This is an optimization exercise on Yosys and OpenROAD, whose aim is small area, not a production implementation.
RTL that was checked went through simulation tests only; none was proved equivalent to the original.
The series may have gaps, and a smaller design here may also do less where the tests do not look.
The RTL of runs 2 to 8 was laid out without a check of its function.
The clock cells of run 12 come from the design's own scripts or RTL, not from TritonCTS.
The clock input has no modelled driver; a real chip could not lean on it and would need a root buffer or a full tree.

$ cat flow/config.mk
export PLATFORM = sky130hd
export DESIGN_NAME = filter_lut
export DESIGN_NICKNAME = filter_lut
export VERILOG_FILES = /design/flow/design.v
export SDC_FILE = /design/flow/constraint.sdc
export NUM_CORES = 4
export LEC_CHECK = 0
export CAP_MARGIN = 20
export CORE_MARGIN = 2
export CORE_UTILIZATION = 40
export SLEW_MARGIN = 20
export SYNTH_HIERARCHICAL = 1
export SYNTH_MINIMUM_KEEP_SIZE = 0
$ cat flow/constraint.sdc
create_clock -name core_clock -period 10.0 [get_ports {clk}]
set_input_delay 2.0000 -clock core_clock [delete_from_list [all_inputs] [get_ports {clk}]]
set_output_delay 2.0000 -clock core_clock [all_outputs]
set_load 0.01 [all_outputs]
$ cat flow/design.v
module fa(input a, input b, input ci, output s, output co);
assign s = a ^ b ^ ci;
assign co = (a & b) | (a & ci) | (b & ci);
endmodule
module ha(input a, input b, output s, output co);
assign s = a ^ b;
assign co = a & b;
endmodule
module filter_lut(output [11:0] filtop,
                  input  [7:0]  x,
                  input         clk);
reg [7:0] x1, x2, x3;
always @(posedge clk) begin
  x1 <= x;
  x2 <= x1;
  x3 <= x2;
end
wire [7:0] x1n = ~x1;
wire [7:0] x0n = ~x;
wire c1 = x1 >= 8'd205;   
wire c0 = x  >= 8'd137;   
wire s1, c2;
ha u_s1 (.a(x3[0]), .b(x2[0]), .s(s1), .co(c2));
wire s3, c4;
fa u_s3 (.a(x3[1]), .b(x2[1]), .ci(c2), .s(s3), .co(c4));
wire s5, c6;
fa u_s5 (.a(x3[0]), .b(x3[2]), .ci(x2[2]), .s(s5), .co(c6));
wire s7, c8;
ha u_s7 (.a(s5), .b(c4), .s(s7), .co(c8));
wire s9, c10;
fa u_s9 (.a(x2[0]), .b(x3[1]), .ci(x3[3]), .s(s9), .co(c10));
wire s11, c12;
fa u_s11 (.a(x2[3]), .b(c6), .ci(s9), .s(s11), .co(c12));
wire s13, c14;
ha u_s13 (.a(c8), .b(s11), .s(s13), .co(c14));
wire s15, c16;
fa u_s15 (.a(x2[1]), .b(x3[2]), .ci(x3[4]), .s(s15), .co(c16));
wire s17, c18;
fa u_s17 (.a(x2[4]), .b(c10), .ci(s15), .s(s17), .co(c18));
wire s19, c20;
fa u_s19 (.a(c12), .b(s17), .ci(c14), .s(s19), .co(c20));
wire s21, c22;
fa u_s21 (.a(x2[2]), .b(x3[3]), .ci(x3[5]), .s(s21), .co(c22));
wire s23, c24;
fa u_s23 (.a(x2[5]), .b(c16), .ci(s21), .s(s23), .co(c24));
wire s25, c26;
fa u_s25 (.a(c18), .b(s23), .ci(c20), .s(s25), .co(c26));
wire s27, c28;
fa u_s27 (.a(x2[3]), .b(x3[4]), .ci(x3[6]), .s(s27), .co(c28));
wire s29, c30;
fa u_s29 (.a(x2[6]), .b(c22), .ci(s27), .s(s29), .co(c30));
wire s31, c32;
fa u_s31 (.a(c24), .b(s29), .ci(c26), .s(s31), .co(c32));
wire s33, c34;
fa u_s33 (.a(x2[4]), .b(x3[5]), .ci(x3[7]), .s(s33), .co(c34));
wire s35, c36;
fa u_s35 (.a(x2[7]), .b(c28), .ci(s33), .s(s35), .co(c36));
wire s37, c38;
fa u_s37 (.a(c30), .b(s35), .ci(c32), .s(s37), .co(c38));
wire s39, c40;
fa u_s39 (.a(x2[5]), .b(x3[6]), .ci(c34), .s(s39), .co(c40));
wire s41, c42;
fa u_s41 (.a(c36), .b(s39), .ci(c38), .s(s41), .co(c42));
wire s43, c44;
fa u_s43 (.a(x2[6]), .b(x3[7]), .ci(c40), .s(s43), .co(c44));
wire s45, c46;
ha u_s45 (.a(s43), .b(c42), .s(s45), .co(c46));
wire s47 = x2[7] ^ c44 ^ c46;
wire s48, c49;
ha u_s48 (.a(s1), .b(x[0]), .s(s48), .co(c49));
wire s50, c51;
fa u_s50 (.a(x1n[0]), .b(x[1]), .ci(s3), .s(s50), .co(c51));
wire s52 = ~(c49 ^ s50);
wire c53 = c49 | s50;
wire s54, c55;
fa u_s54 (.a(x1n[1]), .b(x[2]), .ci(s7), .s(s54), .co(c55));
wire s56, c57;
fa u_s56 (.a(c51), .b(s54), .ci(c53), .s(s56), .co(c57));
wire s58, c59;
fa u_s58 (.a(x1n[0]), .b(x1n[2]), .ci(x[3]), .s(s58), .co(c59));
wire s60, c61;
fa u_s60 (.a(s58), .b(c55), .ci(s13), .s(s60), .co(c61));
wire s62 = ~(s60 ^ c57);
wire c63 = s60 | c57;
wire s64, c65;
fa u_s64 (.a(x1n[1]), .b(x1n[3]), .ci(x[4]), .s(s64), .co(c65));
wire s66, c67;
fa u_s66 (.a(x0n[0]), .b(c59), .ci(s64), .s(s66), .co(c67));
wire s68, c69;
fa u_s68 (.a(s66), .b(c61), .ci(s19), .s(s68), .co(c69));
wire s70 = ~(c63 ^ s68);
wire c71 = c63 | s68;
wire s72, c73;
fa u_s72 (.a(x1n[2]), .b(x1n[4]), .ci(x[5]), .s(s72), .co(c73));
wire s74, c75;
fa u_s74 (.a(x0n[1]), .b(c65), .ci(s72), .s(s74), .co(c75));
wire s76, c77;
fa u_s76 (.a(c67), .b(s74), .ci(s25), .s(s76), .co(c77));
wire s78, c79;
fa u_s78 (.a(c69), .b(c71), .ci(s76), .s(s78), .co(c79));
wire s80, c81;
fa u_s80 (.a(x1n[3]), .b(x1n[5]), .ci(x[6]), .s(s80), .co(c81));
wire s82, c83;
fa u_s82 (.a(x0n[2]), .b(c73), .ci(s80), .s(s82), .co(c83));
wire s84, c85;
fa u_s84 (.a(c75), .b(s82), .ci(s31), .s(s84), .co(c85));
wire s86, c87;
fa u_s86 (.a(c77), .b(c79), .ci(s84), .s(s86), .co(c87));
wire s88, c89;
fa u_s88 (.a(x1n[4]), .b(x1n[6]), .ci(x[7]), .s(s88), .co(c89));
wire s90, c91;
fa u_s90 (.a(x0n[3]), .b(c81), .ci(s88), .s(s90), .co(c91));
wire s92, c93;
fa u_s92 (.a(c83), .b(s90), .ci(s37), .s(s92), .co(c93));
wire s94, c95;
fa u_s94 (.a(c85), .b(c87), .ci(s92), .s(s94), .co(c95));
wire s96, c97;
fa u_s96 (.a(x1n[5]), .b(x1n[7]), .ci(x0n[4]), .s(s96), .co(c97));
wire s98, c99;
fa u_s98 (.a(c89), .b(s96), .ci(c91), .s(s98), .co(c99));
wire s100, c101;
fa u_s100 (.a(s98), .b(s41), .ci(c93), .s(s100), .co(c101));
wire s102, c103;
ha u_s102 (.a(c95), .b(s100), .s(s102), .co(c103));
wire s104, c105;
fa u_s104 (.a(x1n[6]), .b(x0n[5]), .ci(c97), .s(s104), .co(c105));
wire s106, c107;
fa u_s106 (.a(s104), .b(c99), .ci(s45), .s(s106), .co(c107));
wire s108, c109;
fa u_s108 (.a(c101), .b(s106), .ci(c103), .s(s108), .co(c109));
wire s110 = ~s108;
wire s111, c112;
fa u_s111 (.a(x1n[7]), .b(x0n[6]), .ci(c105), .s(s111), .co(c112));
wire s113, c114;
fa u_s113 (.a(s111), .b(c107), .ci(s47), .s(s113), .co(c114));
wire s115, c116;
fa u_s115 (.a(c109), .b(s113), .ci(s108), .s(s115), .co(c116));
wire s117 = ~s115;
wire s118, c119;
fa u_s118 (.a(c1), .b(x0n[7]), .ci(c0), .s(s118), .co(c119));
wire s120, c121;
fa u_s120 (.a(s118), .b(c112), .ci(c114), .s(s120), .co(c121));
wire s122, c123;
fa u_s122 (.a(s120), .b(c116), .ci(s115), .s(s122), .co(c123));
wire s124 = c119 ^ c121 ^ c123;
wire [10:0] L = {s117, s110, s102, s94, s86, s78, s70, s62, s56, s52, s48};
wire neg = s124;   
wire [10:0] lor;   
assign lor[0] = L[0];
genvar i;
generate for (i = 1; i < 11; i = i + 1) begin : g_or
  assign lor[i] = lor[i-1] | L[i];
end endgenerate
wire [10:0] mag = L ^ ({lor[9:0], 1'b0} & {11{neg}});
assign filtop = {neg | (~lor[10] & (x != 8'd0)), mag};
endmodule
$ cat flow/run.sh
#!/bin/bash
# synth_recipe.tcl (not shown) runs the flow's synth.tcl, then flattens the netlist and writes it again
# the make line also repeats each setting of config.mk as NAME=value (left out here)
make -C /OpenROAD-flow-scripts/flow DESIGN_CONFIG=/design/flow/config.mk WORK_HOME=/design/flow/orfs CLKGATE_MAP_FILE= SYNTH_SCRIPT=/design/flow/synth_recipe.tcl finish
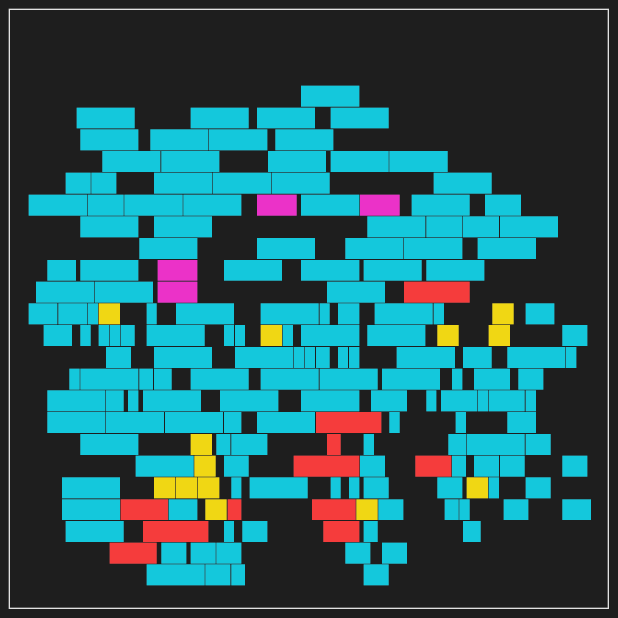
**Above:** run 1 (sizing map).
(8 px per micron)
- red: _2 cells (cells 11)
- yellow: _3 and _4 cells (cells 13)
- cyan: _0 and _1 cells (cells 157)
- magenta: _6 and larger (cells 4)
Syn-to-layout area delta: 21.78%
cell area after layout: 2435 sq um
slack of the critical path: 277.5 ps
non-clock buffer instance count of the final layout: 34

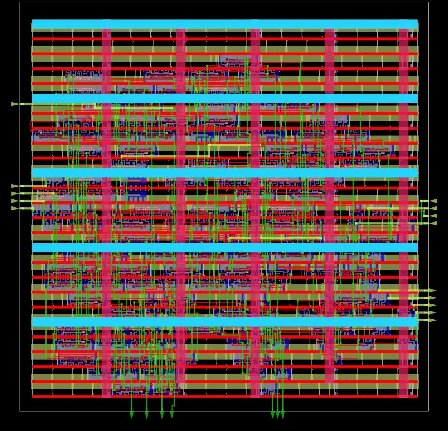
**Above:** run 1 (final layout).
Die W: 74.70 microns
Final Non-Filler Cells: 252
Post-Route WL: 3.389 mm

==> impl_metrics.toml, run 1 <==
[cts]
h-tree-depth = 1
tritoncts = "yes"
cts_setup_buffers = 4
clkTransAtPathRegs_ps = 70

[placed_design]
finalWeightedCongestion = 0.8587

[timing]
rsz0062_at_grt = "no"
setup_viol = 0
max_slew.worst_pin.slew_ps = 362.2

[critical_path]
crit_slowest_cell = "fa_1"
endpoint_kind = "output port"
cpMostUsedCell = "fa_1"
critPathBufInv = 6
r2r_slack_ps = 9470

[floorplanning]
core_area_sq_um = 4786

[yosys]
synth.most_common_cell = "fa_1"
ys_async_sr_fraction = 0
synth_cell_type_count = 22
synthesis.instances = 149

[cells_and_area]
antenna_cells = 0
final_cell_mix = "47 x fa_1, 24 x dfxtp_1, 23 x inv_1"

[min_path]
hold_class = "flip-flop to flip-flop"

[global_route]
grt_max_degree = 14

[status]
outcome = "finished clean"
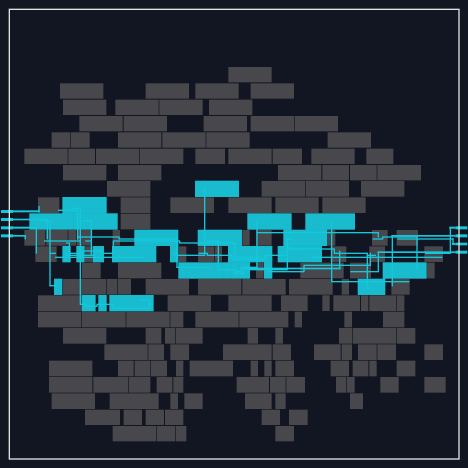
**Above:** run 1 (nets reached from selected ports).
(6 px per micron)
- cyan: `x` (bits 8; direction input; end cells 27; buffers 13; wire 450 microns)
I/O pins: 21
Port Buf Inserts: 20

==> run 1: cell families after synthesis <==
| kind of cell | count (synthesis) | synth area share |
|---|---|---|
| AOI/OAI and AO/OA | 10 | 0.03442 |
| and+or+nand+nor | 16 | 0.04756 |
| DFF | 24 | 0.2403 |
| xor gates and xnor gates | 14 | 0.06133 |
| adders and majority gates | 60 | 0.5670 |
| buffers and inverters | 25 | 0.04943 |
==> run 1: layer usage <==
layer,GRT usage,wire length [microns],up-vias
met5,0,0,-
met4,0.01190,0,0
met3,0.03347,137,0
met2,0.2458,1736,19
met1,0.2124,1515,579
li1,-,-,531
==> run 1: worst min path at each step <==
| stage | start | end | slack [ps] | depth (start not counted) |
|---|---|---|---|---|
| 2_1_floorplan | x1[4] | x2[4] | 330 | 0 |
| 3_5_place_dp | x1[4] | x2[4] | 340 | 0 |
| 6_report | x1[5] | x2[5] | 350 | 0 |
| 4_1_cts | x1[4] | x2[4] | 360 | 0 |
| 3_3_place_gp | x1[5] | x2[5] | 340 | 0 |
| 5_1_grt | x1[5] | x2[5] | 360 | 0 |
==> run 1: Yosys stat by module, one instance, submodules excluded <==
module | cell area, sq um | flip-flops and latches
filter_lut | 903.4 | 24
fa | 20.02 | 0
ha | 12.51 | 0
==> run 1: state kept, by name, summed over array words and instances, names as in the netlist <==
name / flops
x3: 8
x2: 8
x1: 8
==> run 1: layout make-up <==
cell class	instances	area share
clock buffers	4	0.02261
inverters	23	0.03546
multi-input cells	100	0.5935
flip-flops and latches	24	0.1973
well taps	67	0.03443
repair buffers	34	0.1166
==> run 1: through the flow <==
step / area (sq um) / cells / util / TNS, ps
finish: 2435 / 252 / 0.5088 / 0
global route: 2435 / 252 / 0.5088 / 0
CTS: 2417 / 251 / 0.5051 / 0
detailed placement: 2331 / 242 / 0.4871 / -3995
global placement: 2331 / 242 / 0.4871 / -2870
floorplan: 1999 / 149 / - / 0
**Run 1: signal wires by layer**

(10 px per micron) Two of the layers only.
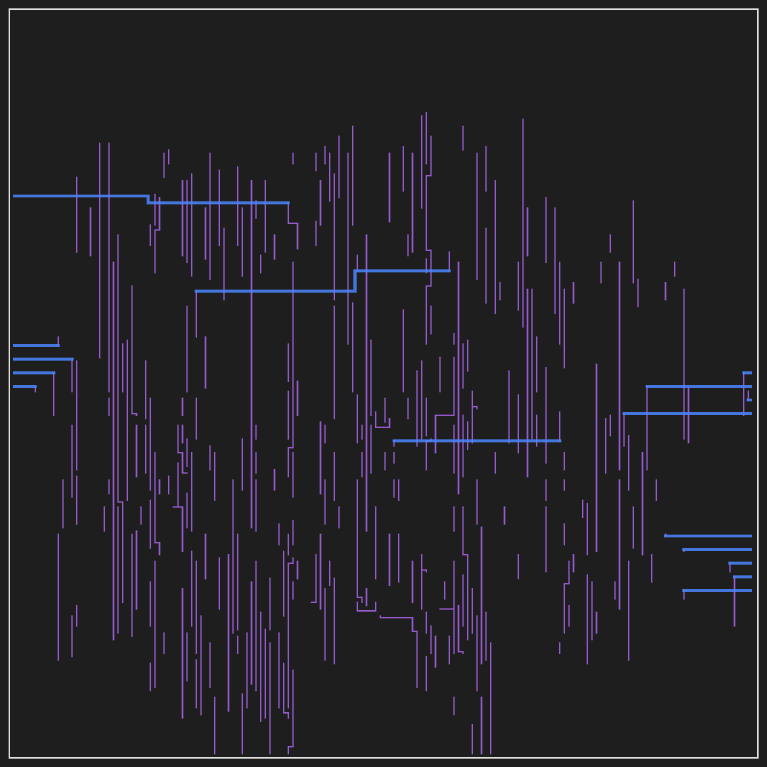

==> inputs of run 2 (changes only) <==
--- a/flow/design.v
+++ b/flow/design.v
@@ -71,3 +71,3 @@
 wire s50, c51;
-fa u_s50 (.a(x1n[0]), .b(x[1]), .ci(s3), .s(s50), .co(c51));
+fa u_s50 (.a(x1n[0]), .b(s3), .ci(x[1]), .s(s50), .co(c51));
 wire s52 = ~(c49 ^ s50);
@@ -75,3 +75,3 @@
 wire s54, c55;
-fa u_s54 (.a(x1n[1]), .b(x[2]), .ci(s7), .s(s54), .co(c55));
+fa u_s54 (.a(x1n[1]), .b(s7), .ci(x[2]), .s(s54), .co(c55));
 wire s56, c57;
@@ -79,5 +79,5 @@
 wire s58, c59;
-fa u_s58 (.a(x1n[0]), .b(x1n[2]), .ci(x[3]), .s(s58), .co(c59));
+fa u_s58 (.a(x1n[0]), .b(x1n[2]), .ci(s13), .s(s58), .co(c59));
 wire s60, c61;
-fa u_s60 (.a(s58), .b(c55), .ci(s13), .s(s60), .co(c61));
+fa u_s60 (.a(x[3]), .b(s58), .ci(c55), .s(s60), .co(c61));
 wire s62 = ~(s60 ^ c57);
@@ -87,7 +87,7 @@
 wire s66, c67;
-fa u_s66 (.a(x0n[0]), .b(c59), .ci(s64), .s(s66), .co(c67));
+fa u_s66 (.a(x0n[0]), .b(c59), .ci(s19), .s(s66), .co(c67));
 wire s68, c69;
-fa u_s68 (.a(s66), .b(c61), .ci(s19), .s(s68), .co(c69));
-wire s70 = ~(c63 ^ s68);
-wire c71 = c63 | s68;
+fa u_s68 (.a(s64), .b(s66), .ci(c61), .s(s68), .co(c69));
+wire s70 = ~(s68 ^ c63);
+wire c71 = s68 | c63;
 wire s72, c73;
@@ -97,5 +97,5 @@
 wire s76, c77;
-fa u_s76 (.a(c67), .b(s74), .ci(s25), .s(s76), .co(c77));
+fa u_s76 (.a(s25), .b(c67), .ci(s74), .s(s76), .co(c77));
 wire s78, c79;
-fa u_s78 (.a(c69), .b(c71), .ci(s76), .s(s78), .co(c79));
+fa u_s78 (.a(c69), .b(s76), .ci(c71), .s(s78), .co(c79));
 wire s80, c81;
@@ -105,5 +105,5 @@
 wire s84, c85;
-fa u_s84 (.a(c75), .b(s82), .ci(s31), .s(s84), .co(c85));
+fa u_s84 (.a(c75), .b(s31), .ci(s82), .s(s84), .co(c85));
 wire s86, c87;
-fa u_s86 (.a(c77), .b(c79), .ci(s84), .s(s86), .co(c87));
+fa u_s86 (.a(c77), .b(s84), .ci(c79), .s(s86), .co(c87));
 wire s88, c89;
@@ -115,3 +115,3 @@
 wire s94, c95;
-fa u_s94 (.a(c85), .b(c87), .ci(s92), .s(s94), .co(c95));
+fa u_s94 (.a(c85), .b(s92), .ci(c87), .s(s94), .co(c95));
 wire s96, c97;
@@ -123,3 +123,3 @@
 wire s102, c103;
-ha u_s102 (.a(c95), .b(s100), .s(s102), .co(c103));
+ha u_s102 (.a(s100), .b(c95), .s(s102), .co(c103));
 wire s104, c105;
@@ -136,3 +136,3 @@
 wire s115, c116;
-fa u_s115 (.a(c109), .b(s113), .ci(s108), .s(s115), .co(c116));
+fa u_s115 (.a(s113), .b(c109), .ci(s108), .s(s115), .co(c116));
 wire s117 = ~s115;
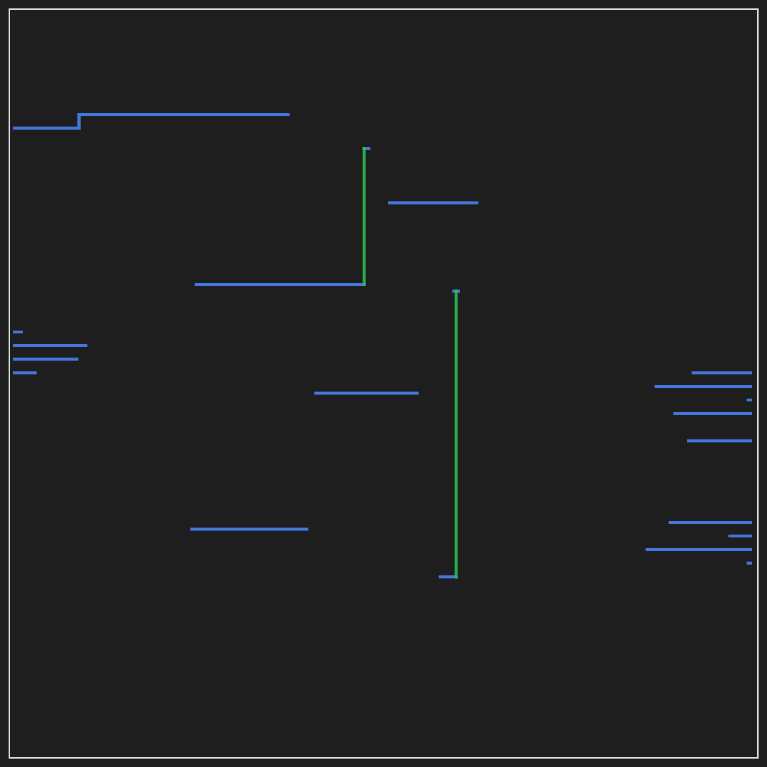
**Above:** run 2 (signal wires by layer).
(10 px per micron) Two of the layers only.
- green: metal 4 (wire length 42.2 microns)
- blue: metal 3 (wire length 144 microns)
total track usage: 0.1422
drt wl/cell: 13.52 microns
via count: 1119
Post-Route WL: 3.352 mm

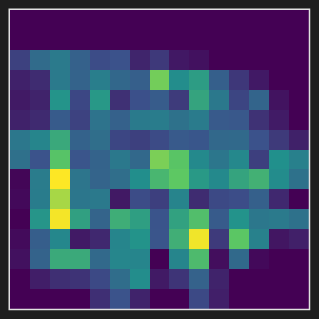
**Above:** run 2 (wire density map).
(4 px per micron) The die is cut into 15 by 15 equal tiles; dark purple is low, yellow is high, scaled to the fullest tile. Values are wire area over tile area, all layers added.
- fullest tile: 0.37
- emptiest ninth of the die: top right
- tiles over half the peak: 14%
- mean over tiles: 0.093

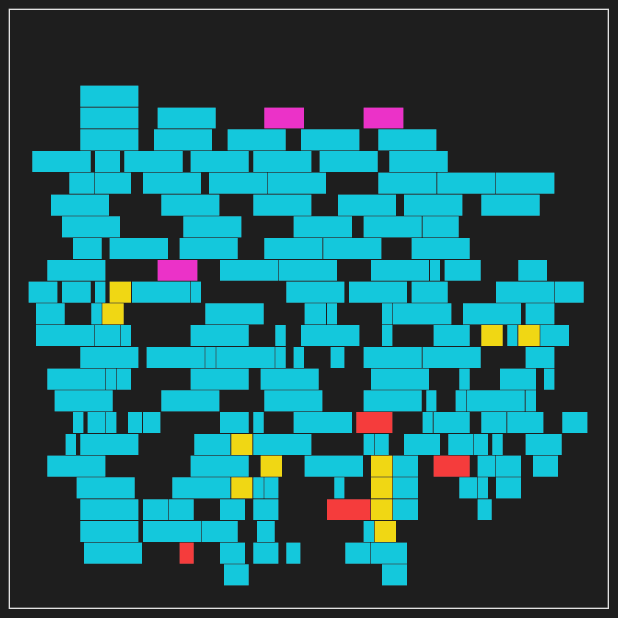
**Above:** run 2 (sizing map).
(8 px per micron)
cell area after layout: 2392 sq um
slack of the critical path: 217.4 ps

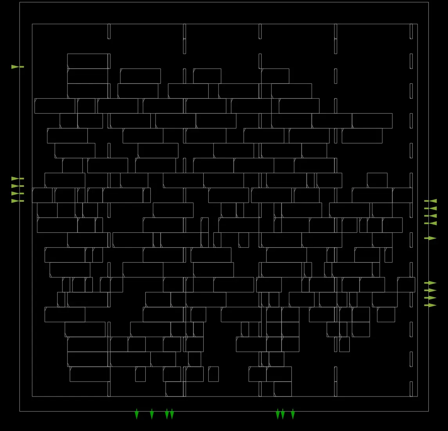
**Above:** run 2 (cell placement).
Rows: 25
Final Util: 0.4999
Seq Cell Count: 24
CORE AREA: 4786 sq um

==> impl_metrics.toml, run 2 <==
[status]
outcome = "finished clean"

[detailed_routing]
drt-pass1-iter-count = 4
highest_layer = "met4"
route.met3.wl_microns = 143
postRouteAntennaNets = 0
dr_wl_met2_mm = 1.657
wl_met1_mm = 1.508

[cts]
holdBufCountCts = 0
clockBufferDepth = 2
h-tree-depth = 1
clkTransAtPathRegs_ps = 70
root_buffer = "clkbuf_8"
cts_buffers = 3
tritoncts = "yes"

[timing]
post-route-period-util = 0.9783
clock_skew_ps = 6.950
fin_tns_setup_ps = 0
fmax_ghz = 0.1022
max_slew.worst_pin.slew_ps = 439.0
setup_viol = 0
post-route-min-period_ps = 9783

[yosys]
synth_compound_area_frac = 0.03442
synthesis.instances = 149
synth_fa_ha_area_frac = 0.5670
synth-simple-area-share = 0.04756
synth_cell_type_count = 22
syn_avg_cell_area_sq_um = 13.42
synth_xor_area_frac = 0.06133
muxShareOfSynthArea = 0
synth_top_family_by_area = "adder cells"
synth.most_common_cell = "fa_1"
ys_async_sr_fraction = 0

[critical_path]
endpoint_kind = "output port"
crit_start = "x[5]"
crit_slowest_cell = "fa_1"
cpMostUsedCell = "fa_1"

[placed_design]
port_buffers = 20
finalWeightedCongestion = 0.8235

[min_path]
min-delay-start = "x1[4]"
hold_class = "flip-flop to flip-flop"
hold_depth = 0

[cells_and_area]
multiInputGateArea_sq_um = 1420
area.sequential_sq_um = 480.5
top_regs = "x1 x8, x2 x8, x3 x8"
syn2layout_area_growth_pct = 19.65
antenna_cells = 0
final_cell_mix = "51 x fa_1, 24 x dfxtp_1, 23 x inv_1"
final_nets = 252

[floorplanning]
io-pin-count = 21
die_x_microns = 74.70

[job]
cap_viol_max_count = 0

[global_route]
grt_max_degree = 13
[run 2: cell count changes in the layout (fill, tap and decap cells not counted), sizes merged]
| cell | delta |
|---|---|
| dlygate4sd2 | -5 |
| dlymetal6s2s | +4 |
| buf | -3 |
| clkdlybuf4s50 | +3 |
| clkdlybuf4s15 | -2 |
| clkbuf | -1 |
[run 2: layout make-up]
type                            instances  area share
Clock buffer                            3     0.01726
Inverter                               23     0.03609
Multi-Input combinational cell        100      0.5936
Sequential cell                        24      0.2008
Tap cell                               67     0.03504
Timing Repair Buffer                   31      0.1172
[run 2: critical path, delay by kind of cell]
family / cells / cell delay, ps
fa+ha+maj: 10 / 4140
xor+xnor: 3 / 430
buf+inv: 4 / 1090
compound gates: 1 / 100
[run 2: path summary, 6_finish.rpt]
path	endpoint	slack (ps)
min	x2[4]	350
max reg2reg	x3[3]	9490
max	filtop[4]	220
min reg2reg	x2[4]	350
[run 2: cell families (layout without fill, tap and decap cells)]
kind of cell | after synthesis | after routing
AOI/OAI and AO/OA | 10 | 10
xor gates and xnor gates | 14 | 14
adders and majority gates | 60 | 60
buffers and inverters | 25 | 57
DFF | 24 | 24
and+or+nand+nor | 16 | 16
[run 2: metrics by stage]
step	std cells	area [sq um]
2_1_floorplan	149	1999
3_3_place_gp	241	2323
3_5_place_dp	241	2323
4_1_cts	244	2356
5_1_grt	248	2392
6_report	248	2392
[run 2: timing repair]
action / CTS / global route
resized for setup: 7 / 6
pin swaps: 0 / 0
endpoints found under the setup margin: 7 / 4
setup buffers: 0 / 4
[run 2: per-module statistics from Yosys, one instance, submodules excluded]
module / times used / flip-flops and latches / cells inside / cell area, sq um
ha: 6 / 0 / 1 / 12.51
filter_lut: 1 / 24 / 92 / 903.4
fa: 51 / 0 / 1 / 20.02
[run 2: per-layer routing]
layer | up-vias | GRT usage
met5 | - | 0
met4 | 0 | 0.02579
met3 | 4 | 0.03481
met2 | 24 | 0.2389
met1 | 566 | 0.1920
li1 | 525 | -
**Run 2: final layout**

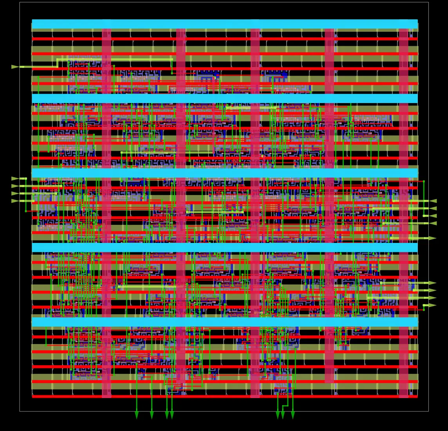

==> inputs of run 3 (changes only) <==
--- a/flow/config.mk
+++ b/flow/config.mk
@@ -10,2 +10,3 @@
 export CORE_UTILIZATION = 40
+export GPL_TIMING_DRIVEN = 0
 export SLEW_MARGIN = 20
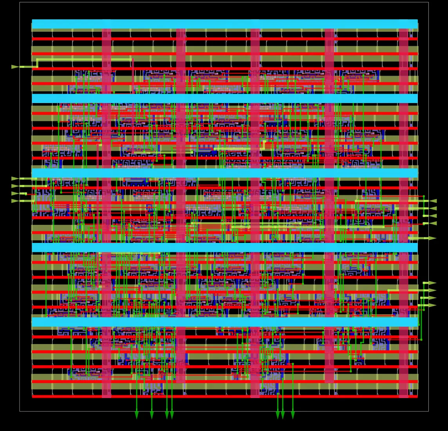
**Above:** run 3 (final layout).
Final Util: 0.4920
Post-Route WL: 3.264 mm
Final Non-Filler Cells: 242

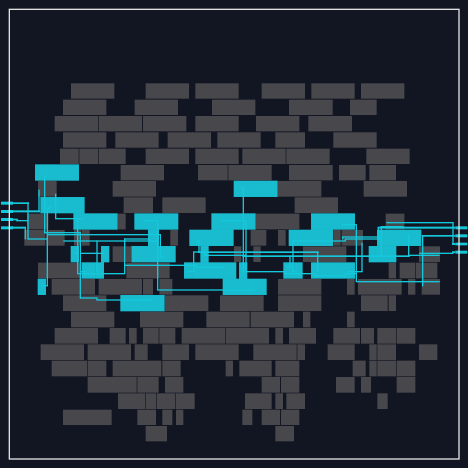
**Above:** run 3 (nets reached from selected ports).
(6 px per micron)
- cyan: `x` (bits 8; direction input; end cells 27; buffers 8; wire 451 microns)

==> impl_metrics.toml, run 3 <==
[cts]
tritoncts = "yes"
cts_resized = 17
clockBufferDepth = 2
cts_setup_buffers = 2
clkTransAtPathRegs_ps = 70
h-tree-depth = 1
cts_buffers = 3
root_buffer = "clkbuf_8"

[cells_and_area]
top_regs = "x1 x8, x2 x8, x3 x8"
final_nets = 246
antenna_cells = 0

[floorplanning]
io-pin-count = 21
rows = 25
die_x_microns = 74.70

[min_path]
hold_class = "flip-flop to flip-flop"

[yosys]
synth-simple-area-share = 0.04756
ys_async_sr_fraction = 0
synth_top_family_by_area = "adder cells"
synth.most_common_cell = "fa_1"
syn_avg_cell_area_sq_um = 13.42
synth_xor_area_frac = 0.06133
synth_fa_ha_area_frac = 0.5670
synthesis.instances = 149

[timing]
clock_skew_ps = 0.9779
post-route-period-util = 0.9730
fin_tns_setup_ps = 0
max_slew.worst_pin.slew_ps = 394.1
fmax_ghz = 0.1028

[critical_path]
crit_start = "x[2]"
rr_endpoint = "x3[2]"
crit_end = "filtop[10]"

[detailed_routing]
highest_layer = "met4"
route.met3.wl_microns = 143
postRouteAntennaNets = 0

[global_route]
grt_busiest_layer = "met2"
use_met1 = 0.1949
met3_usage = 0.03347

[placed_design]
port_buffers = 20
finalWeightedCongestion = 0.8208

[status]
outcome = "finished clean"
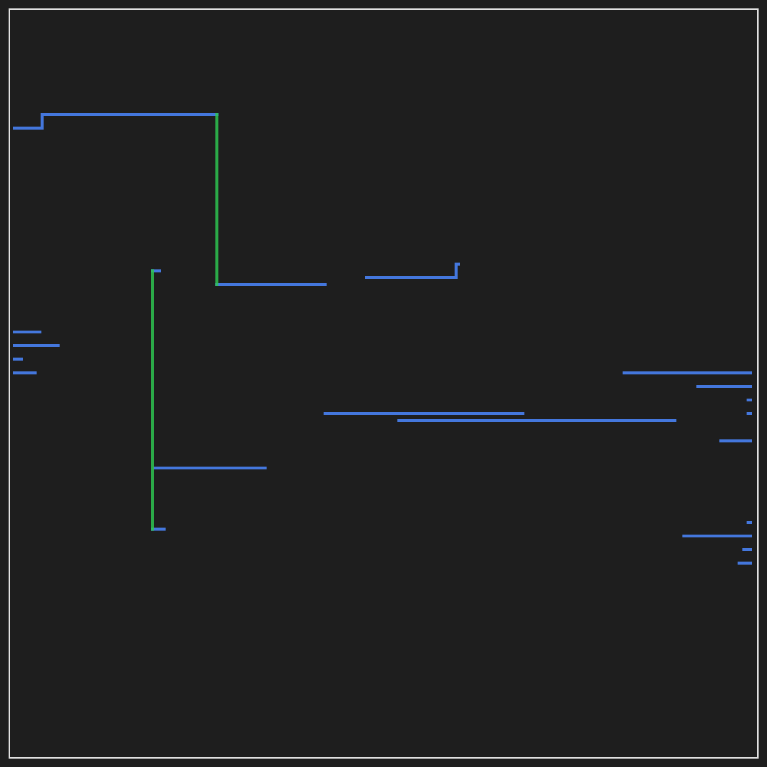
**Above:** run 3 (signal wires by layer).
(10 px per micron) Two of the layers only.
- blue: metal 3 (wire length 143 microns)
- green: metal 4 (wire length 42.8 microns)
total track usage: 0.1435
drt wl/cell: 13.49 microns

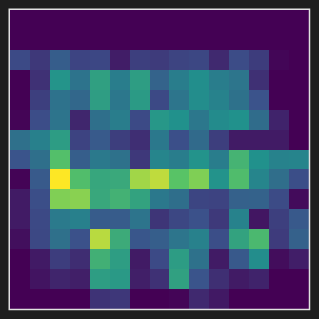
**Above:** run 3 (wire density map).
(4 px per micron) The die is cut into 15 by 15 equal tiles; dark purple is low, yellow is high, scaled to the fullest tile. Values are wire area over tile area, all layers added.
- nearly empty tiles: 25%
- emptiest ninth of the die: top right
- fullest tile: 0.36
- mean over tiles: 0.091
- tiles over half the peak: 16%
- densest ninth of the die: middle
via count: 1118

run 3: per-stage QoR:
stage               utilization  hold WS, ps  worst slack [ps]  instance area, sq um
finish                   0.4920        352.8             269.9                  2355
global route             0.4920        361.0             23.10                  2355
CTS                      0.4892        354.7             41.15                  2341
detailed placement       0.4771        339.5            -278.6                  2283
global placement         0.4771        341.0            -193.3                  2283
floorplan                     -        330.8              1006                  1999
run 3: worst min path at each step:
stage	start	slack, ps	cells after the start	end
2_1_floorplan	x1[4]	330	0	x2[4]
3_3_place_gp	x1[4]	340	0	x2[4]
3_5_place_dp	x1[5]	340	0	x2[5]
4_1_cts	x1[5]	350	0	x2[5]
5_1_grt	x1[5]	360	0	x2[5]
6_report	x1[4]	350	0	x2[4]
run 3: logic make-up after synthesis:
group | count (synthesis)
AOI/OAI and AO/OA | 10
xor gates and xnor gates | 14
adders and majority gates | 60
buffers and inverters | 25
DFF | 24
and+or+nand+nor | 16
run 3: cell type report:
class / count / area (sq um) / share of cell area
Multi-Input combinational cell: 100 / 1435 / 0.6095
Sequential cell: 24 / 480.5 / 0.2040
Timing Repair Buffer: 23 / 212.7 / 0.09033
Inverter: 23 / 86.33 / 0.03666
Tap cell: 67 / 83.83 / 0.03560
Clock buffer: 3 / 41.29 / 0.01753
Buffer: 2 / 15.01 / 0.006376
run 3: per-module statistics from Yosys (local to each module, per instance):
module | times used | cells | cell area, sq um | flops+latches
fa | 51 | 1 | 20.02 | 0
filter_lut | 1 | 92 | 903.4 | 24
ha | 6 | 1 | 12.51 | 0
run 3: critical path, cell delays in order:
cell and delay [ps]:
dlygate4sd2_1 300, fa_1 410, fa_1 390, fa_1 430, inv_1 60, ha_1 130
inv_1 40, fa_1 370, fa_1 380, fa_1 370, ha_1 220, fa_2 570
fa_2 480, fa_2 370, xnor2_2 140, xnor2_1 120, buf_4 140, o21ai_1 80
xor2_1 150, clkdlybuf4s50_1 550
**Run 3: cell placement**

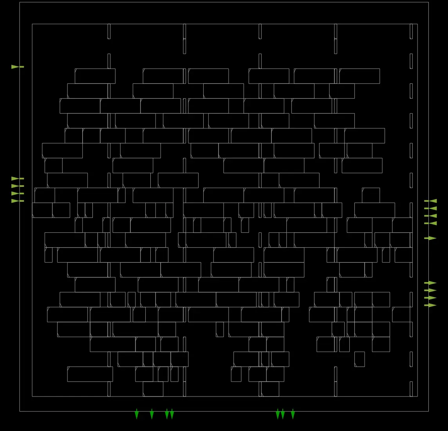

==> inputs of run 4 (changes only) <==
--- a/flow/config.mk
+++ b/flow/config.mk
@@ -10,2 +10,3 @@
 export CORE_UTILIZATION = 40
+export CTS_BUF_LIST = sky130_fd_sc_hd__clkbuf_4
 export GPL_TIMING_DRIVEN = 0
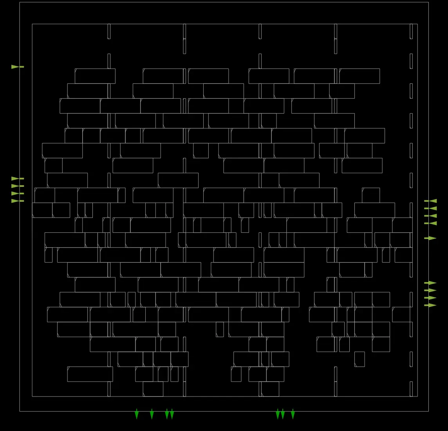
**Above:** run 4 (cell placement).
Final Util: 0.4881
# Taps: 67
fillcell total: 448
register share of the cell area: 0.2057

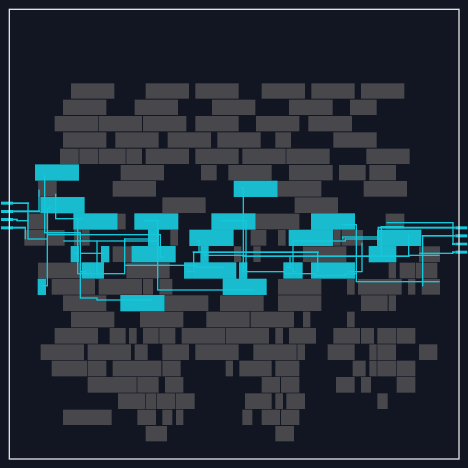
**Above:** run 4 (nets reached from selected ports).
(6 px per micron)
- cyan: `x` (bits 8; direction input; end cells 27; buffers 8; wire 451 microns)

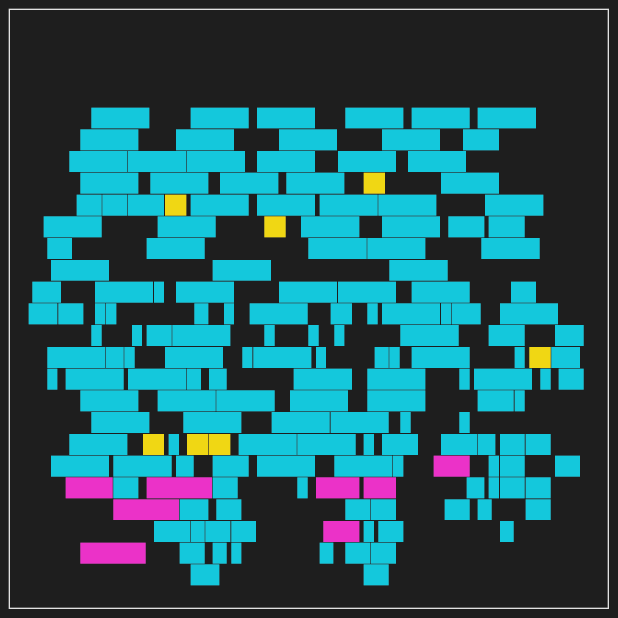
**Above:** run 4 (sizing map).
(8 px per micron)
- yellow: _3 and _4 cells (cells 7)
- magenta: _2 cells (cells 8)
- cyan: _0 and _1 cells (cells 160)
cell area after layout: 2336 sq um
Syn-to-layout area delta: 16.83%
slack of the critical path: 269.9 ps
non-clock buffer instance count of the final layout: 25

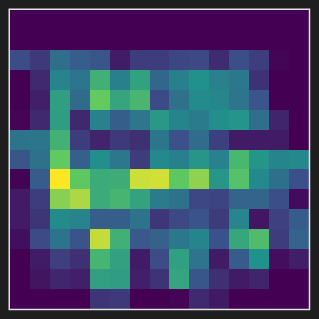
**Above:** run 4 (wire density map).
(4 px per micron) The die is cut into 15 by 15 equal tiles; dark purple is low, yellow is high, scaled to the fullest tile. Values are wire area over tile area, all layers added.
- densest ninth of the die: middle
- mean over tiles: 0.092
- nearly empty tiles: 25%
- fullest tile: 0.34
- tiles over half the peak: 18%
drt wl/cell: 13.53 microns
via count: 1117
Post-Route WL: 3.275 mm

==> impl_metrics.toml, run 4 <==
[critical_path]
crit_slowest_cell = "fa_2"
crit_start = "x[2]"
cpLargestDelayFamily = "adder cells"
crit_chain = "dlygate4sd2_1, fa_1, fa_1, fa_1, inv_1, ha_1, inv_1, fa_1, fa_1, fa_1, ha_1, fa_2, fa_2, fa_2, xnor2_2, xnor2_1, buf_4, o21ai_1, xor2_1, clkdlybuf4s50_1"
endpoint_kind = "output port"
cpPeakStageDelay_ps = 570

[placed_design]
placed_cell_area_sq_um = 2283
placedCellCount = 236
port_buffers = 20
dp_worst_setup_slack_ps = -278.6
finalWeightedCongestion = 0.8208

[cts]
h-tree-depth = 1
clockBufferDepth = 2
clkTransAtPathRegs_ps = 120

[timing]
post-route-period-util = 0.9730
setup_viol = 0
clock_skew_ps = 4.099
post-route-min-period_ps = 9730
rsz0062_at_grt = "no"
fmax_ghz = 0.1028
max_slew.worst_pin.slew_ps = 394.1

[cells_and_area]
multiInputGateArea_sq_um = 1435
final_nets = 246
area.sequential_sq_um = 480.5
instances_no_fill = 242
antenna_cells = 0
top_regs = "x1 x8, x2 x8, x3 x8"
final_cell_mix = "48 x fa_1, 24 x dfxtp_1, 23 x inv_1"

[detailed_routing]
drt-pass1-iter-count = 4
postRouteAntennaNets = 0

[yosys]
synth.most_common_cell = "fa_1"
ys_async_sr_fraction = 0
syn_avg_cell_area_sq_um = 13.42
synth_cell_type_count = 22

[min_path]
hold_class = "flip-flop to flip-flop"

[floorplanning]
die_x_microns = 74.70
rows = 25

[global_route]
grt_max_degree = 13

[status]
outcome = "finished clean"
run 4: layout make-up:
cell class                 count  area share
timing repair buffer          23     0.09106
tap                           67     0.03589
multi-input combinational    100      0.6144
inverter                      23     0.03696
sequential                    24      0.2057
buffer                         2    0.006427
clock buffer                   3    0.009641
run 4: path summary, 6_finish.rpt:
kind	endpoint	slack, ps	cells past startpoint
setup / recovery	filtop[10]	270	20
hold / removal	x2[4]	360	0
hold reg to reg	x2[4]	360	0
setup reg to reg	x3[4]	9470	0
run 4: routing by layer:
layer / global-route usage / up-vias / share of wire
li1: - / 514 / -
met1: 0.1957 / 572 / 0.42
met2: 0.2380 / 27 / 0.51
met3: 0.03347 / 4 / 0.048
met4: 0.03175 / 0 / 0.013
met5: 0 / - / 0
run 4: kinds of logic after synthesis:
| family | share of synthesized area |
|---|---|
| compound gates | 0.03442 |
| buf+inv | 0.04943 |
| flops | 0.2403 |
| fa+ha+maj | 0.5670 |
| xor+xnor | 0.06133 |
| simple gates | 0.04756 |
run 4: what timing repair did:
action                     in CTS  in global routing
setup buffers                   2                  0
gates cloned                    1                  0
setup endpoints to repair      10                  6
pin swaps                       4                  0
gates resized for setup        17                  4
run 4: per-stage QoR:
stage	setup TNS [ps]	hold slack [ps]
after floorplan	0	330.8
after global placement	-1549	341.0
after detailed placement	-2299	339.5
after CTS	0	361.1
after global routing	0	367.4
final	0	359.2
run 4: modules after synthesis, one instance, submodules excluded:
module      flip-flops and latches  cell area, sq um  times used
filter_lut                      24             903.4           1
fa                               0             20.02          51
ha                               0             12.51           6
**Run 4: signal wires by layer**

(10 px per micron) Two of the layers only.
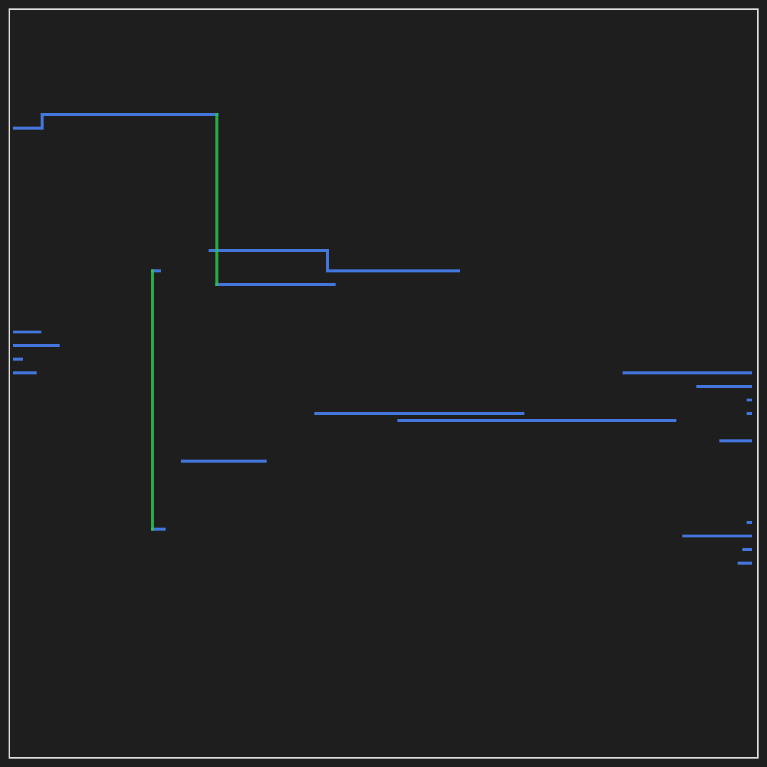

==> inputs of run 5 (changes only) <==
--- a/flow/config.mk
+++ b/flow/config.mk
@@ -11,3 +11,2 @@
 export CTS_BUF_LIST = sky130_fd_sc_hd__clkbuf_4
-export GPL_TIMING_DRIVEN = 0
 export SLEW_MARGIN = 20
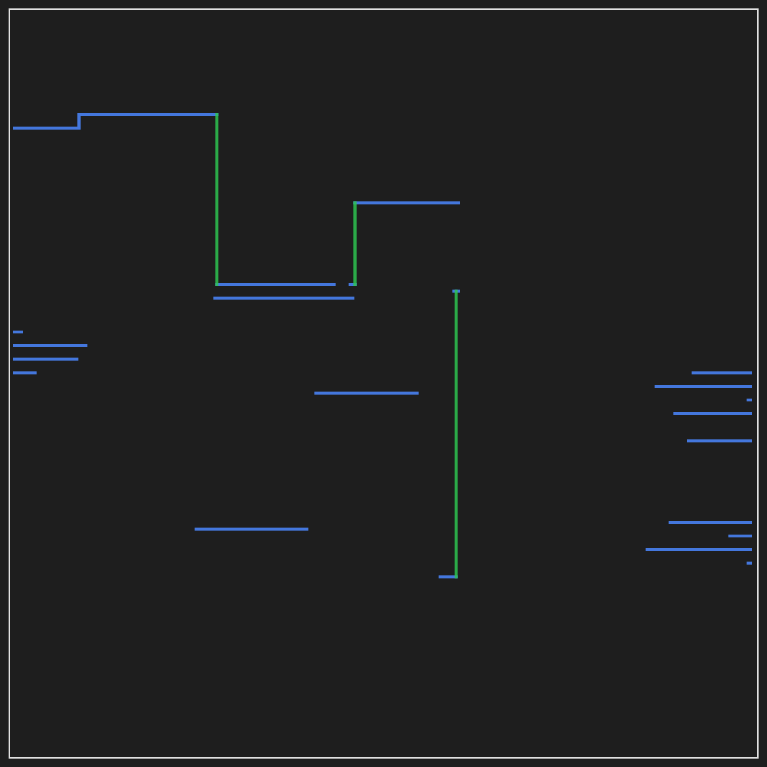
**Above:** run 5 (signal wires by layer).
(10 px per micron) Two of the layers only.
- blue: metal 3 (wire length 147 microns)
- green: metal 4 (wire length 53.7 microns)
drt wl/cell: 13.53 microns
total track usage: 0.1439
via count: 1121

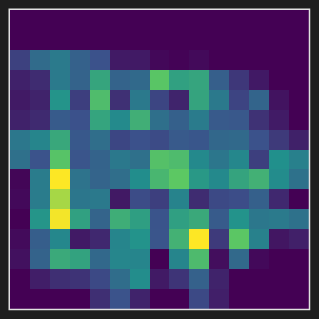
**Above:** run 5 (wire density map).
(4 px per micron) The die is cut into 15 by 15 equal tiles; dark purple is low, yellow is high, scaled to the fullest tile. Values are wire area over tile area, all layers added.
- emptiest ninth of the die: top right
- nearly empty tiles: 27%
- mean over tiles: 0.094
- fullest tile: 0.37
Post-Route WL: 3.355 mm

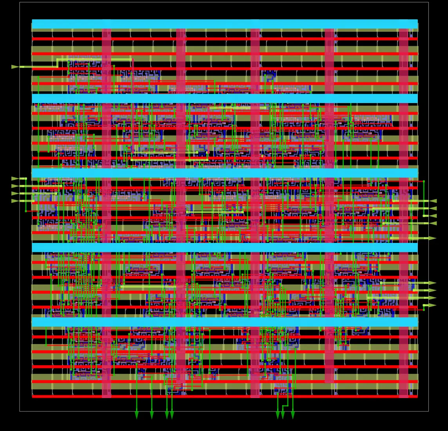
**Above:** run 5 (final layout).
Die H: 74.70 microns
cell area after layout: 2374 sq um
die area: 5580 sq um
Final Util: 0.4959

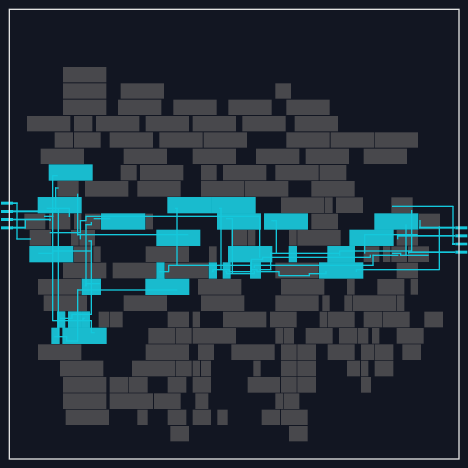
**Above:** run 5 (nets reached from selected ports).
(6 px per micron)

==> impl_metrics.toml, run 5 <==
[min_path]
hold_depth = 0
hold_class = "flip-flop to flip-flop"
min_delay_worst_endpoint = "x2[4]"

[critical_path]
cpPeakStageDelay_ps = 520
reg2reg_depth = 0
critPathBufInv = 4
crit_cells = 18
cpMostUsedCell = "fa_1"

[timing]
post-route-period-util = 0.9782

[yosys]
muxShareOfSynthArea = 0
ys_async_sr_fraction = 0
synth_xor_area_frac = 0.06133
synth_top_family_by_area = "adder cells"

[floorplanning]
die_x_microns = 74.70
io-pin-count = 21
rows = 25

[cts]
tritoncts = "yes"
holdBufCountCts = 0
root_buffer = "clkbuf_4"
clockBufferDepth = 2
h-tree-depth = 1

[cells_and_area]
syn2layout_area_growth_pct = 18.71
multiInputGateArea_sq_um = 1420

[global_route]
grt_max_degree = 13

[status]
outcome = "finished clean"
## run 5: cell count changes in the layout (fill, tap and decap cells not counted), sizes merged
cell and delta:
buf +7, dlygate4sd2 -7, clkdlybuf4s50 +4, dlymetal6s2s +3
clkdlybuf4s15 -2, clkbuf +1
## run 5: layout make-up
cell class / instances / share of cell area
Tap cell: 67 / 0.03532
Sequential cell: 24 / 0.2024
Inverter: 23 / 0.03637
Clock buffer: 3 / 0.009489
Multi-Input combinational cell: 100 / 0.5983
Timing Repair Buffer: 31 / 0.1181
## run 5: kinds of logic after synthesis
group                    Yosys count
flip-flops                        24
XOR/XNOR                          14
AO/OA/AOI/OAI                     10
buffers and inverters             25
adder cells (fa/ha/maj)           60
AND/OR/NAND/NOR                   16
## run 5: how the worst max path moves through the flow
stage / end / slack (ps)
floorplan: filtop[6] / 1010
global placement: filtop[10] / 100
detailed placement: filtop[4] / -30
CTS: filtop[1] / 8
global route: filtop[7] / -9
finish: filtop[4] / 220
## run 5: modules after synthesis (local to each module, per instance)
module / copies in the design / flops+latches
fa: 51 / 0
filter_lut: 1 / 24
ha: 6 / 0
## run 5: through the flow
step	setup WS [ps]	hold WS [ps]	TNS, ps	utilization	instances
global route	-9.009	369.5	-9.140	0.4959	248
floorplan	1006	330.8	0	-	149
CTS	8.299	361.1	0	0.4884	244
finish	217.7	358.3	0	0.4959	248
global placement	99.75	340.8	0	0.4855	241
detailed placement	-28.11	339.3	-77.82	0.4855	241
## run 5: layer usage
| layer | track usage | vias to the layer above | wire length [microns] |
|---|---|---|---|
| met5 | 0 | - | 0 |
| met4 | 0.03770 | 0 | 53 |
| met3 | 0.03481 | 6 | 146 |
| met2 | 0.2389 | 24 | 1663 |
| met1 | 0.1920 | 568 | 1491 |
| li1 | - | 523 | - |
## run 5: repair_timing
action                     4_1_cts  5_1_grt
setup endpoints to repair        7        4
gates resized for setup          7        6
buffers inserted                 0        4
**Run 5: cell placement**

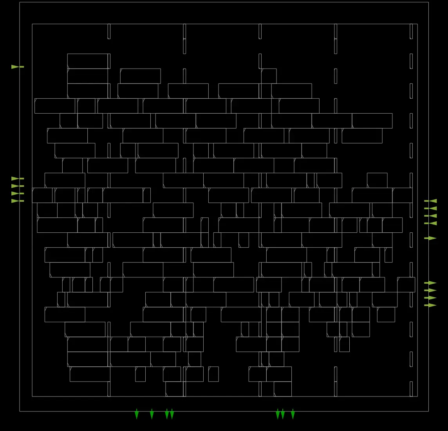

==> inputs of run 6 (changes only) <==
==> flow/flow/run.sh (new file) <==
#!/bin/bash
# The standard ORFS layout (standard.sh), except that the port buffers that
# buffer_ports inserts on every input and output use the smallest buffer cell
# (buf_1) instead of the delay-buffer cell it picks by default.
set -euo pipefail
export BUFFER_PORTS_ARGS="-buffer_cell sky130_fd_sc_hd__buf_1"
bash standard.sh > standard.log 2>&1
==> flow/standard.sh (new file) <==
#!/bin/bash
# synth_recipe.tcl (not shown) runs the flow's synth.tcl, then flattens the netlist and writes it again
# the make line also repeats each setting of config.mk as NAME=value (left out here)
make -C /OpenROAD-flow-scripts/flow DESIGN_CONFIG=/design/flow/config.mk WORK_HOME=/design/flow/orfs CLKGATE_MAP_FILE= SYNTH_SCRIPT=/design/flow/synth_recipe.tcl "${@:-finish}"
--- a/flow/config.mk
+++ b/flow/config.mk
@@ -10,3 +10,3 @@
 export CORE_UTILIZATION = 40
-export CTS_BUF_LIST = sky130_fd_sc_hd__clkbuf_4
+export GPL_TIMING_DRIVEN = 0
 export SLEW_MARGIN = 20
removed: flow/run.sh
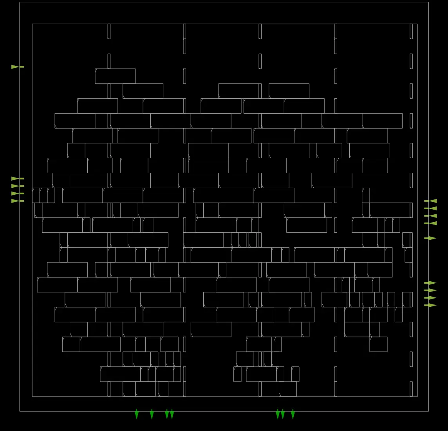
**Above:** run 6 (cell placement).
Final Util: 0.4596
fillcell total: 457
register share of the cell area: 0.2184
Final Non-Filler Cells: 239

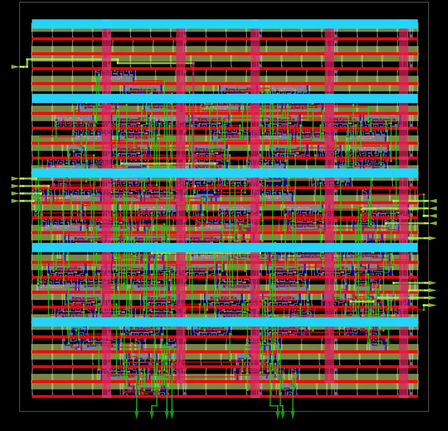
**Above:** run 6 (final layout).
Post-Route WL: 3.287 mm
cell area after layout: 2200 sq um

==> impl_metrics.toml, run 6 <==
[cells_and_area]
final_nets = 243
top_regs = "x1 x8, x2 x8, x3 x8"
drive_gt1_frac = 0.04651
antenna_cells = 0
syn2layout_area_growth_pct = 10.01
final_cell_mix = "51 x fa_1, 24 x dfxtp_1, 23 x inv_1"

[cts]
cts_resized = 0
clockBufferDepth = 2
cts_buffers = 3
clkTransAtPathRegs_ps = 80
holdBufCountCts = 0
cts_setup_buffers = 0
tritoncts = "yes"
h-tree-depth = 1
clk_latency_ps = 260
root_buffer = "clkbuf_8"

[timing]
max_slew.worst_pin.slew_ps = 365.9
post-route-min-period_ps = 9492
post-route-period-util = 0.9492
rsz0062_at_grt = "no"
fmax_ghz = 0.1054
clock_skew_ps = 5.365
setup_viol = 0
fin_tns_setup_ps = 0

[critical_path]
r2r_slack_ps = 9470
cpPeakStageDelay_ps = 580
crit_slowest_cell = "fa_1"
crit_chain = "buf_1, fa_1, fa_1, fa_1, fa_1, fa_1, fa_1, ha_1, fa_1, fa_1, fa_1, xnor2_1, xnor2_1, buf_2, o21ai_1, xnor2_1, buf_1"
cpMostUsedCell = "fa_1"
endpoint_kind = "output port"
worstSetupStartpointType = "input pin"

[global_route]
grt_max_degree = 13
use_met1 = 0.1922
met3_usage = 0.03614
grt_pass1_wl_mm = 5.927
grt_busiest_layer = "met2"
use_met2 = 0.2488

[yosys]
synth.most_common_cell = "fa_1"
ys_async_sr_fraction = 0
seq_area_frac_synth = 0.2403
syn_avg_cell_area_sq_um = 13.42
synthesis.instances = 149
synth_cell_type_count = 22

[detailed_routing]
drt-pass1-iter-count = 4
postRouteAntennaNets = 0

[floorplanning]
core_area_sq_um = 4786
io-pin-count = 21
die_area_sq_um = 5580
die_x_microns = 74.70
die_h_microns = 74.70
rows = 25

[placed_design]
finalWeightedCongestion = 0.8192
placedCellCount = 236
port_buffers = 20

[min_path]
hold_class = "flip-flop to flip-flop"

[status]
outcome = "finished clean"

[job]
cap_viol_max_count = 0
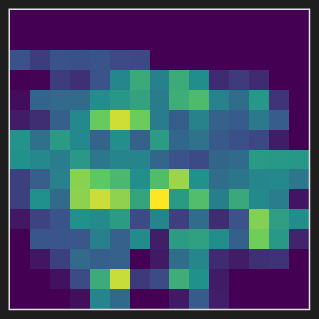
**Above:** run 6 (wire density map).
(4 px per micron) The die is cut into 15 by 15 equal tiles; dark purple is low, yellow is high, scaled to the fullest tile. Values are wire area over tile area, all layers added.
- mean over tiles: 0.091
- fullest tile: 0.33
- emptiest ninth of the die: top right
- densest ninth of the die: middle
- nearly empty tiles: 28%
- tiles over half the peak: 18%
via count: 1112
drt wl/cell: 13.75 microns

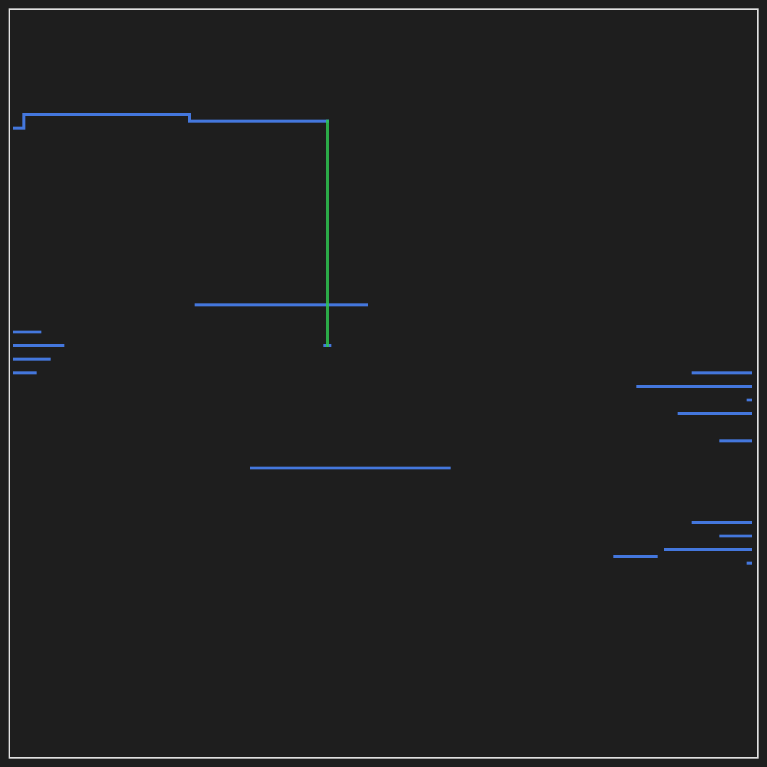
**Above:** run 6 (signal wires by layer).
(10 px per micron) Two of the layers only.
- green: metal 4 (wire length 22.4 microns)
- blue: metal 3 (wire length 132 microns)
total track usage: 0.1460

## run 6: changes by cell type in the layout (fill, tap and decap cells not counted), moves of 4 or more
cell and delta:
buf_1 +20, buf_4 -10, clkdlybuf4s50_1 -9, dlygate4sd2_1 -6, dlymetal6s2s_1 -4
## run 6: per-layer routing
| metal | wire [microns] | up-vias | share of wire |
|---|---|---|---|
| li1 | - | 505 | - |
| met1 | 1388 | 585 | 0.42 |
| met2 | 1744 | 20 | 0.53 |
| met3 | 132 | 2 | 0.040 |
| met4 | 22 | 0 | 0.0067 |
| met5 | 0 | - | 0 |
## run 6: Yosys stat by module (local to each module, per instance)
module,flip-flops and latches,cells inside
ha,0,1
fa,0,1
filter_lut,24,92
## run 6: cells by family after synthesis
| group | share of synthesized area |
|---|---|
| compound gates | 0.03442 |
| xor+xnor | 0.06133 |
| fa+ha+maj | 0.5670 |
| buf+inv | 0.04943 |
| flops | 0.2403 |
| simple gates | 0.04756 |
## run 6: worst paths after layout
kind / from / cells past startpoint / to
worst max-delay path: x[5] / 17 / filtop[6]
worst min-delay path: x1[4] / 0 / x2[4]
worst max register to register: x2[4] / 0 / x3[4]
worst min register to register: x1[4] / 0 / x2[4]
## run 6: critical path: cells and delay by family
kind	cells	cell delay, ps
buf+inv	3	600
fa+ha+maj	10	4290
compound gates	1	110
xor+xnor	3	470
## run 6: through the flow
step	utilization	cell area (sq um)	hold slack (ps)	setup slack (ps)
after floorplan	-	1999	330.8	1006
after global placement	0.4510	2158	340.3	563.2
after detailed placement	0.4510	2158	342.8	464.2
after CTS	0.4596	2200	358.3	455.3
after global routing	0.4596	2200	367.3	186.2
final	0.4596	2200	356.3	508.3
## run 6: cell type report
class | instances | area (sq um) | share of cell area
repair buffers | 20 | 75.07 | 0.03413
flip-flops and latches | 24 | 480.5 | 0.2184
well taps | 67 | 83.83 | 0.03811
plain buffers | 2 | 12.51 | 0.005688
clock buffers | 3 | 41.29 | 0.01877
inverters | 23 | 86.33 | 0.03925
multi-input cells | 100 | 1420 | 0.6456
==> inputs of run 7 (changes only) <==
--- a/flow/config.mk
+++ b/flow/config.mk
@@ -10,2 +10,5 @@
 export CORE_UTILIZATION = 40
+export CTS_BUF_LIST = sky130_fd_sc_hd__clkbuf_8
+export CTS_CLUSTER_DIAMETER = 200
+export CTS_CLUSTER_SIZE = 30
 export GPL_TIMING_DRIVEN = 0
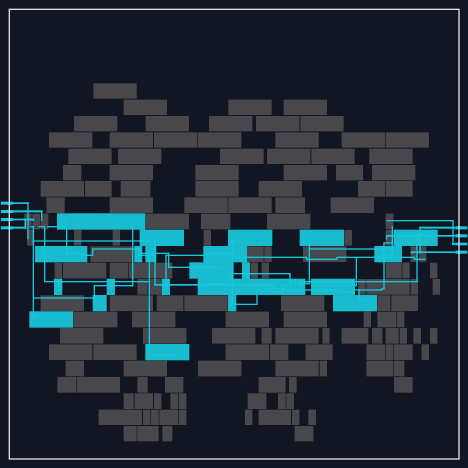
**Above:** run 7 (nets reached from selected ports).
(6 px per micron)
- cyan: `x` (bits 8; direction input; end cells 27; buffers 8; wire 440 microns)

==> impl_metrics.toml, run 7 <==
[floorplanning]
die_h_microns = 74.70
die_x_microns = 74.70
io-pin-count = 21
die_area_sq_um = 5580
rows = 25
core_area_sq_um = 4786

[critical_path]
crit_cells = 17
crit_start = "x[5]"
critPathBufInv = 3
crit_slowest_cell = "fa_1"
worstSetupStartpointType = "input pin"
r2r_slack_ps = 9470
cpMostUsedCell = "fa_1"
worstReg2RegStart = "x2[4]"
cpLargestDelayFamily = "adder cells"

[cells_and_area]
final_cell_mix = "51 x fa_1, 24 x dfxtp_1, 23 x inv_1"
drive_gt1_frac = 0.04651
antenna_cells = 0
top_regs = "x1 x8, x2 x8, x3 x8"
instances_no_fill = 239
fillers = 457
area.sequential_sq_um = 480.5
multiInputGateArea_sq_um = 1420

[detailed_routing]
drt-pass1-iter-count = 4
wl_per_cell_microns = 13.75
vias = 1112
wl_mm = 3.287

[yosys]
seq_area_frac_synth = 0.2403
syn_avg_cell_area_sq_um = 13.42
synthesis.instances = 149
synth.most_common_cell = "fa_1"
synth_cell_type_count = 22

[cts]
cts_resized = 0
cts_buffers = 3
clkTransAtPathRegs_ps = 80
tritoncts = "yes"
holdBufCountCts = 0
clockBufferDepth = 2
h-tree-depth = 1
clk_latency_ps = 260

[timing]
max_slew.worst_pin.slew_ps = 365.9
fmax_ghz = 0.1054
setup_viol = 0
rsz0062_at_grt = "no"
post-route-min-period_ps = 9492
post-route-period-util = 0.9492
whs_ps = 356.3

[status]
outcome = "finished clean"

[placed_design]
placedCellCount = 236
finalWeightedCongestion = 0.8192

[global_route]
grt_use_total = 0.1460
grt_max_degree = 13
grt_pass1_wl_mm = 5.927

[min_path]
hold_class = "flip-flop to flip-flop"

[job]
cap_viol_max_count = 0
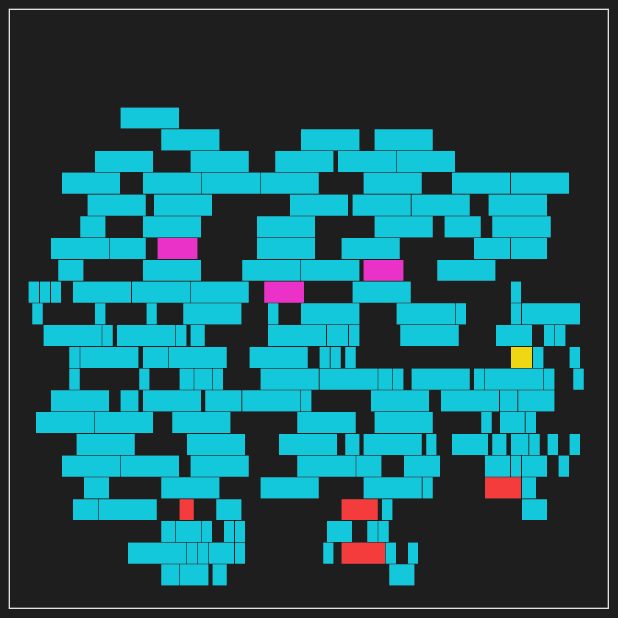
**Above:** run 7 (sizing map).
(8 px per micron)
- cyan: _0 and _1 cells (cells 164)
- magenta: _6 and larger (cells 3)
- yellow: _3 and _4 cells (cells 1)
- red: _2 cells (cells 4)
non-clock buffer instance count of the final layout: 22
Syn-to-layout area delta: 10.01%
slack of the critical path: 508.3 ps

[run 7: metal layers]
| layer | vias to the layer above | routed length [microns] | GRT usage |
|---|---|---|---|
| met1 | 585 | 1388 | 0.1922 |
| met2 | 20 | 1744 | 0.2488 |
| met5 | - | 0 | 0 |
| li1 | 505 | - | - |
| met3 | 2 | 132 | 0.03614 |
| met4 | 0 | 22 | 0.02976 |
[run 7: worst min path at each step]
stage / from / endpoint / slack (ps) / cells past startpoint
after global placement: x1[4] / x2[4] / 340 / 0
after CTS: x1[5] / x2[5] / 360 / 0
after detailed placement: x1[5] / x2[5] / 340 / 0
after floorplan: x1[4] / x2[4] / 330 / 0
final: x1[4] / x2[4] / 360 / 0
after global routing: x1[5] / x2[5] / 370 / 0
[run 7: modules after synthesis (local to each module, per instance)]
module,cell area (sq um),copies in the design,flops+latches
filter_lut,903.4,1,24
fa,20.02,51,0
ha,12.51,6,0
[run 7: through the flow]
step	cell area, sq um	setup slack (ps)
after floorplan	1999	1006
after global placement	2158	563.2
after detailed placement	2158	464.2
final	2200	508.3
after CTS	2200	455.3
after global routing	2200	186.2
[run 7: cell type report]
type / instances / area share
buffer: 2 / 0.005688
clock buffer: 3 / 0.01877
inverter: 23 / 0.03925
multi-input combinational: 100 / 0.6456
sequential: 24 / 0.2184
tap: 67 / 0.03811
timing repair buffer: 20 / 0.03413
[run 7: kinds of logic after synthesis]
family	Yosys count	share of synthesized area
flip-flops	24	0.2403
buffers and inverters	25	0.04943
adder cells (fa/ha/maj)	60	0.5670
AO/OA/AOI/OAI	10	0.03442
XOR/XNOR	14	0.06133
AND/OR/NAND/NOR	16	0.04756
--- run 8 (changed files replaced; the others as in run 7) ---
removed: flow/flow/run.sh
removed: flow/standard.sh
==> flow/design.v <==
module fa(input a, input b, input ci, output s, output co);
assign s = a ^ b ^ ci;
assign co = (a & b) | (a & ci) | (b & ci);
endmodule
module ha(input a, input b, output s, output co);
assign s = a ^ b;
assign co = a & b;
endmodule
module filter_lut(output [11:0] filtop,
                  input  [7:0]  x,
                  input         clk);
reg [7:0] x1, x2, x3;
always @(posedge clk) begin
  x1 <= x;
  x2 <= x1;
  x3 <= x2;
end
wire [7:0] x0n = ~x;
wire c1 = x1 >= 8'd205;   
wire c0 = x  >= 8'd137;   
wire s1, c2;
ha u_s1 (.a(x3[0]), .b(x2[0]), .s(s1), .co(c2));
wire s3, c4;
fa u_s3 (.a(x3[1]), .b(x2[1]), .ci(c2), .s(s3), .co(c4));
wire s5, c6;
fa u_s5 (.a(x3[0]), .b(x3[2]), .ci(x2[2]), .s(s5), .co(c6));
wire s7, c8;
ha u_s7 (.a(s5), .b(c4), .s(s7), .co(c8));
wire s9, c10;
fa u_s9 (.a(x2[0]), .b(x3[1]), .ci(x3[3]), .s(s9), .co(c10));
wire s11, c12;
fa u_s11 (.a(x2[3]), .b(c6), .ci(s9), .s(s11), .co(c12));
wire s13, c14;
ha u_s13 (.a(c8), .b(s11), .s(s13), .co(c14));
wire s15, c16;
fa u_s15 (.a(x2[1]), .b(x3[2]), .ci(x3[4]), .s(s15), .co(c16));
wire s17, c18;
fa u_s17 (.a(x2[4]), .b(c10), .ci(s15), .s(s17), .co(c18));
wire s19, c20;
fa u_s19 (.a(c12), .b(s17), .ci(c14), .s(s19), .co(c20));
wire s21, c22;
fa u_s21 (.a(x2[2]), .b(x3[3]), .ci(x3[5]), .s(s21), .co(c22));
wire s23, c24;
fa u_s23 (.a(x2[5]), .b(c16), .ci(s21), .s(s23), .co(c24));
wire s25, c26;
fa u_s25 (.a(c18), .b(s23), .ci(c20), .s(s25), .co(c26));
wire s27, c28;
fa u_s27 (.a(x2[3]), .b(x3[4]), .ci(x3[6]), .s(s27), .co(c28));
wire s29, c30;
fa u_s29 (.a(x2[6]), .b(c22), .ci(s27), .s(s29), .co(c30));
wire s31, c32;
fa u_s31 (.a(c24), .b(s29), .ci(c26), .s(s31), .co(c32));
wire s33, c34;
fa u_s33 (.a(x2[4]), .b(x3[5]), .ci(x3[7]), .s(s33), .co(c34));
wire s35, c36;
fa u_s35 (.a(x2[7]), .b(c28), .ci(s33), .s(s35), .co(c36));
wire s37, c38;
fa u_s37 (.a(c30), .b(s35), .ci(c32), .s(s37), .co(c38));
wire s39, c40;
fa u_s39 (.a(x2[5]), .b(x3[6]), .ci(c34), .s(s39), .co(c40));
wire s41, c42;
fa u_s41 (.a(c36), .b(s39), .ci(c38), .s(s41), .co(c42));
wire s43, c44;
fa u_s43 (.a(x2[6]), .b(x3[7]), .ci(c40), .s(s43), .co(c44));
wire s45, c46;
ha u_s45 (.a(s43), .b(c42), .s(s45), .co(c46));
wire s47 = x2[7] ^ c44 ^ c46;
wire tn0 = ~s1;
wire tn1 = ~s3;
wire tn2 = ~s7;
wire tn3 = ~s13;
wire tn4 = ~s19;
wire tn5 = ~s25;
wire tn6 = ~s31;
wire tn7 = ~s37;
wire tn8 = ~s41;
wire tn9 = ~s45;
wire tn10 = ~s47;
wire s48, c49;
ha u_s48 (.a(tn0), .b(x0n[0]), .s(s48), .co(c49));
wire s50, c51;
fa u_s50 (.a(x1[0]), .b(x0n[1]), .ci(tn1), .s(s50), .co(c51));
wire s52 = ~(c49 ^ s50);
wire c53 = c49 | s50;
wire s54, c55;
fa u_s54 (.a(x1[1]), .b(x0n[2]), .ci(tn2), .s(s54), .co(c55));
wire s56, c57;
fa u_s56 (.a(c51), .b(s54), .ci(c53), .s(s56), .co(c57));
wire s58, c59;
fa u_s58 (.a(x1[0]), .b(x1[2]), .ci(x0n[3]), .s(s58), .co(c59));
wire s60, c61;
fa u_s60 (.a(s58), .b(c55), .ci(tn3), .s(s60), .co(c61));
wire s62, c63;
ha u_s62 (.a(s60), .b(c57), .s(s62), .co(c63));
wire s64, c65;
fa u_s64 (.a(x1[1]), .b(x1[3]), .ci(x[0]), .s(s64), .co(c65));
wire s66, c67;
fa u_s66 (.a(x0n[4]), .b(c59), .ci(s64), .s(s66), .co(c67));
wire s68, c69;
fa u_s68 (.a(s66), .b(c61), .ci(tn4), .s(s68), .co(c69));
wire s70, c71;
ha u_s70 (.a(c63), .b(s68), .s(s70), .co(c71));
wire s72, c73;
fa u_s72 (.a(x1[2]), .b(x1[4]), .ci(x[1]), .s(s72), .co(c73));
wire s74, c75;
fa u_s74 (.a(x0n[5]), .b(c65), .ci(s72), .s(s74), .co(c75));
wire s76, c77;
fa u_s76 (.a(c67), .b(s74), .ci(c69), .s(s76), .co(c77));
wire s78, c79;
fa u_s78 (.a(tn5), .b(c71), .ci(s76), .s(s78), .co(c79));
wire s80, c81;
fa u_s80 (.a(x1[3]), .b(x1[5]), .ci(x[2]), .s(s80), .co(c81));
wire s82, c83;
fa u_s82 (.a(x0n[6]), .b(c73), .ci(s80), .s(s82), .co(c83));
wire s84, c85;
fa u_s84 (.a(c75), .b(s82), .ci(c77), .s(s84), .co(c85));
wire s86, c87;
fa u_s86 (.a(tn6), .b(c79), .ci(s84), .s(s86), .co(c87));
wire s88, c89;
fa u_s88 (.a(x1[4]), .b(x1[6]), .ci(x[3]), .s(s88), .co(c89));
wire s90, c91;
fa u_s90 (.a(x0n[7]), .b(c81), .ci(s88), .s(s90), .co(c91));
wire s92, c93;
fa u_s92 (.a(c83), .b(s90), .ci(c85), .s(s92), .co(c93));
wire s94, c95;
fa u_s94 (.a(tn7), .b(c87), .ci(s92), .s(s94), .co(c95));
wire s96, c97;
fa u_s96 (.a(x1[5]), .b(x1[7]), .ci(x[4]), .s(s96), .co(c97));
wire s98, c99;
fa u_s98 (.a(c89), .b(s96), .ci(c91), .s(s98), .co(c99));
wire s100, c101;
fa u_s100 (.a(s98), .b(c93), .ci(tn8), .s(s100), .co(c101));
wire s102 = ~(c95 ^ s100);
wire c103 = c95 | s100;
wire s104, c105;
fa u_s104 (.a(x1[6]), .b(x[5]), .ci(c97), .s(s104), .co(c105));
wire s106, c107;
fa u_s106 (.a(s104), .b(c99), .ci(tn9), .s(s106), .co(c107));
wire s108, c109;
fa u_s108 (.a(c101), .b(s106), .ci(c103), .s(s108), .co(c109));
wire s110 = ~s108;
wire s111, c112;
fa u_s111 (.a(x1[7]), .b(x[6]), .ci(c105), .s(s111), .co(c112));
wire s113, c114;
fa u_s113 (.a(s111), .b(c107), .ci(tn10), .s(s113), .co(c114));
wire s115, c116;
fa u_s115 (.a(c109), .b(s113), .ci(s108), .s(s115), .co(c116));
wire s117 = ~s115;
wire s118, c119;
fa u_s118 (.a(~c1), .b(x[7]), .ci(~c0), .s(s118), .co(c119));
wire s120, c121;
fa u_s120 (.a(s118), .b(c112), .ci(c114), .s(s120), .co(c121));
wire s122, c123;
fa u_s122 (.a(s120), .b(c116), .ci(s115), .s(s122), .co(c123));
wire s124 = c119 ^ c121 ^ c123;
wire [10:0] L = {s117, s110, s102, s94, s86, s78, s70, s62, s56, s52, s48};
wire fneg = s124;   
wire [10:0] lor;   
assign lor[0] = L[0];
genvar i;
generate for (i = 1; i < 11; i = i + 1) begin : g_or
  assign lor[i] = lor[i-1] | L[i];
end endgenerate
wire [10:0] mag = L ^ ({lor[9:0], 1'b0} & {11{fneg}});
wire f11 = s122;
assign filtop = {~fneg & (lor[10] | f11 | (x != 8'd0)), mag};
endmodule
==> flow/run.sh <==
#!/bin/bash
# synth_recipe.tcl (not shown) runs the flow's synth.tcl, then flattens the netlist and writes it again
# the make line also repeats each setting of config.mk as NAME=value (left out here)
make -C /OpenROAD-flow-scripts/flow DESIGN_CONFIG=/design/flow/config.mk WORK_HOME=/design/flow/orfs CLKGATE_MAP_FILE= SYNTH_SCRIPT=/design/flow/synth_recipe.tcl finish
==> flow/config.mk <==
export PLATFORM = sky130hd
export DESIGN_NAME = filter_lut
export DESIGN_NICKNAME = filter_lut
export VERILOG_FILES = /design/flow/design.v
export SDC_FILE = /design/flow/constraint.sdc
export NUM_CORES = 4
export LEC_CHECK = 0
export CAP_MARGIN = 20
export CORE_MARGIN = 2
export CORE_UTILIZATION = 40
export SLEW_MARGIN = 20
export SYNTH_HIERARCHICAL = 1
export SYNTH_MINIMUM_KEEP_SIZE = 0
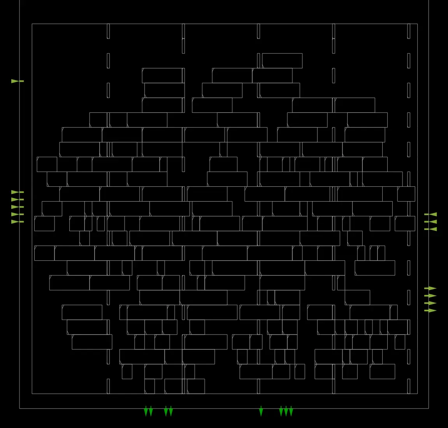
**Above:** run 8 (cell placement).
register share of the cell area: 0.1966
CORE AREA: 4817 sq um
Final Non-Filler Cells: 248
fillcell total: 438

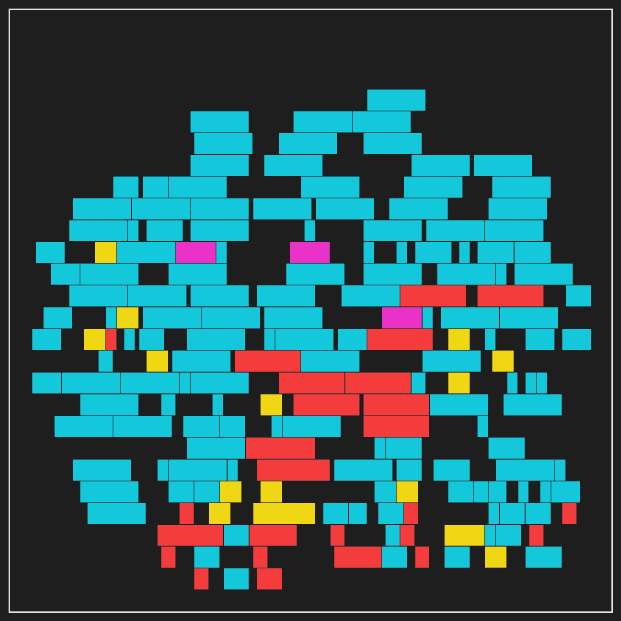
**Above:** run 8 (sizing map).
(8 px per micron)
slack of the critical path: 182.6 ps
non-clock buffer instance count of the final layout: 33

==> impl_metrics.toml, run 8 <==
[timing]
clock_skew_ps = 6.783
whs_ps = 400.8
setup_viol = 0
fmax_ghz = 0.1019
post-route-period-util = 0.9817
post-route-min-period_ps = 9817
max_slew.worst_pin.slew_ps = 1078

[yosys]
synth_cell_type_count = 24
synthesis.instances = 146
synth.most_common_cell = "fa_1"
ys_async_sr_fraction = 0

[critical_path]
crit_slowest_cell = "fa_1"
reg2reg_depth = 0
cpPeakStageDelay_ps = 540
cpMostUsedCell = "fa_2"
crit_chain = "clkdlybuf4s50_1, inv_2, fa_2, fa_1, fa_2, fa_2, fa_2, fa_2, fa_1, inv_1, ha_1, inv_1, fa_1, fa_1, fa_2, buf_4, xnor3_2, a31oi_4, xnor2_1, buf_2"
worstSetupStartpointType = "input pin"
crit_cells = 20
critPathBufInv = 6
endpoint_kind = "output port"
critPathKind = "input pin to output port"
cpLargestDelayFamily = "adder cells"

[cells_and_area]
final_nets = 252
antenna_cells = 0
final_cell_mix = "41 x fa_1, 24 x dfxtp_1, 23 x inv_1"
top_regs = "x1 x8, x2 x8, x3 x8"

[job]
cap_viol_max_count = 0

[detailed_routing]
drt-pass1-iter-count = 4
postRouteAntennaNets = 0
wl_per_cell_microns = 14.63

[placed_design]
dp_worst_setup_slack_ps = -622.1

[min_path]
hold_depth = 0

[cts]
clkTransAtPathRegs_ps = 80
tritoncts = "yes"
clk_latency_ps = 260
clockBufferDepth = 2
h-tree-depth = 1

[floorplanning]
die_h_microns = 75.19
io-pin-count = 21

[global_route]
grt_max_degree = 13

[status]
outcome = "finished clean"
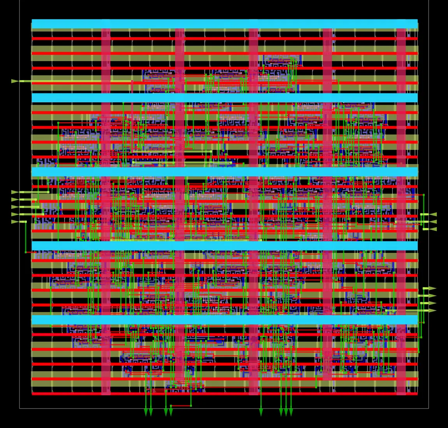
**Above:** run 8 (final layout).
cell area after layout: 2444 sq um
Final Util: 0.5073
die area: 5653 sq um

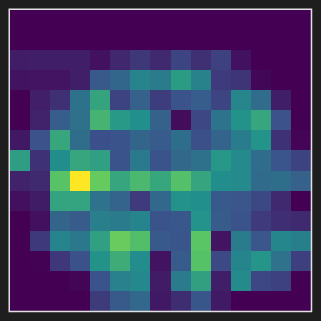
**Above:** run 8 (wire density map).
(4 px per micron) The die is cut into 15 by 15 equal tiles; dark purple is low, yellow is high, scaled to the fullest tile. Values are wire area over tile area, all layers added.
- tiles over half the peak: 15%
- nearly empty tiles: 26%
- mean over tiles: 0.097
- emptiest ninth of the die: top right
- fullest tile: 0.40
total track usage: 0.1583
Post-Route WL: 3.627 mm
via count: 1144

==> run 8: cell count changes in the layout (fill, tap and decap cells not counted), moves of 3 or more <==
cell	delta
buf_1	-20
buf_2	+7
buf_4	+12
clkdlybuf4s50_1	+8
fa_1	-10
fa_2	+10
o21ai_1	-5
xor2_1	-3
==> run 8: kinds of logic after synthesis <==
kind of cell               after synthesis  share of synthesized area
AOI/OAI and AO/OA                       11                    0.04260
xor gates and xnor gates                14                    0.07469
adders and majority gates               60                     0.5593
buffers and inverters                   25                    0.04815
DFF                                     24                     0.2370
and+or+nand+nor                         12                    0.03827
==> run 8: path summary, 6_finish.rpt <==
| kind | startpoint | endpoint | slack, ps |
|---|---|---|---|
| worst max-delay path | x[3] | filtop[9] | 180 |
| worst max register to register | x1[4] | x2[4] | 9460 |
| worst min-delay path | x2[0] | x3[0] | 400 |
| worst min register to register | x2[0] | x3[0] | 400 |
==> run 8: metrics by stage <==
stage	instance area [sq um]	setup TNS, ps
detailed placement	2371	-5487
floorplan	2027	0
global route	2444	-0.2229
global placement	2371	-3710
finish	2444	0
CTS	2422	0
==> run 8: cell type report <==
class / instances / area (sq um)
clock buffer: 3 / 41.29
sequential: 24 / 480.5
inverter: 24 / 90.09
timing repair buffer: 33 / 245.2
fill: 438 / 2374
tap: 67 / 83.83
multi-input combinational: 97 / 1503
==> run 8: per-module statistics from Yosys, one instance, submodules excluded <==
module | cell area [sq um] | flops+latches | times used | cells
filter_lut | 918.4 | 24 | 1 | 88
fa | 20.02 | 0 | 51 | 1
ha | 12.51 | 0 | 7 | 1
==> run 8: per-layer routing <==
| metal | global-route usage | vias to the layer above | wire [microns] |
|---|---|---|---|
| li1 | - | 532 | - |
| met1 | 0.2146 | 593 | 1611 |
| met2 | 0.2749 | 17 | 1889 |
| met3 | 0.03213 | 2 | 113 |
| met4 | 0.01754 | 0 | 12 |
| met5 | 0 | - | 0 |
==> run 8: repair_timing <==
item                       in CTS  in global routing
hold buffers                    0                  0
setup buffers                   4                  0
pin swaps                      10                  4
cloned                          0                  0
gates resized for setup        48                  9
setup endpoints to repair      11                 11
**Run 8: nets reached from selected ports**

(6 px per micron)
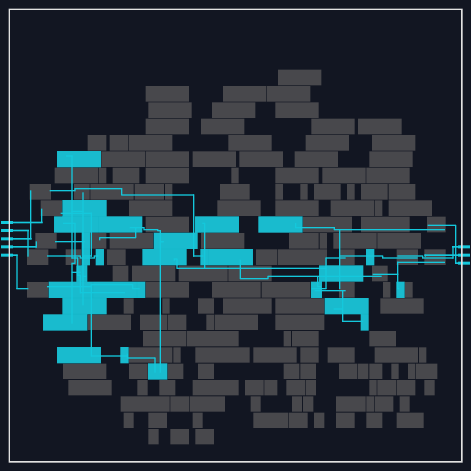

==> run 9: a larger rewrite; changed files in full <==
removed: flow/run.sh
==> flow/design.v <==
module fa(input a, input b, input ci, output s, output co);
assign s = a ^ b ^ ci;
assign co = (a & b) | (a & ci) | (b & ci);
endmodule
module ha(input a, input b, output s, output co);
assign s = a ^ b;
assign co = a & b;
endmodule
module filter_lut(output [11:0] filtop,
                  input  [7:0]  x,
                  input         clk);
reg [7:0] x1, x2, x3;
always @(posedge clk) begin
  x1 <= x;
  x2 <= x1;
  x3 <= x2;
end
wire c1 = x1 >= 8'd205;   
wire c0 = x  >= 8'd137;   
wire s1, c2;
ha u_s1 (.a(x3[0]), .b(x2[0]), .s(s1), .co(c2));
wire s3, c4;
fa u_s3 (.a(x3[1]), .b(x2[1]), .ci(c2), .s(s3), .co(c4));
wire s5, c6;
fa u_s5 (.a(x3[0]), .b(x3[2]), .ci(x2[2]), .s(s5), .co(c6));
wire s7, c8;
ha u_s7 (.a(s5), .b(c4), .s(s7), .co(c8));
wire s9, c10;
fa u_s9 (.a(x2[0]), .b(x3[1]), .ci(x3[3]), .s(s9), .co(c10));
wire s11, c12;
fa u_s11 (.a(x2[3]), .b(c6), .ci(s9), .s(s11), .co(c12));
wire s13, c14;
ha u_s13 (.a(c8), .b(s11), .s(s13), .co(c14));
wire s15, c16;
fa u_s15 (.a(x2[1]), .b(x3[2]), .ci(x3[4]), .s(s15), .co(c16));
wire s17, c18;
fa u_s17 (.a(x2[4]), .b(c10), .ci(s15), .s(s17), .co(c18));
wire s19, c20;
fa u_s19 (.a(c12), .b(s17), .ci(c14), .s(s19), .co(c20));
wire s21, c22;
fa u_s21 (.a(x2[2]), .b(x3[3]), .ci(x3[5]), .s(s21), .co(c22));
wire s23, c24;
fa u_s23 (.a(x2[5]), .b(c16), .ci(s21), .s(s23), .co(c24));
wire s25, c26;
fa u_s25 (.a(c18), .b(s23), .ci(c20), .s(s25), .co(c26));
wire s27, c28;
fa u_s27 (.a(x2[3]), .b(x3[4]), .ci(x3[6]), .s(s27), .co(c28));
wire s29, c30;
fa u_s29 (.a(x2[6]), .b(c22), .ci(s27), .s(s29), .co(c30));
wire s31, c32;
fa u_s31 (.a(c24), .b(s29), .ci(c26), .s(s31), .co(c32));
wire s33, c34;
fa u_s33 (.a(x2[4]), .b(x3[5]), .ci(x3[7]), .s(s33), .co(c34));
wire s35, c36;
fa u_s35 (.a(x2[7]), .b(c28), .ci(s33), .s(s35), .co(c36));
wire s37, c38;
fa u_s37 (.a(c30), .b(s35), .ci(c32), .s(s37), .co(c38));
wire s39, c40;
fa u_s39 (.a(x2[5]), .b(x3[6]), .ci(c34), .s(s39), .co(c40));
wire s41, c42;
fa u_s41 (.a(c36), .b(s39), .ci(c38), .s(s41), .co(c42));
wire s43, c44;
fa u_s43 (.a(x2[6]), .b(x3[7]), .ci(c40), .s(s43), .co(c44));
wire s45, c46;
ha u_s45 (.a(s43), .b(c42), .s(s45), .co(c46));
wire s47 = x2[7] ^ c44 ^ c46;
wire s48, c49;
ha u_s48 (.a(x1[0]), .b(x1[2]), .s(s48), .co(c49));
wire s50, c51;
fa u_s50 (.a(x1[1]), .b(x1[3]), .ci(c49), .s(s50), .co(c51));
wire s52, c53;
ha u_s52 (.a(s50), .b(x[0]), .s(s52), .co(c53));
wire s54, c55;
fa u_s54 (.a(x1[2]), .b(x1[4]), .ci(c51), .s(s54), .co(c55));
wire s56, c57;
fa u_s56 (.a(s54), .b(x[1]), .ci(c53), .s(s56), .co(c57));
wire s58, c59;
fa u_s58 (.a(x1[3]), .b(x1[5]), .ci(c55), .s(s58), .co(c59));
wire s60, c61;
fa u_s60 (.a(s58), .b(x[2]), .ci(c57), .s(s60), .co(c61));
wire s62, c63;
fa u_s62 (.a(x1[4]), .b(x1[6]), .ci(c59), .s(s62), .co(c63));
wire s64, c65;
fa u_s64 (.a(x[3]), .b(s62), .ci(c61), .s(s64), .co(c65));
wire s66, c67;
fa u_s66 (.a(x1[5]), .b(x1[7]), .ci(x[4]), .s(s66), .co(c67));
wire s68, c69;
fa u_s68 (.a(c63), .b(s66), .ci(c65), .s(s68), .co(c69));
wire s70, c71;
fa u_s70 (.a(x1[6]), .b(x[5]), .ci(c67), .s(s70), .co(c71));
wire s72, c73;
ha u_s72 (.a(s70), .b(c69), .s(s72), .co(c73));
wire s74, c75;
fa u_s74 (.a(x1[7]), .b(x[6]), .ci(c71), .s(s74), .co(c75));
wire s76, c77;
ha u_s76 (.a(s74), .b(c73), .s(s76), .co(c77));
wire s78, c79;
fa u_s78 (.a(x[7]), .b(c75), .ci(c77), .s(s78), .co(c79));
wire nn1 = ~x1[0];
wire nn2 = ~x1[1];
wire nn3 = ~s48;
wire nn4 = ~s52;
wire nn5 = ~s56;
wire nn6 = ~s60;
wire nn7 = ~s64;
wire nn8 = ~s68;
wire nn9 = ~s72;
wire nn10 = ~s76;
wire nn11 = ~s78;
wire nn12 = ~c79;
wire s80, c81;
ha u_s80 (.a(s1), .b(x[0]), .s(s80), .co(c81));
wire s82, c83;
fa u_s82 (.a(nn1), .b(s3), .ci(x[1]), .s(s82), .co(c83));
wire s84 = ~(c81 ^ s82);
wire c85 = c81 | s82;
wire s86, c87;
fa u_s86 (.a(nn2), .b(s7), .ci(x[2]), .s(s86), .co(c87));
wire s88, c89;
fa u_s88 (.a(c83), .b(s86), .ci(c85), .s(s88), .co(c89));
wire s90, c91;
fa u_s90 (.a(nn3), .b(s13), .ci(x[3]), .s(s90), .co(c91));
wire s92, c93;
fa u_s92 (.a(c87), .b(s90), .ci(c89), .s(s92), .co(c93));
wire s94, c95;
fa u_s94 (.a(x[4]), .b(s19), .ci(nn4), .s(s94), .co(c95));
wire s96, c97;
fa u_s96 (.a(c91), .b(s94), .ci(c93), .s(s96), .co(c97));
wire s98, c99;
fa u_s98 (.a(x[5]), .b(s25), .ci(c95), .s(s98), .co(c99));
wire s100, c101;
fa u_s100 (.a(nn5), .b(s98), .ci(c97), .s(s100), .co(c101));
wire s102, c103;
fa u_s102 (.a(x[6]), .b(s31), .ci(c99), .s(s102), .co(c103));
wire s104, c105;
fa u_s104 (.a(nn6), .b(s102), .ci(c101), .s(s104), .co(c105));
wire s106, c107;
fa u_s106 (.a(x[7]), .b(s37), .ci(c103), .s(s106), .co(c107));
wire s108, c109;
fa u_s108 (.a(nn7), .b(s106), .ci(c105), .s(s108), .co(c109));
wire s110, c111;
fa u_s110 (.a(s41), .b(c107), .ci(nn8), .s(s110), .co(c111));
wire s112, c113;
ha u_s112 (.a(s110), .b(c109), .s(s112), .co(c113));
wire s114, c115;
fa u_s114 (.a(s45), .b(nn9), .ci(c111), .s(s114), .co(c115));
wire s116, c117;
ha u_s116 (.a(s114), .b(c113), .s(s116), .co(c117));
wire s118, c119;
fa u_s118 (.a(s47), .b(nn10), .ci(c115), .s(s118), .co(c119));
wire s120, c121;
ha u_s120 (.a(s118), .b(c117), .s(s120), .co(c121));
wire s122, c123;
fa u_s122 (.a(c1), .b(c0), .ci(nn11), .s(s122), .co(c123));
wire s124, c125;
fa u_s124 (.a(c119), .b(s122), .ci(c121), .s(s124), .co(c125));
wire s126 = nn12 ^ c123 ^ c125;
wire [10:0] L = {s120, s116, s112, s108, s104, s100, s96, s92, s88, s84, s80};
wire neg = s126;   
wire [10:0] lor;   
assign lor[0] = L[0];
genvar i;
generate for (i = 1; i < 11; i = i + 1) begin : g_or
  assign lor[i] = lor[i-1] | L[i];
end endgenerate
wire [10:0] mag = L ^ ({lor[9:0], 1'b0} & {11{neg}});
assign filtop = {neg | (~lor[10] & (x != 8'd0)), mag};
endmodule
==> flow/flow/run.sh <==
#!/bin/bash
# The standard ORFS layout (standard.sh), except that the port buffers that
# buffer_ports inserts on every input and output use the smallest buffer cell
# (buf_1) instead of the delay-buffer cell it picks by default.
set -euo pipefail
export BUFFER_PORTS_ARGS="-buffer_cell sky130_fd_sc_hd__buf_1"
bash standard.sh > standard.log 2>&1
==> flow/standard.sh <==
#!/bin/bash
# synth_recipe.tcl (not shown) runs the flow's synth.tcl, then flattens the netlist and writes it again
# the make line also repeats each setting of config.mk as NAME=value (left out here)
make -C /OpenROAD-flow-scripts/flow DESIGN_CONFIG=/design/flow/config.mk WORK_HOME=/design/flow/orfs CLKGATE_MAP_FILE= SYNTH_SCRIPT=/design/flow/synth_recipe.tcl "${@:-finish}"
==> flow/config.mk <==
export PLATFORM = sky130hd
export DESIGN_NAME = filter_lut
export DESIGN_NICKNAME = filter_lut
export VERILOG_FILES = /design/flow/design.v
export SDC_FILE = /design/flow/constraint.sdc
export NUM_CORES = 4
export LEC_CHECK = 0
export CAP_MARGIN = 20
export CORE_MARGIN = 2
export CORE_UTILIZATION = 40
export CTS_BUF_LIST = sky130_fd_sc_hd__clkbuf_4 sky130_fd_sc_hd__clkbuf_8
export GPL_TIMING_DRIVEN = 0
export SLEW_MARGIN = 20
export SYNTH_HIERARCHICAL = 1
export SYNTH_MINIMUM_KEEP_SIZE = 0
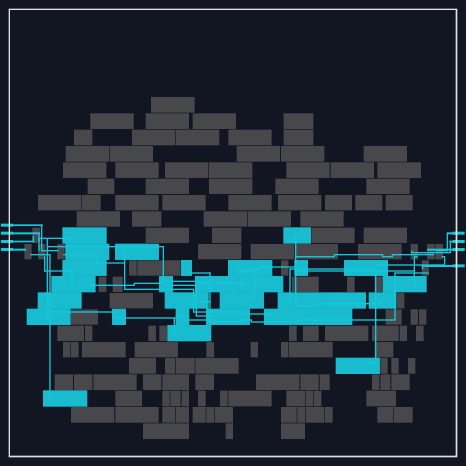
**Above:** run 9 (nets reached from selected ports).
(6 px per micron)
- cyan: `x` (bits 8; direction input; end cells 29; buffers 8; wire 455 microns)

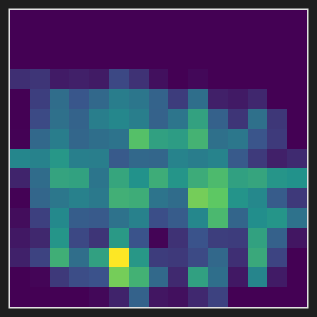
**Above:** run 9 (wire density map).
(4 px per micron) The die is cut into 15 by 15 equal tiles; dark purple is low, yellow is high, scaled to the fullest tile. Values are wire area over tile area, all layers added.
drt wl/cell: 14.48 microns
via count: 1094
Post-Route WL: 3.360 mm
total track usage: 0.1511

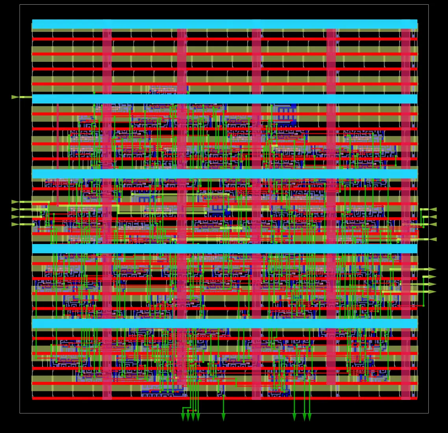
**Above:** run 9 (final layout).
cell area after layout: 2190 sq um
Die W: 74.28 microns

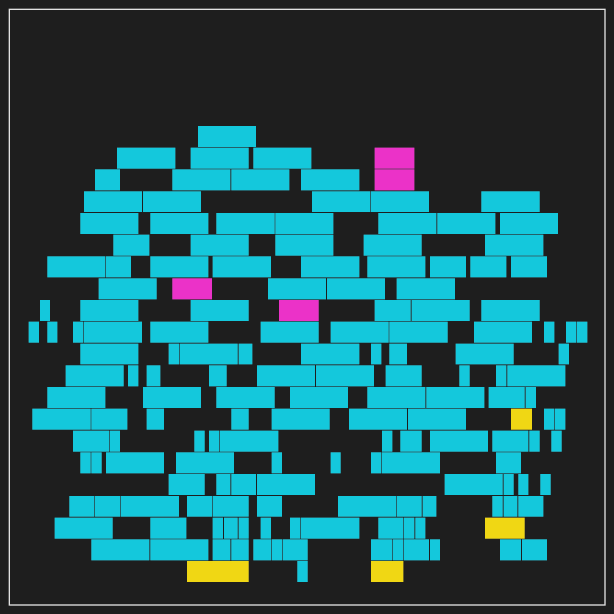
**Above:** run 9 (sizing map).
(8 px per micron)
- cyan: _0 and _1 cells (cells 157)
- yellow: _3 and _4 cells (cells 4)
- magenta: _6 and larger (cells 4)
non-clock buffer instance count of the final layout: 22
slack of the critical path: 527.8 ps
Syn-to-layout area delta: 10.83%

==> impl_metrics.toml, run 9 <==
[status]
outcome = "finished clean"

[timing]
post-route-period-util = 0.9472
fmax_ghz = 0.1056
slew_headroom = 0.6996
rsz0062_at_grt = "no"
clock_skew_ps = 1.469
max_slew.worst_pin.slew_ps = 450.5
post-route-min-period_ps = 9472

[critical_path]
reg2reg_depth = 0
cpMostUsedCell = "fa_1"
crit_cells = 21
critPathKind = "input pin to output port"
critPathBufInv = 5
worstReg2RegStart = "x1[3]"
rr_endpoint = "x2[3]"
cpPeakStageDelay_ps = 460
endpoint_kind = "output port"
worstSetupStartpointType = "input pin"
r2r_slack_ps = 9440
crit_start = "x[1]"
crit_slowest_cell = "fa_1"
crit_end = "filtop[2]"

[min_path]
hold_class = "flip-flop to flip-flop"
hold_depth = 0
min-delay-start = "x1[0]"

[cts]
clkTransAtPathRegs_ps = 80
root_buffer = "clkbuf_8"
cts_buffers = 3
tritoncts = "yes"
clk_latency_ps = 270
cts_setup_buffers = 0
cts_resized = 0
clockBufferDepth = 2
holdBufCountCts = 0

[floorplanning]
core_area_sq_um = 4755
io-pin-count = 21
rows = 25
die_area_sq_um = 5518

[detailed_routing]
postRouteAntennaNets = 0
drt-pass1-iter-count = 4

[placed_design]
placed_cell_area_sq_um = 2135
placedCellCount = 228
finalWeightedCongestion = 0.8391
port_buffers = 20

[global_route]
grt_pass1_wl_mm = 6.113

[cells_and_area]
final_cell_mix = "49 x fa_1, 24 x dfxtp_1, 20 x buf_1"
drive_gt1_frac = 0.04848
antenna_cells = 0

[yosys]
syn_avg_cell_area_sq_um = 14.01
seq_area_frac_synth = 0.2432
ys_async_sr_fraction = 0
synth.most_common_cell = "fa_1"
synthesis.instances = 141

[job]
cap_viol_max_count = 0
## run 9: per-stage QoR
step	hold slack [ps]	utilization	setup WS, ps
finish	405.3	0.4605	527.8
global route	425.5	0.4605	171.2
CTS	406.7	0.4605	463.0
detailed placement	393.0	0.4489	475.1
global placement	395.7	0.4489	619.8
floorplan	367.8	-	1162
## run 9: modules after synthesis, one instance, submodules excluded
| module | flip-flops and latches | times used |
|---|---|---|
| ha | 0 | 12 |
| filter_lut | 24 | 1 |
| fa | 0 | 49 |
## run 9: worst min path at each step
stage          endpoint
2_1_floorplan     x2[0]
6_report          x2[0]
4_1_cts           x2[0]
3_5_place_dp      x2[0]
5_1_grt           x2[0]
3_3_place_gp      x3[0]
## run 9: final cells by class
class,count,area (sq um)
multi-input combinational,100,1428
inverter,15,56.30
tap,67,83.83
timing repair buffer,20,75.07
sequential,24,480.5
clock buffer,4,55.05
fill,466,2565
buffer,2,11.26
## run 9: per-layer routing
layer | part of all wire | track usage | routed length [microns]
met5 | 0 | 0 | 0
met4 | 0.013 | 0.03571 | 45
met3 | 0.037 | 0.03252 | 125
met2 | 0.55 | 0.2768 | 1833
met1 | 0.40 | 0.1824 | 1355
## run 9: kinds of logic (layout without fill, tap and decap cells)
kind of cell	Yosys count	count (layout)	share of synthesized area
xor gates and xnor gates	14	14	0.06207
adders and majority gates	62	62	0.5788
DFF	24	24	0.2432
buffers and inverters	17	41	0.03420
and+or+nand+nor	14	14	0.04433
AOI/OAI and AO/OA	10	10	0.03737
==> inputs of run 10 (changes only) <==
--- a/flow/config.mk
+++ b/flow/config.mk
@@ -10,3 +10,2 @@
 export CORE_UTILIZATION = 40
-export CTS_BUF_LIST = sky130_fd_sc_hd__clkbuf_4 sky130_fd_sc_hd__clkbuf_8
 export GPL_TIMING_DRIVEN = 0
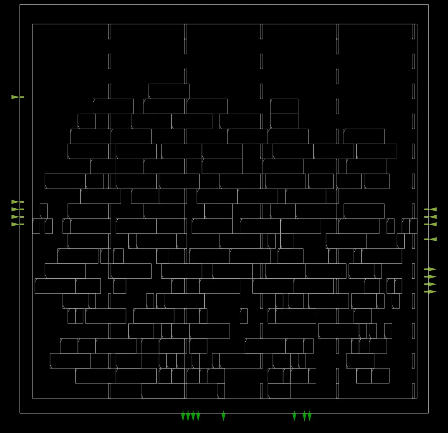
**Above:** run 10 (cell placement).
fillcell total: 466
register share of the cell area: 0.2194
Final Non-Filler Cells: 232
CORE AREA: 4755 sq um

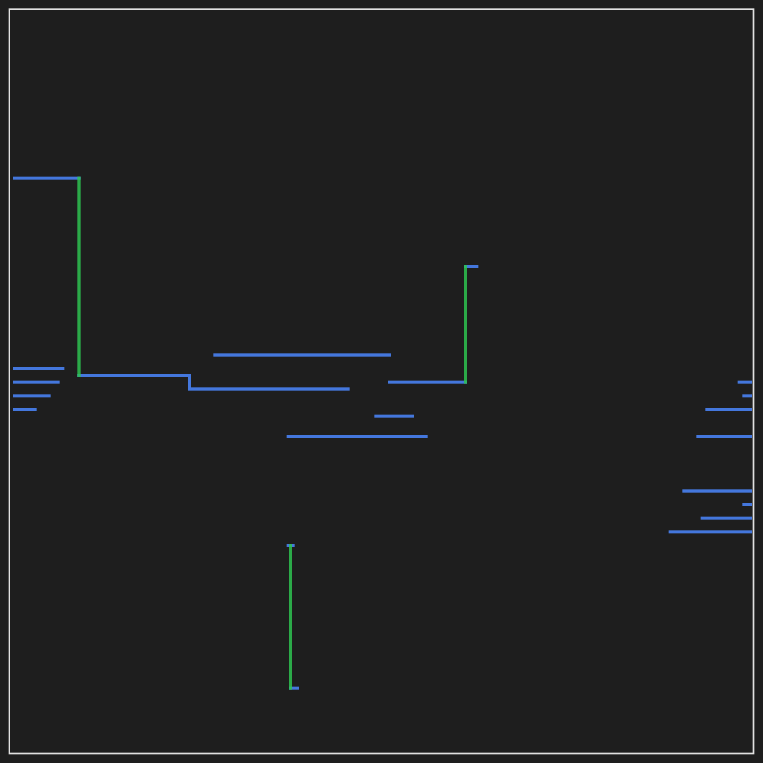
**Above:** run 10 (signal wires by layer).
(10 px per micron) Two of the layers only.
- green: metal 4 (wire length 45.6 microns)
- blue: metal 3 (wire length 126 microns)

==> impl_metrics.toml, run 10 <==
[status]
outcome = "finished clean"

[critical_path]
worstSetupStartpointType = "input pin"
critPathKind = "input pin to output port"
critPathBufInv = 5
cpLargestDelayFamily = "adder cells"
crit_chain = "buf_1, fa_1, inv_1, ha_1, inv_1, fa_1, fa_1, fa_1, fa_1, fa_1, fa_1, ha_1, ha_1, ha_1, fa_1, xor2_1, xnor2_1, clkbuf_1, o21ai_0, xnor2_1, buf_1"
crit_slowest_cell = "fa_1"

[min_path]
hold_class = "flip-flop to flip-flop"

[timing]
fin_ws_ps = 527.8
fmax_ghz = 0.1056
clock_skew_ps = 1.469
post-route-min-period_ps = 9472
rsz0062_at_grt = "no"
max_slew.worst_pin.slew_ps = 450.5
fin_tns_setup_ps = 0

[detailed_routing]
vias = 1094

[cts]
holdBufCountCts = 0
h-tree-depth = 1
cts_resized = 0
tritoncts = "yes"

[yosys]
ys_async_sr_fraction = 0
synth.most_common_cell = "fa_1"

[floorplanning]
io-pin-count = 21

[placed_design]
finalWeightedCongestion = 0.8391

[job]
cap_viol_max_count = 0

[cells_and_area]
final_nets = 237
-- run 10: cell counts in the layout (fill, tap and decap cells not counted) --
No cell type changed its count.
-- run 10: logic make-up after synthesis --
family,after synthesis,share of synthesized area
xor+xnor,14,0.06207
simple gates,14,0.04433
flops,24,0.2432
fa+ha+maj,62,0.5788
buf+inv,17,0.03420
compound gates,10,0.03737
-- run 10: layer usage --
metal  vias up  part of all wire  GRT usage
li1        495                 -          -
met1       570              0.40     0.1824
met2        23              0.55     0.2768
met3         6             0.037    0.03252
met4         0             0.013    0.03571
met5         -                 0          0
-- run 10: per-module statistics from Yosys (local to each module, per instance) --
module | cell area [sq um] | cells
filter_lut | 844.6 | 80
ha | 12.51 | 1
fa | 20.02 | 1
-- run 10: metrics by stage --
step	utilization	instance area, sq um	hold WS [ps]
after floorplan	-	1976	367.8
after global placement	0.4489	2135	395.7
after detailed placement	0.4489	2135	393.0
after CTS	0.4605	2190	406.7
after global routing	0.4605	2190	425.5
final	0.4605	2190	405.3
-- run 10: worst paths after layout --
path              startpoint        end  slack (ps)
setup / recovery        x[1]  filtop[2]         530
hold / removal         x1[0]      x2[0]         410
setup reg to reg       x1[3]      x2[3]        9440
hold reg to reg        x1[0]      x2[0]         410
-- run 10: area by class of cell --
type | count | area [sq um]
buffer | 2 | 11.26
clock buffer | 4 | 55.05
fill | 466 | 2565
inverter | 15 | 56.30
multi-input combinational | 100 | 1428
sequential | 24 | 480.5
tap | 67 | 83.83
timing repair buffer | 20 | 75.07
==> inputs of run 11 (changes only) <==
==> flow/flow/run.sh (replaced) <==
#!/bin/bash
# The standard ORFS layout (standard.sh) with three changes:
#  - the port buffers that buffer_ports puts on every input and output use the
#    smallest buffer cell (buf_1) instead of the delay-buffer cell it picks by
#    default;
#  - the buffers ABC inserted are removed at floorplan (REMOVE_ABC_BUFFERS);
#  - after floorplan, cells that ABC upsized are set back to their smallest
#    drive strength (flow/downsize.tcl); later repair steps size up as needed.
set -euo pipefail
here=$(pwd)
export BUFFER_PORTS_ARGS="-buffer_cell sky130_fd_sc_hd__buf_1"
export REMOVE_ABC_BUFFERS=1
export POST_FLOORPLAN_TCL="$here/flow/downsize.tcl"
bash standard.sh > standard.log 2>&1
==> flow/flow/downsize.tcl (new file) <==
# POST_FLOORPLAN hook: give every combinational cell that synthesis (ABC)
# upsized the smallest cell of the same function (same name, lowest drive
# strength), and let the later repair steps size up what timing needs.
set n 0
foreach inst [get_cells *] {
  set master [get_property $inst ref_name]
  if { ![regexp {^(sky130_fd_sc_hd__[a-z0-9]+)_([0-9]+)$} $master -> base drive] } { continue }
  if { [regexp {df|dl|sdf|edf|clk|conb|tap|fill|decap} $base] } { continue }
  set best $master
  set best_area [get_property [get_lib_cells */$master] area]
  foreach d {0 1 2} {
    if { $d >= $drive } { break }
    set cand ${base}_$d
    set lc [get_lib_cells -quiet */$cand]
    if { [llength $lc] == 0 } { continue }
    set a [get_property $lc area]
    if { $a < $best_area } { set best $cand; set best_area $a }
  }
  if { $best ne $master } {
    puts "downsize [get_full_name $inst]: $master -> $best"
    replace_cell $inst $best
    incr n
  }
}
puts "downsized $n cells"
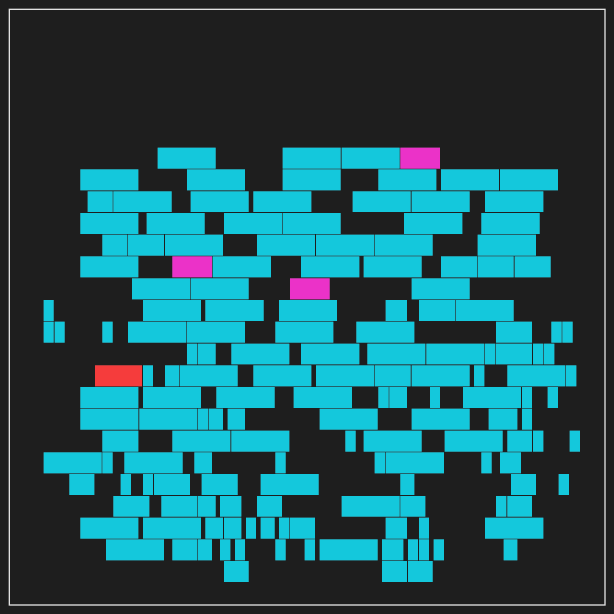
**Above:** run 11 (sizing map).
(8 px per micron)
slack of the critical path: 688.9 ps
non-clock buffer instance count of the final layout: 20
Syn-to-layout area delta: 8.866%
cell area after layout: 2151 sq um

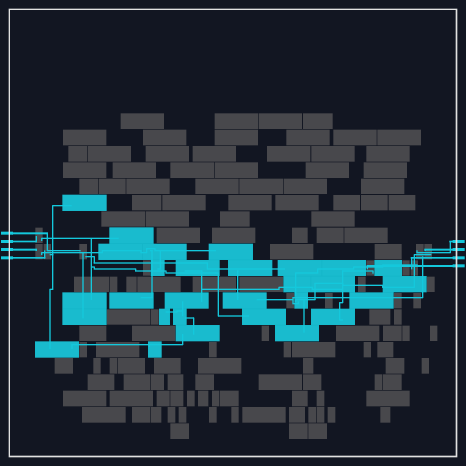
**Above:** run 11 (nets reached from selected ports).
(6 px per micron)
- cyan: `x` (bits 8; direction input; end cells 29; buffers 8; wire 424 microns)

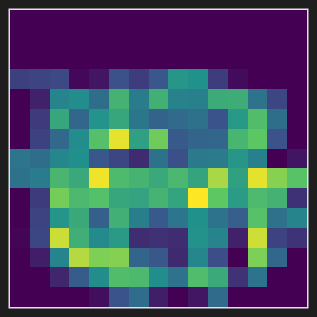
**Above:** run 11 (wire density map).
(4 px per micron) The die is cut into 15 by 15 equal tiles; dark purple is low, yellow is high, scaled to the fullest tile. Values are wire area over tile area, all layers added.
- fullest tile: 0.29
- tiles over half the peak: 27%
- nearly empty tiles: 33%
- mean over tiles: 0.088
Post-Route WL: 3.117 mm
drt wl/cell: 13.61 microns
via count: 1058

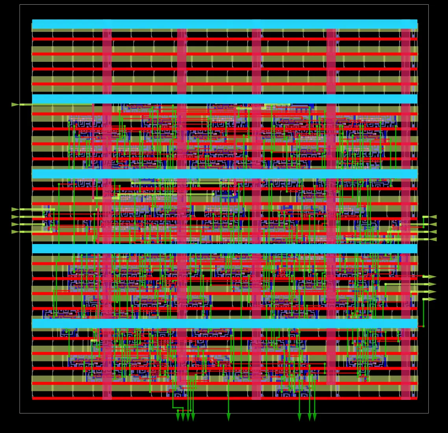
**Above:** run 11 (final layout).
die area: 5518 sq um
Final Non-Filler Cells: 229
Final Util: 0.4524

==> impl_metrics.toml, run 11 <==
[status]
outcome = "finished clean"

[critical_path]
cpMostUsedCell = "fa_1"
crit_start = "x[1]"
crit_cells = 20
cpLargestDelayFamily = "adder cells"
endpoint_kind = "output port"
worstSetupStartpointType = "input pin"
critPathKind = "input pin to output port"
reg2reg_depth = 0
critPathBufInv = 4
worstReg2RegStart = "x1[6]"

[min_path]
hold_class = "flip-flop to flip-flop"
hold_depth = 0
min_delay_worst_endpoint = "x3[0]"

[cells_and_area]
antenna_cells = 0
final_cell_mix = "49 x fa_1, 24 x dfxtp_1, 20 x buf_1"

[timing]
setup_viol = 0
clock_skew_ps = 4.311
rsz0062_at_grt = "no"
post-route-period-util = 0.9311
fmax_ghz = 0.1074
whs_ps = 411.7

[placed_design]
port_buffers = 20
finalWeightedCongestion = 0.8312

[cts]
cts_setup_buffers = 0
clk_latency_ps = 260

[global_route]
grt_max_degree = 13

[yosys]
synthesis.instances = 141

[detailed_routing]
postRouteAntennaNets = 0
-- run 11: how the worst max path moves through the flow --
stage / endpoint
finish: filtop[2]
global route: filtop[2]
CTS: filtop[2]
detailed placement: filtop[2]
global placement: filtop[2]
floorplan: filtop[2]
-- run 11: Yosys stat by module, one instance, submodules excluded --
module | cells inside | flops+latches | area (sq um) | times used
fa | 1 | 0 | 20.02 | 49
filter_lut | 80 | 24 | 844.6 | 1
ha | 1 | 0 | 12.51 | 12
-- run 11: kinds of logic after synthesis --
logic type	synth area share
buffers and inverters	0.03420
and+or+nand+nor	0.04433
DFF	0.2432
xor gates and xnor gates	0.06207
adders and majority gates	0.5788
AOI/OAI and AO/OA	0.03737
-- run 11: per-stage QoR --
| step | cells | setup slack [ps] |
|---|---|---|
| 2_1_floorplan | 139 | 1005 |
| 4_1_cts | 229 | 327.6 |
| 5_1_grt | 229 | 256.8 |
| 3_3_place_gp | 226 | 536.2 |
| 6_report | 229 | 688.9 |
| 3_5_place_dp | 226 | 334.9 |
-- run 11: layer usage --
layer	global-route usage	wire (microns)	up-vias
met3	0.04336	124	7
met5	0	0	-
met2	0.2421	1633	18
met4	0.04563	56	0
met1	0.1817	1303	545
li1	-	-	488
-- run 11: layout make-up --
| cell class | instances | area, sq um |
|---|---|---|
| fillers | 460 | 2604 |
| multi-input cells | 100 | 1414 |
| flip-flops and latches | 24 | 480.5 |
| well taps | 67 | 83.83 |
| repair buffers | 20 | 75.07 |
| inverters | 15 | 56.30 |
| clock buffers | 3 | 41.29 |
-- run 11: what timing repair did --
| item | 4_1_cts | 5_1_grt |
|---|---|---|
| hold endpoints to repair | 0 | 0 |
| endpoints found under the setup margin | 0 | 2 |
| gates resized for setup | 0 | 1 |
**Run 11: signal wires by layer**

(10 px per micron) Two of the layers only.
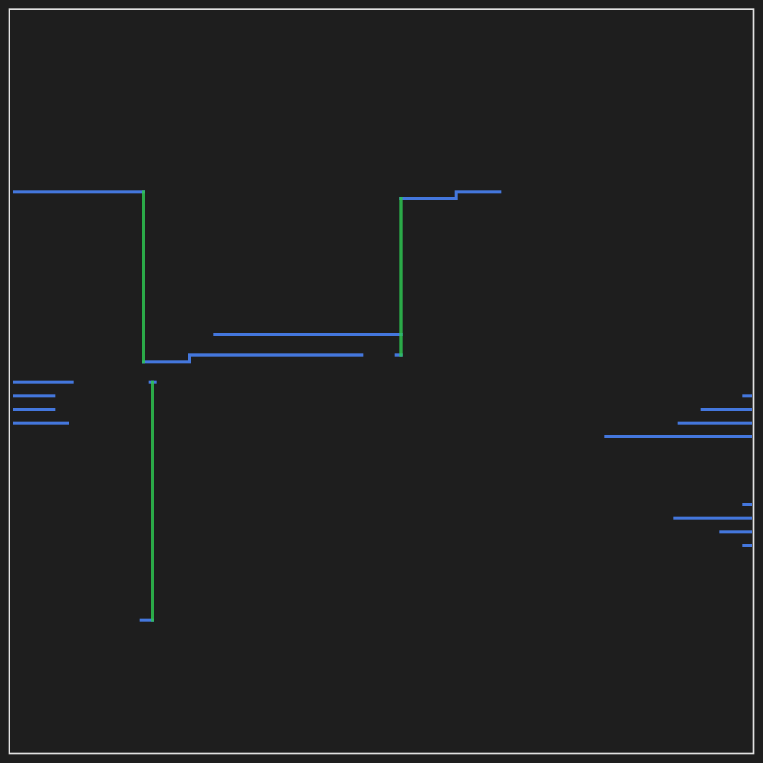

==> inputs of run 12 (changes only) <==
--- a/flow/flow/run.sh
+++ b/flow/flow/run.sh
@@ -1,3 +1,3 @@
 #!/bin/bash
-# The standard ORFS layout (standard.sh) with three changes:
+# The standard ORFS layout (standard.sh) with these changes:
 #  - the port buffers that buffer_ports puts on every input and output use the
@@ -7,3 +7,5 @@
 #  - after floorplan, cells that ABC upsized are set back to their smallest
-#    drive strength (flow/downsize.tcl); later repair steps size up as needed.
+#    drive strength (flow/downsize.tcl); later repair steps size up as needed;
+#  - the clock tree (24 flip-flops) is one clkbuf_16 driven by the clock port
+#    (flow/onebuf.tcl, after CTS) instead of a root and two leaf buffers.
 set -euo pipefail
@@ -13,2 +15,4 @@
 export POST_FLOORPLAN_TCL="$here/flow/downsize.tcl"
+export CTS_ARGS="-sink_clustering_enable -repair_clock_nets -dont_use_dummy_load"
+export POST_CTS_TCL="$here/flow/onebuf.tcl"
 bash standard.sh > standard.log 2>&1
==> flow/flow/onebuf.tcl (new file) <==
# POST_CTS hook.
# Collapse the clock tree CTS built into one buffer: every flip-flop clock pin
# is moved to the output of the root buffer, the other clock buffers (and any
# dummy loads) are deleted, and the root buffer is sized to drive them all.
set block [ord::get_db_block]
set clkport [$block findBTerm clk]
set rootnet [$clkport getNet]
set root ""
foreach it [$rootnet getITerms] {
  if { [$it isInputSignal] } { set root [$it getInst] }
}
set n_roots 0
foreach it [$rootnet getITerms] { incr n_roots }
puts "clock port feeds $n_roots pins; root buffer [$root getName] ([[$root getMaster] getName])"
set rootout ""
foreach it [$root getITerms] {
  if { [$it isOutputSignal] } { set rootout [$it getNet] }
}
# walk the tree below the root
set bufs {}
set sinks {}
set todo [list $rootout]
while { [llength $todo] } {
  set net [lindex $todo 0]
  set todo [lrange $todo 1 end]
  foreach it [$net getITerms] {
    if { [$it isOutputSignal] } { continue }
    set inst [$it getInst]
    set m [[$inst getMaster] getName]
    if { [string match "*clkbuf*" $m] || [string match "*clkinv*" $m] } {
      lappend bufs $inst
      foreach o [$inst getITerms] {
        if { [$o isOutputSignal] && [$o getNet] ne "NULL" } { lappend todo [$o getNet] }
      }
    } else {
      lappend sinks $it
    }
  }
}
puts "tree: [llength $bufs] buffers below the root, [llength $sinks] sinks"
foreach it $sinks {
  if { [$it getNet] ne $rootout } {
    $it disconnect
    $it connect $rootout
  }
}
foreach inst $bufs {
  set nets {}
  foreach o [$inst getITerms] {
    if { [$o isOutputSignal] && [$o getNet] ne "NULL" } { lappend nets [$o getNet] }
  }
  odb::dbInst_destroy $inst
  foreach net $nets {
    if { [llength [$net getITerms]] == 0 } { odb::dbNet_destroy $net }
  }
}
replace_cell [get_cells [$root getName]] sky130_fd_sc_hd__clkbuf_16
detailed_placement
estimate_parasitics -placement
set mx 0
foreach p [get_pins -hierarchical */CLK] {
  set s [get_property $p slew_max]
  if { $s > $mx } { set mx $s }
}
puts "one clock buffer: largest flip-flop clock-pin slew $mx"
--- a/flow/config.mk
+++ b/flow/config.mk
@@ -9,3 +9,3 @@
 export CORE_MARGIN = 2
-export CORE_UTILIZATION = 40
+export CORE_UTILIZATION = 60
 export GPL_TIMING_DRIVEN = 0
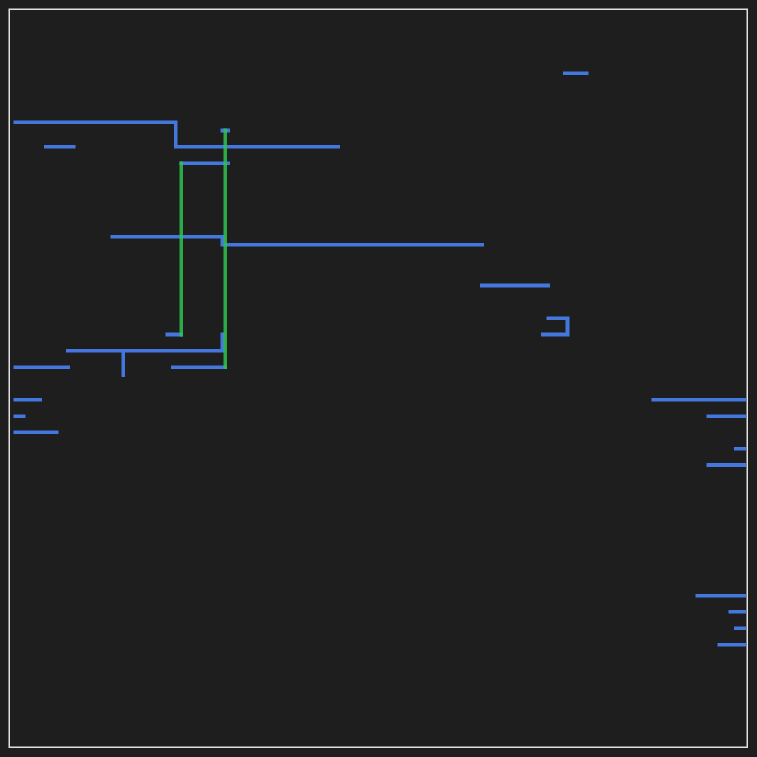
**Above:** run 12 (signal wires by layer).
(12 px per micron) Two of the layers only.
- green: metal 4 (wire length 34.0 microns)
- blue: metal 3 (wire length 134 microns)
total track usage: 0.2039
via count: 1069

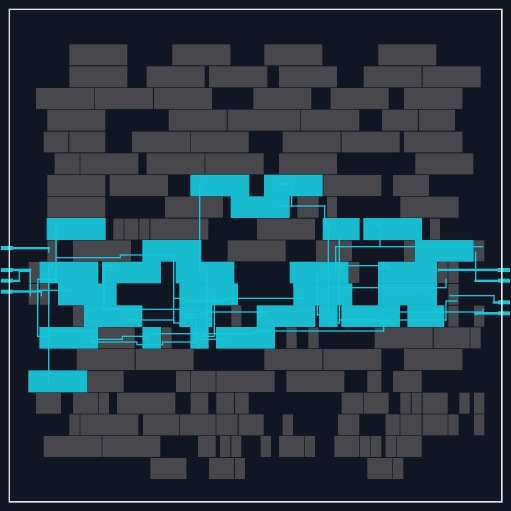
**Above:** run 12 (nets reached from selected ports).
(8 px per micron)
- cyan: `x` (bits 8; direction input; end cells 29; buffers 8; wire 376 microns)

==> impl_metrics.toml, run 12 <==
[status]
outcome = "finished clean"

[cells_and_area]
final_cell_mix = "49 x fa_1, 24 x dfxtp_1, 20 x buf_1"
top_regs = "x1 x8, x2 x8, x3 x8"
fin_util = 0.6762
drive_gt1_frac = 0.006250
final_nets = 233
instances_no_fill = 204
antenna_cells = 0

[critical_path]
reg2reg_depth = 0
critPathBufInv = 4
cpLargestDelayFamily = "adder cells"
worstSetupStartpointType = "input pin"
critPathKind = "input pin to output port"
crit_chain = "buf_1, fa_1, inv_1, ha_1, inv_1, fa_1, fa_1, fa_1, fa_1, fa_1, fa_1, ha_1, ha_1, ha_1, fa_1, xor2_1, xnor2_1, o21ai_0, xnor2_1, buf_1"
crit_cells = 20
cpMostUsedCell = "fa_1"
crit_slowest_cell = "xnor2_1"

[placed_design]
dp_worst_setup_slack_ps = 488.0
port_buffers = 20
finalWeightedCongestion = 0.7486

[timing]
max_slew.worst_pin.slew_ps = 752.2
post-route-min-period_ps = 9469
whs_ps = 402.2
post-route-period-util = 0.9469
clock_skew_ps = 1.281
slew_headroom = 0.4949
fmax_ghz = 0.1056
setup_viol = 0
rsz0062_at_grt = "no"

[detailed_routing]
postRouteAntennaNets = 0
drt_iter0_markers = 71

[floorplanning]
rows = 20
core_area_sq_um = 3103
die_x_microns = 61.38
die_h_microns = 61.38
die_area_sq_um = 3768

[yosys]
ys_async_sr_fraction = 0
seq_area_frac_synth = 0.2432
synth_cell_type_count = 22
syn_avg_cell_area_sq_um = 14.01
synthesis.instances = 141

[min_path]
hold_depth = 0
hold_class = "flip-flop to flip-flop"

[job]
cap_viol_max_count = 0

[global_route]
grt_max_degree = 25
grt_pass1_vias = 1125

[cts]
clk_latency_ps = 150
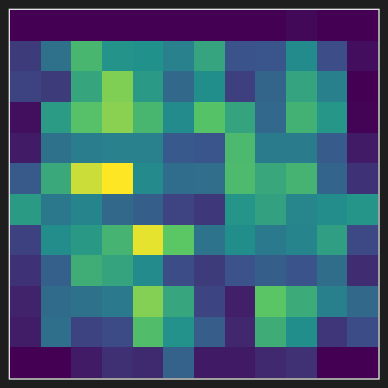
**Above:** run 12 (wire density map).
(6 px per micron) The die is cut into 12 by 12 equal tiles; dark purple is low, yellow is high, scaled to the fullest tile. Values are wire area over tile area, all layers added.
drt wl/cell: 14.03 microns
Post-Route WL: 2.863 mm

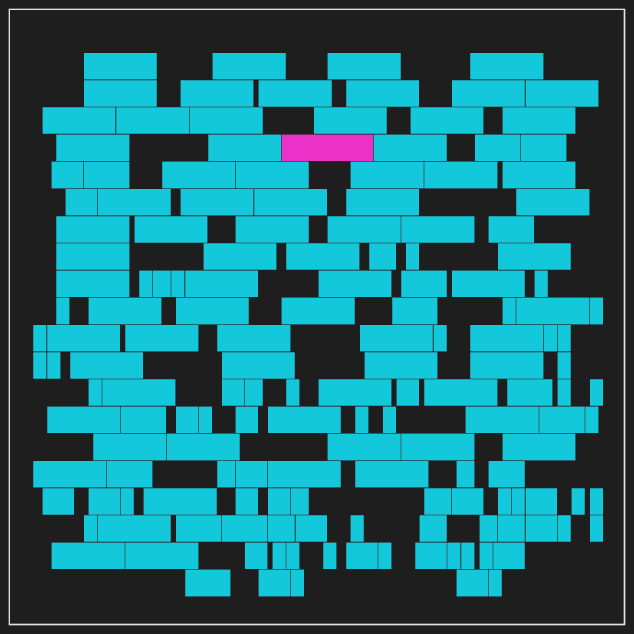
**Above:** run 12 (sizing map).
(10 px per micron)
- magenta: _6 and larger (cells 1)
- cyan: _0 and _1 cells (cells 159)
Syn-to-layout area delta: 6.206%
cell area after layout: 2098 sq um
slack of the critical path: 531.2 ps

## run 12: layout make-up
| type | count | area, sq um |
|---|---|---|
| multi-input cells | 100 | 1406 |
| well taps | 44 | 55.05 |
| flip-flops and latches | 24 | 480.5 |
| fillers | 265 | 1005 |
| repair buffers | 20 | 75.07 |
| inverters | 15 | 56.30 |
| clock buffers | 1 | 25.02 |
## run 12: path summary, 6_finish.rpt
path / start / endpoint / slack [ps]
worst min register to register: x2[0] / x3[0] / 400
worst min-delay path: x2[0] / x3[0] / 400
worst max register to register: x2[4] / x3[4] / 9470
worst max-delay path: x[1] / filtop[2] / 530
## run 12: metrics by stage
step	area [sq um]
after floorplan	1964
after global placement	2073
after detailed placement	2073
after global routing	2098
final	2098
## run 12: logic make-up (layout without fill, tap and decap cells)
logic type | after synthesis | after routing | synth area share
xor gates and xnor gates | 14 | 14 | 0.06207
and+or+nand+nor | 14 | 14 | 0.04433
buffers and inverters | 17 | 36 | 0.03420
DFF | 24 | 24 | 0.2432
adders and majority gates | 62 | 62 | 0.5788
AOI/OAI and AO/OA | 10 | 10 | 0.03737
## run 12: per-layer routing
layer  GRT usage  vias to the layer above  share of wire
met5           0                        -              0
met4     0.02736                        0          0.012
met3     0.02311                        4          0.046
met2      0.3556                       35           0.54
met1      0.2876                      545           0.40
li1            -                      485              -
## run 12: modules after synthesis, one instance, submodules excluded
module,flip-flops and latches,cells inside,area (sq um),times used
fa,0,1,20.02,49
ha,0,1,12.51,12
filter_lut,24,80,844.6,1

-- static timing again, ports no longer ideal --
In the flow no input, the clock included, has a driving cell. The finished layouts below were timed again as built, in two steps.
Step 1: set_driving_cell puts a clkbuf_16 on clk and a buf_2 on each other input, an assumption about the parent block.
Step 2 times the ports against the registers' clock, not the clock port: input delays grow and output delays shrink by t, the midpoint of the rising clock arrivals with the driver on.
Slacks: ideal ports / drivers / drivers and shift; pairs: ideal ports / drivers.
| run | t, ns | setup WS [ns] | worst setup path after step 2 | worst register clock-pin slew, ns |
|---|---|---|---|---|
| run 1 | 0.279 | 0.278 / 0.253 / 0.253 | input to output | 0.08 / 0.08 |
| run 2 | 0.278 | 0.217 / 0.188 / 0.188 | input to output | 0.08 / 0.08 |
| run 3 | 0.279 | 0.270 / 0.247 / 0.247 | input to output | 0.07 / 0.07 |
| run 4 | 0.322 | 0.270 / 0.247 / 0.247 | input to output | 0.12 / 0.12 |
| run 5 | 0.327 | 0.218 / 0.189 / 0.189 | input to output | 0.12 / 0.12 |
| run 6 | 0.284 | 0.508 / 0.484 / 0.484 | input to output | 0.08 / 0.08 |
| run 7 | 0.284 | 0.508 / 0.484 / 0.484 | input to output | 0.08 / 0.08 |
| run 8 | 0.281 | 0.183 / 0.159 / 0.159 | input to output | 0.08 / 0.08 |
| run 9 | 0.288 | 0.528 / 0.500 / 0.500 | input to output | 0.08 / 0.08 |
| run 10 | 0.288 | 0.528 / 0.500 / 0.500 | input to output | 0.08 / 0.08 |
| run 11 | 0.285 | 0.689 / 0.665 / 0.665 | input to output | 0.08 / 0.08 |
| run 12 | 0.174 | 0.531 / 0.508 / 0.508 | input to output | 0.09 / 0.09 |
After both steps every run listed still meets setup and hold.
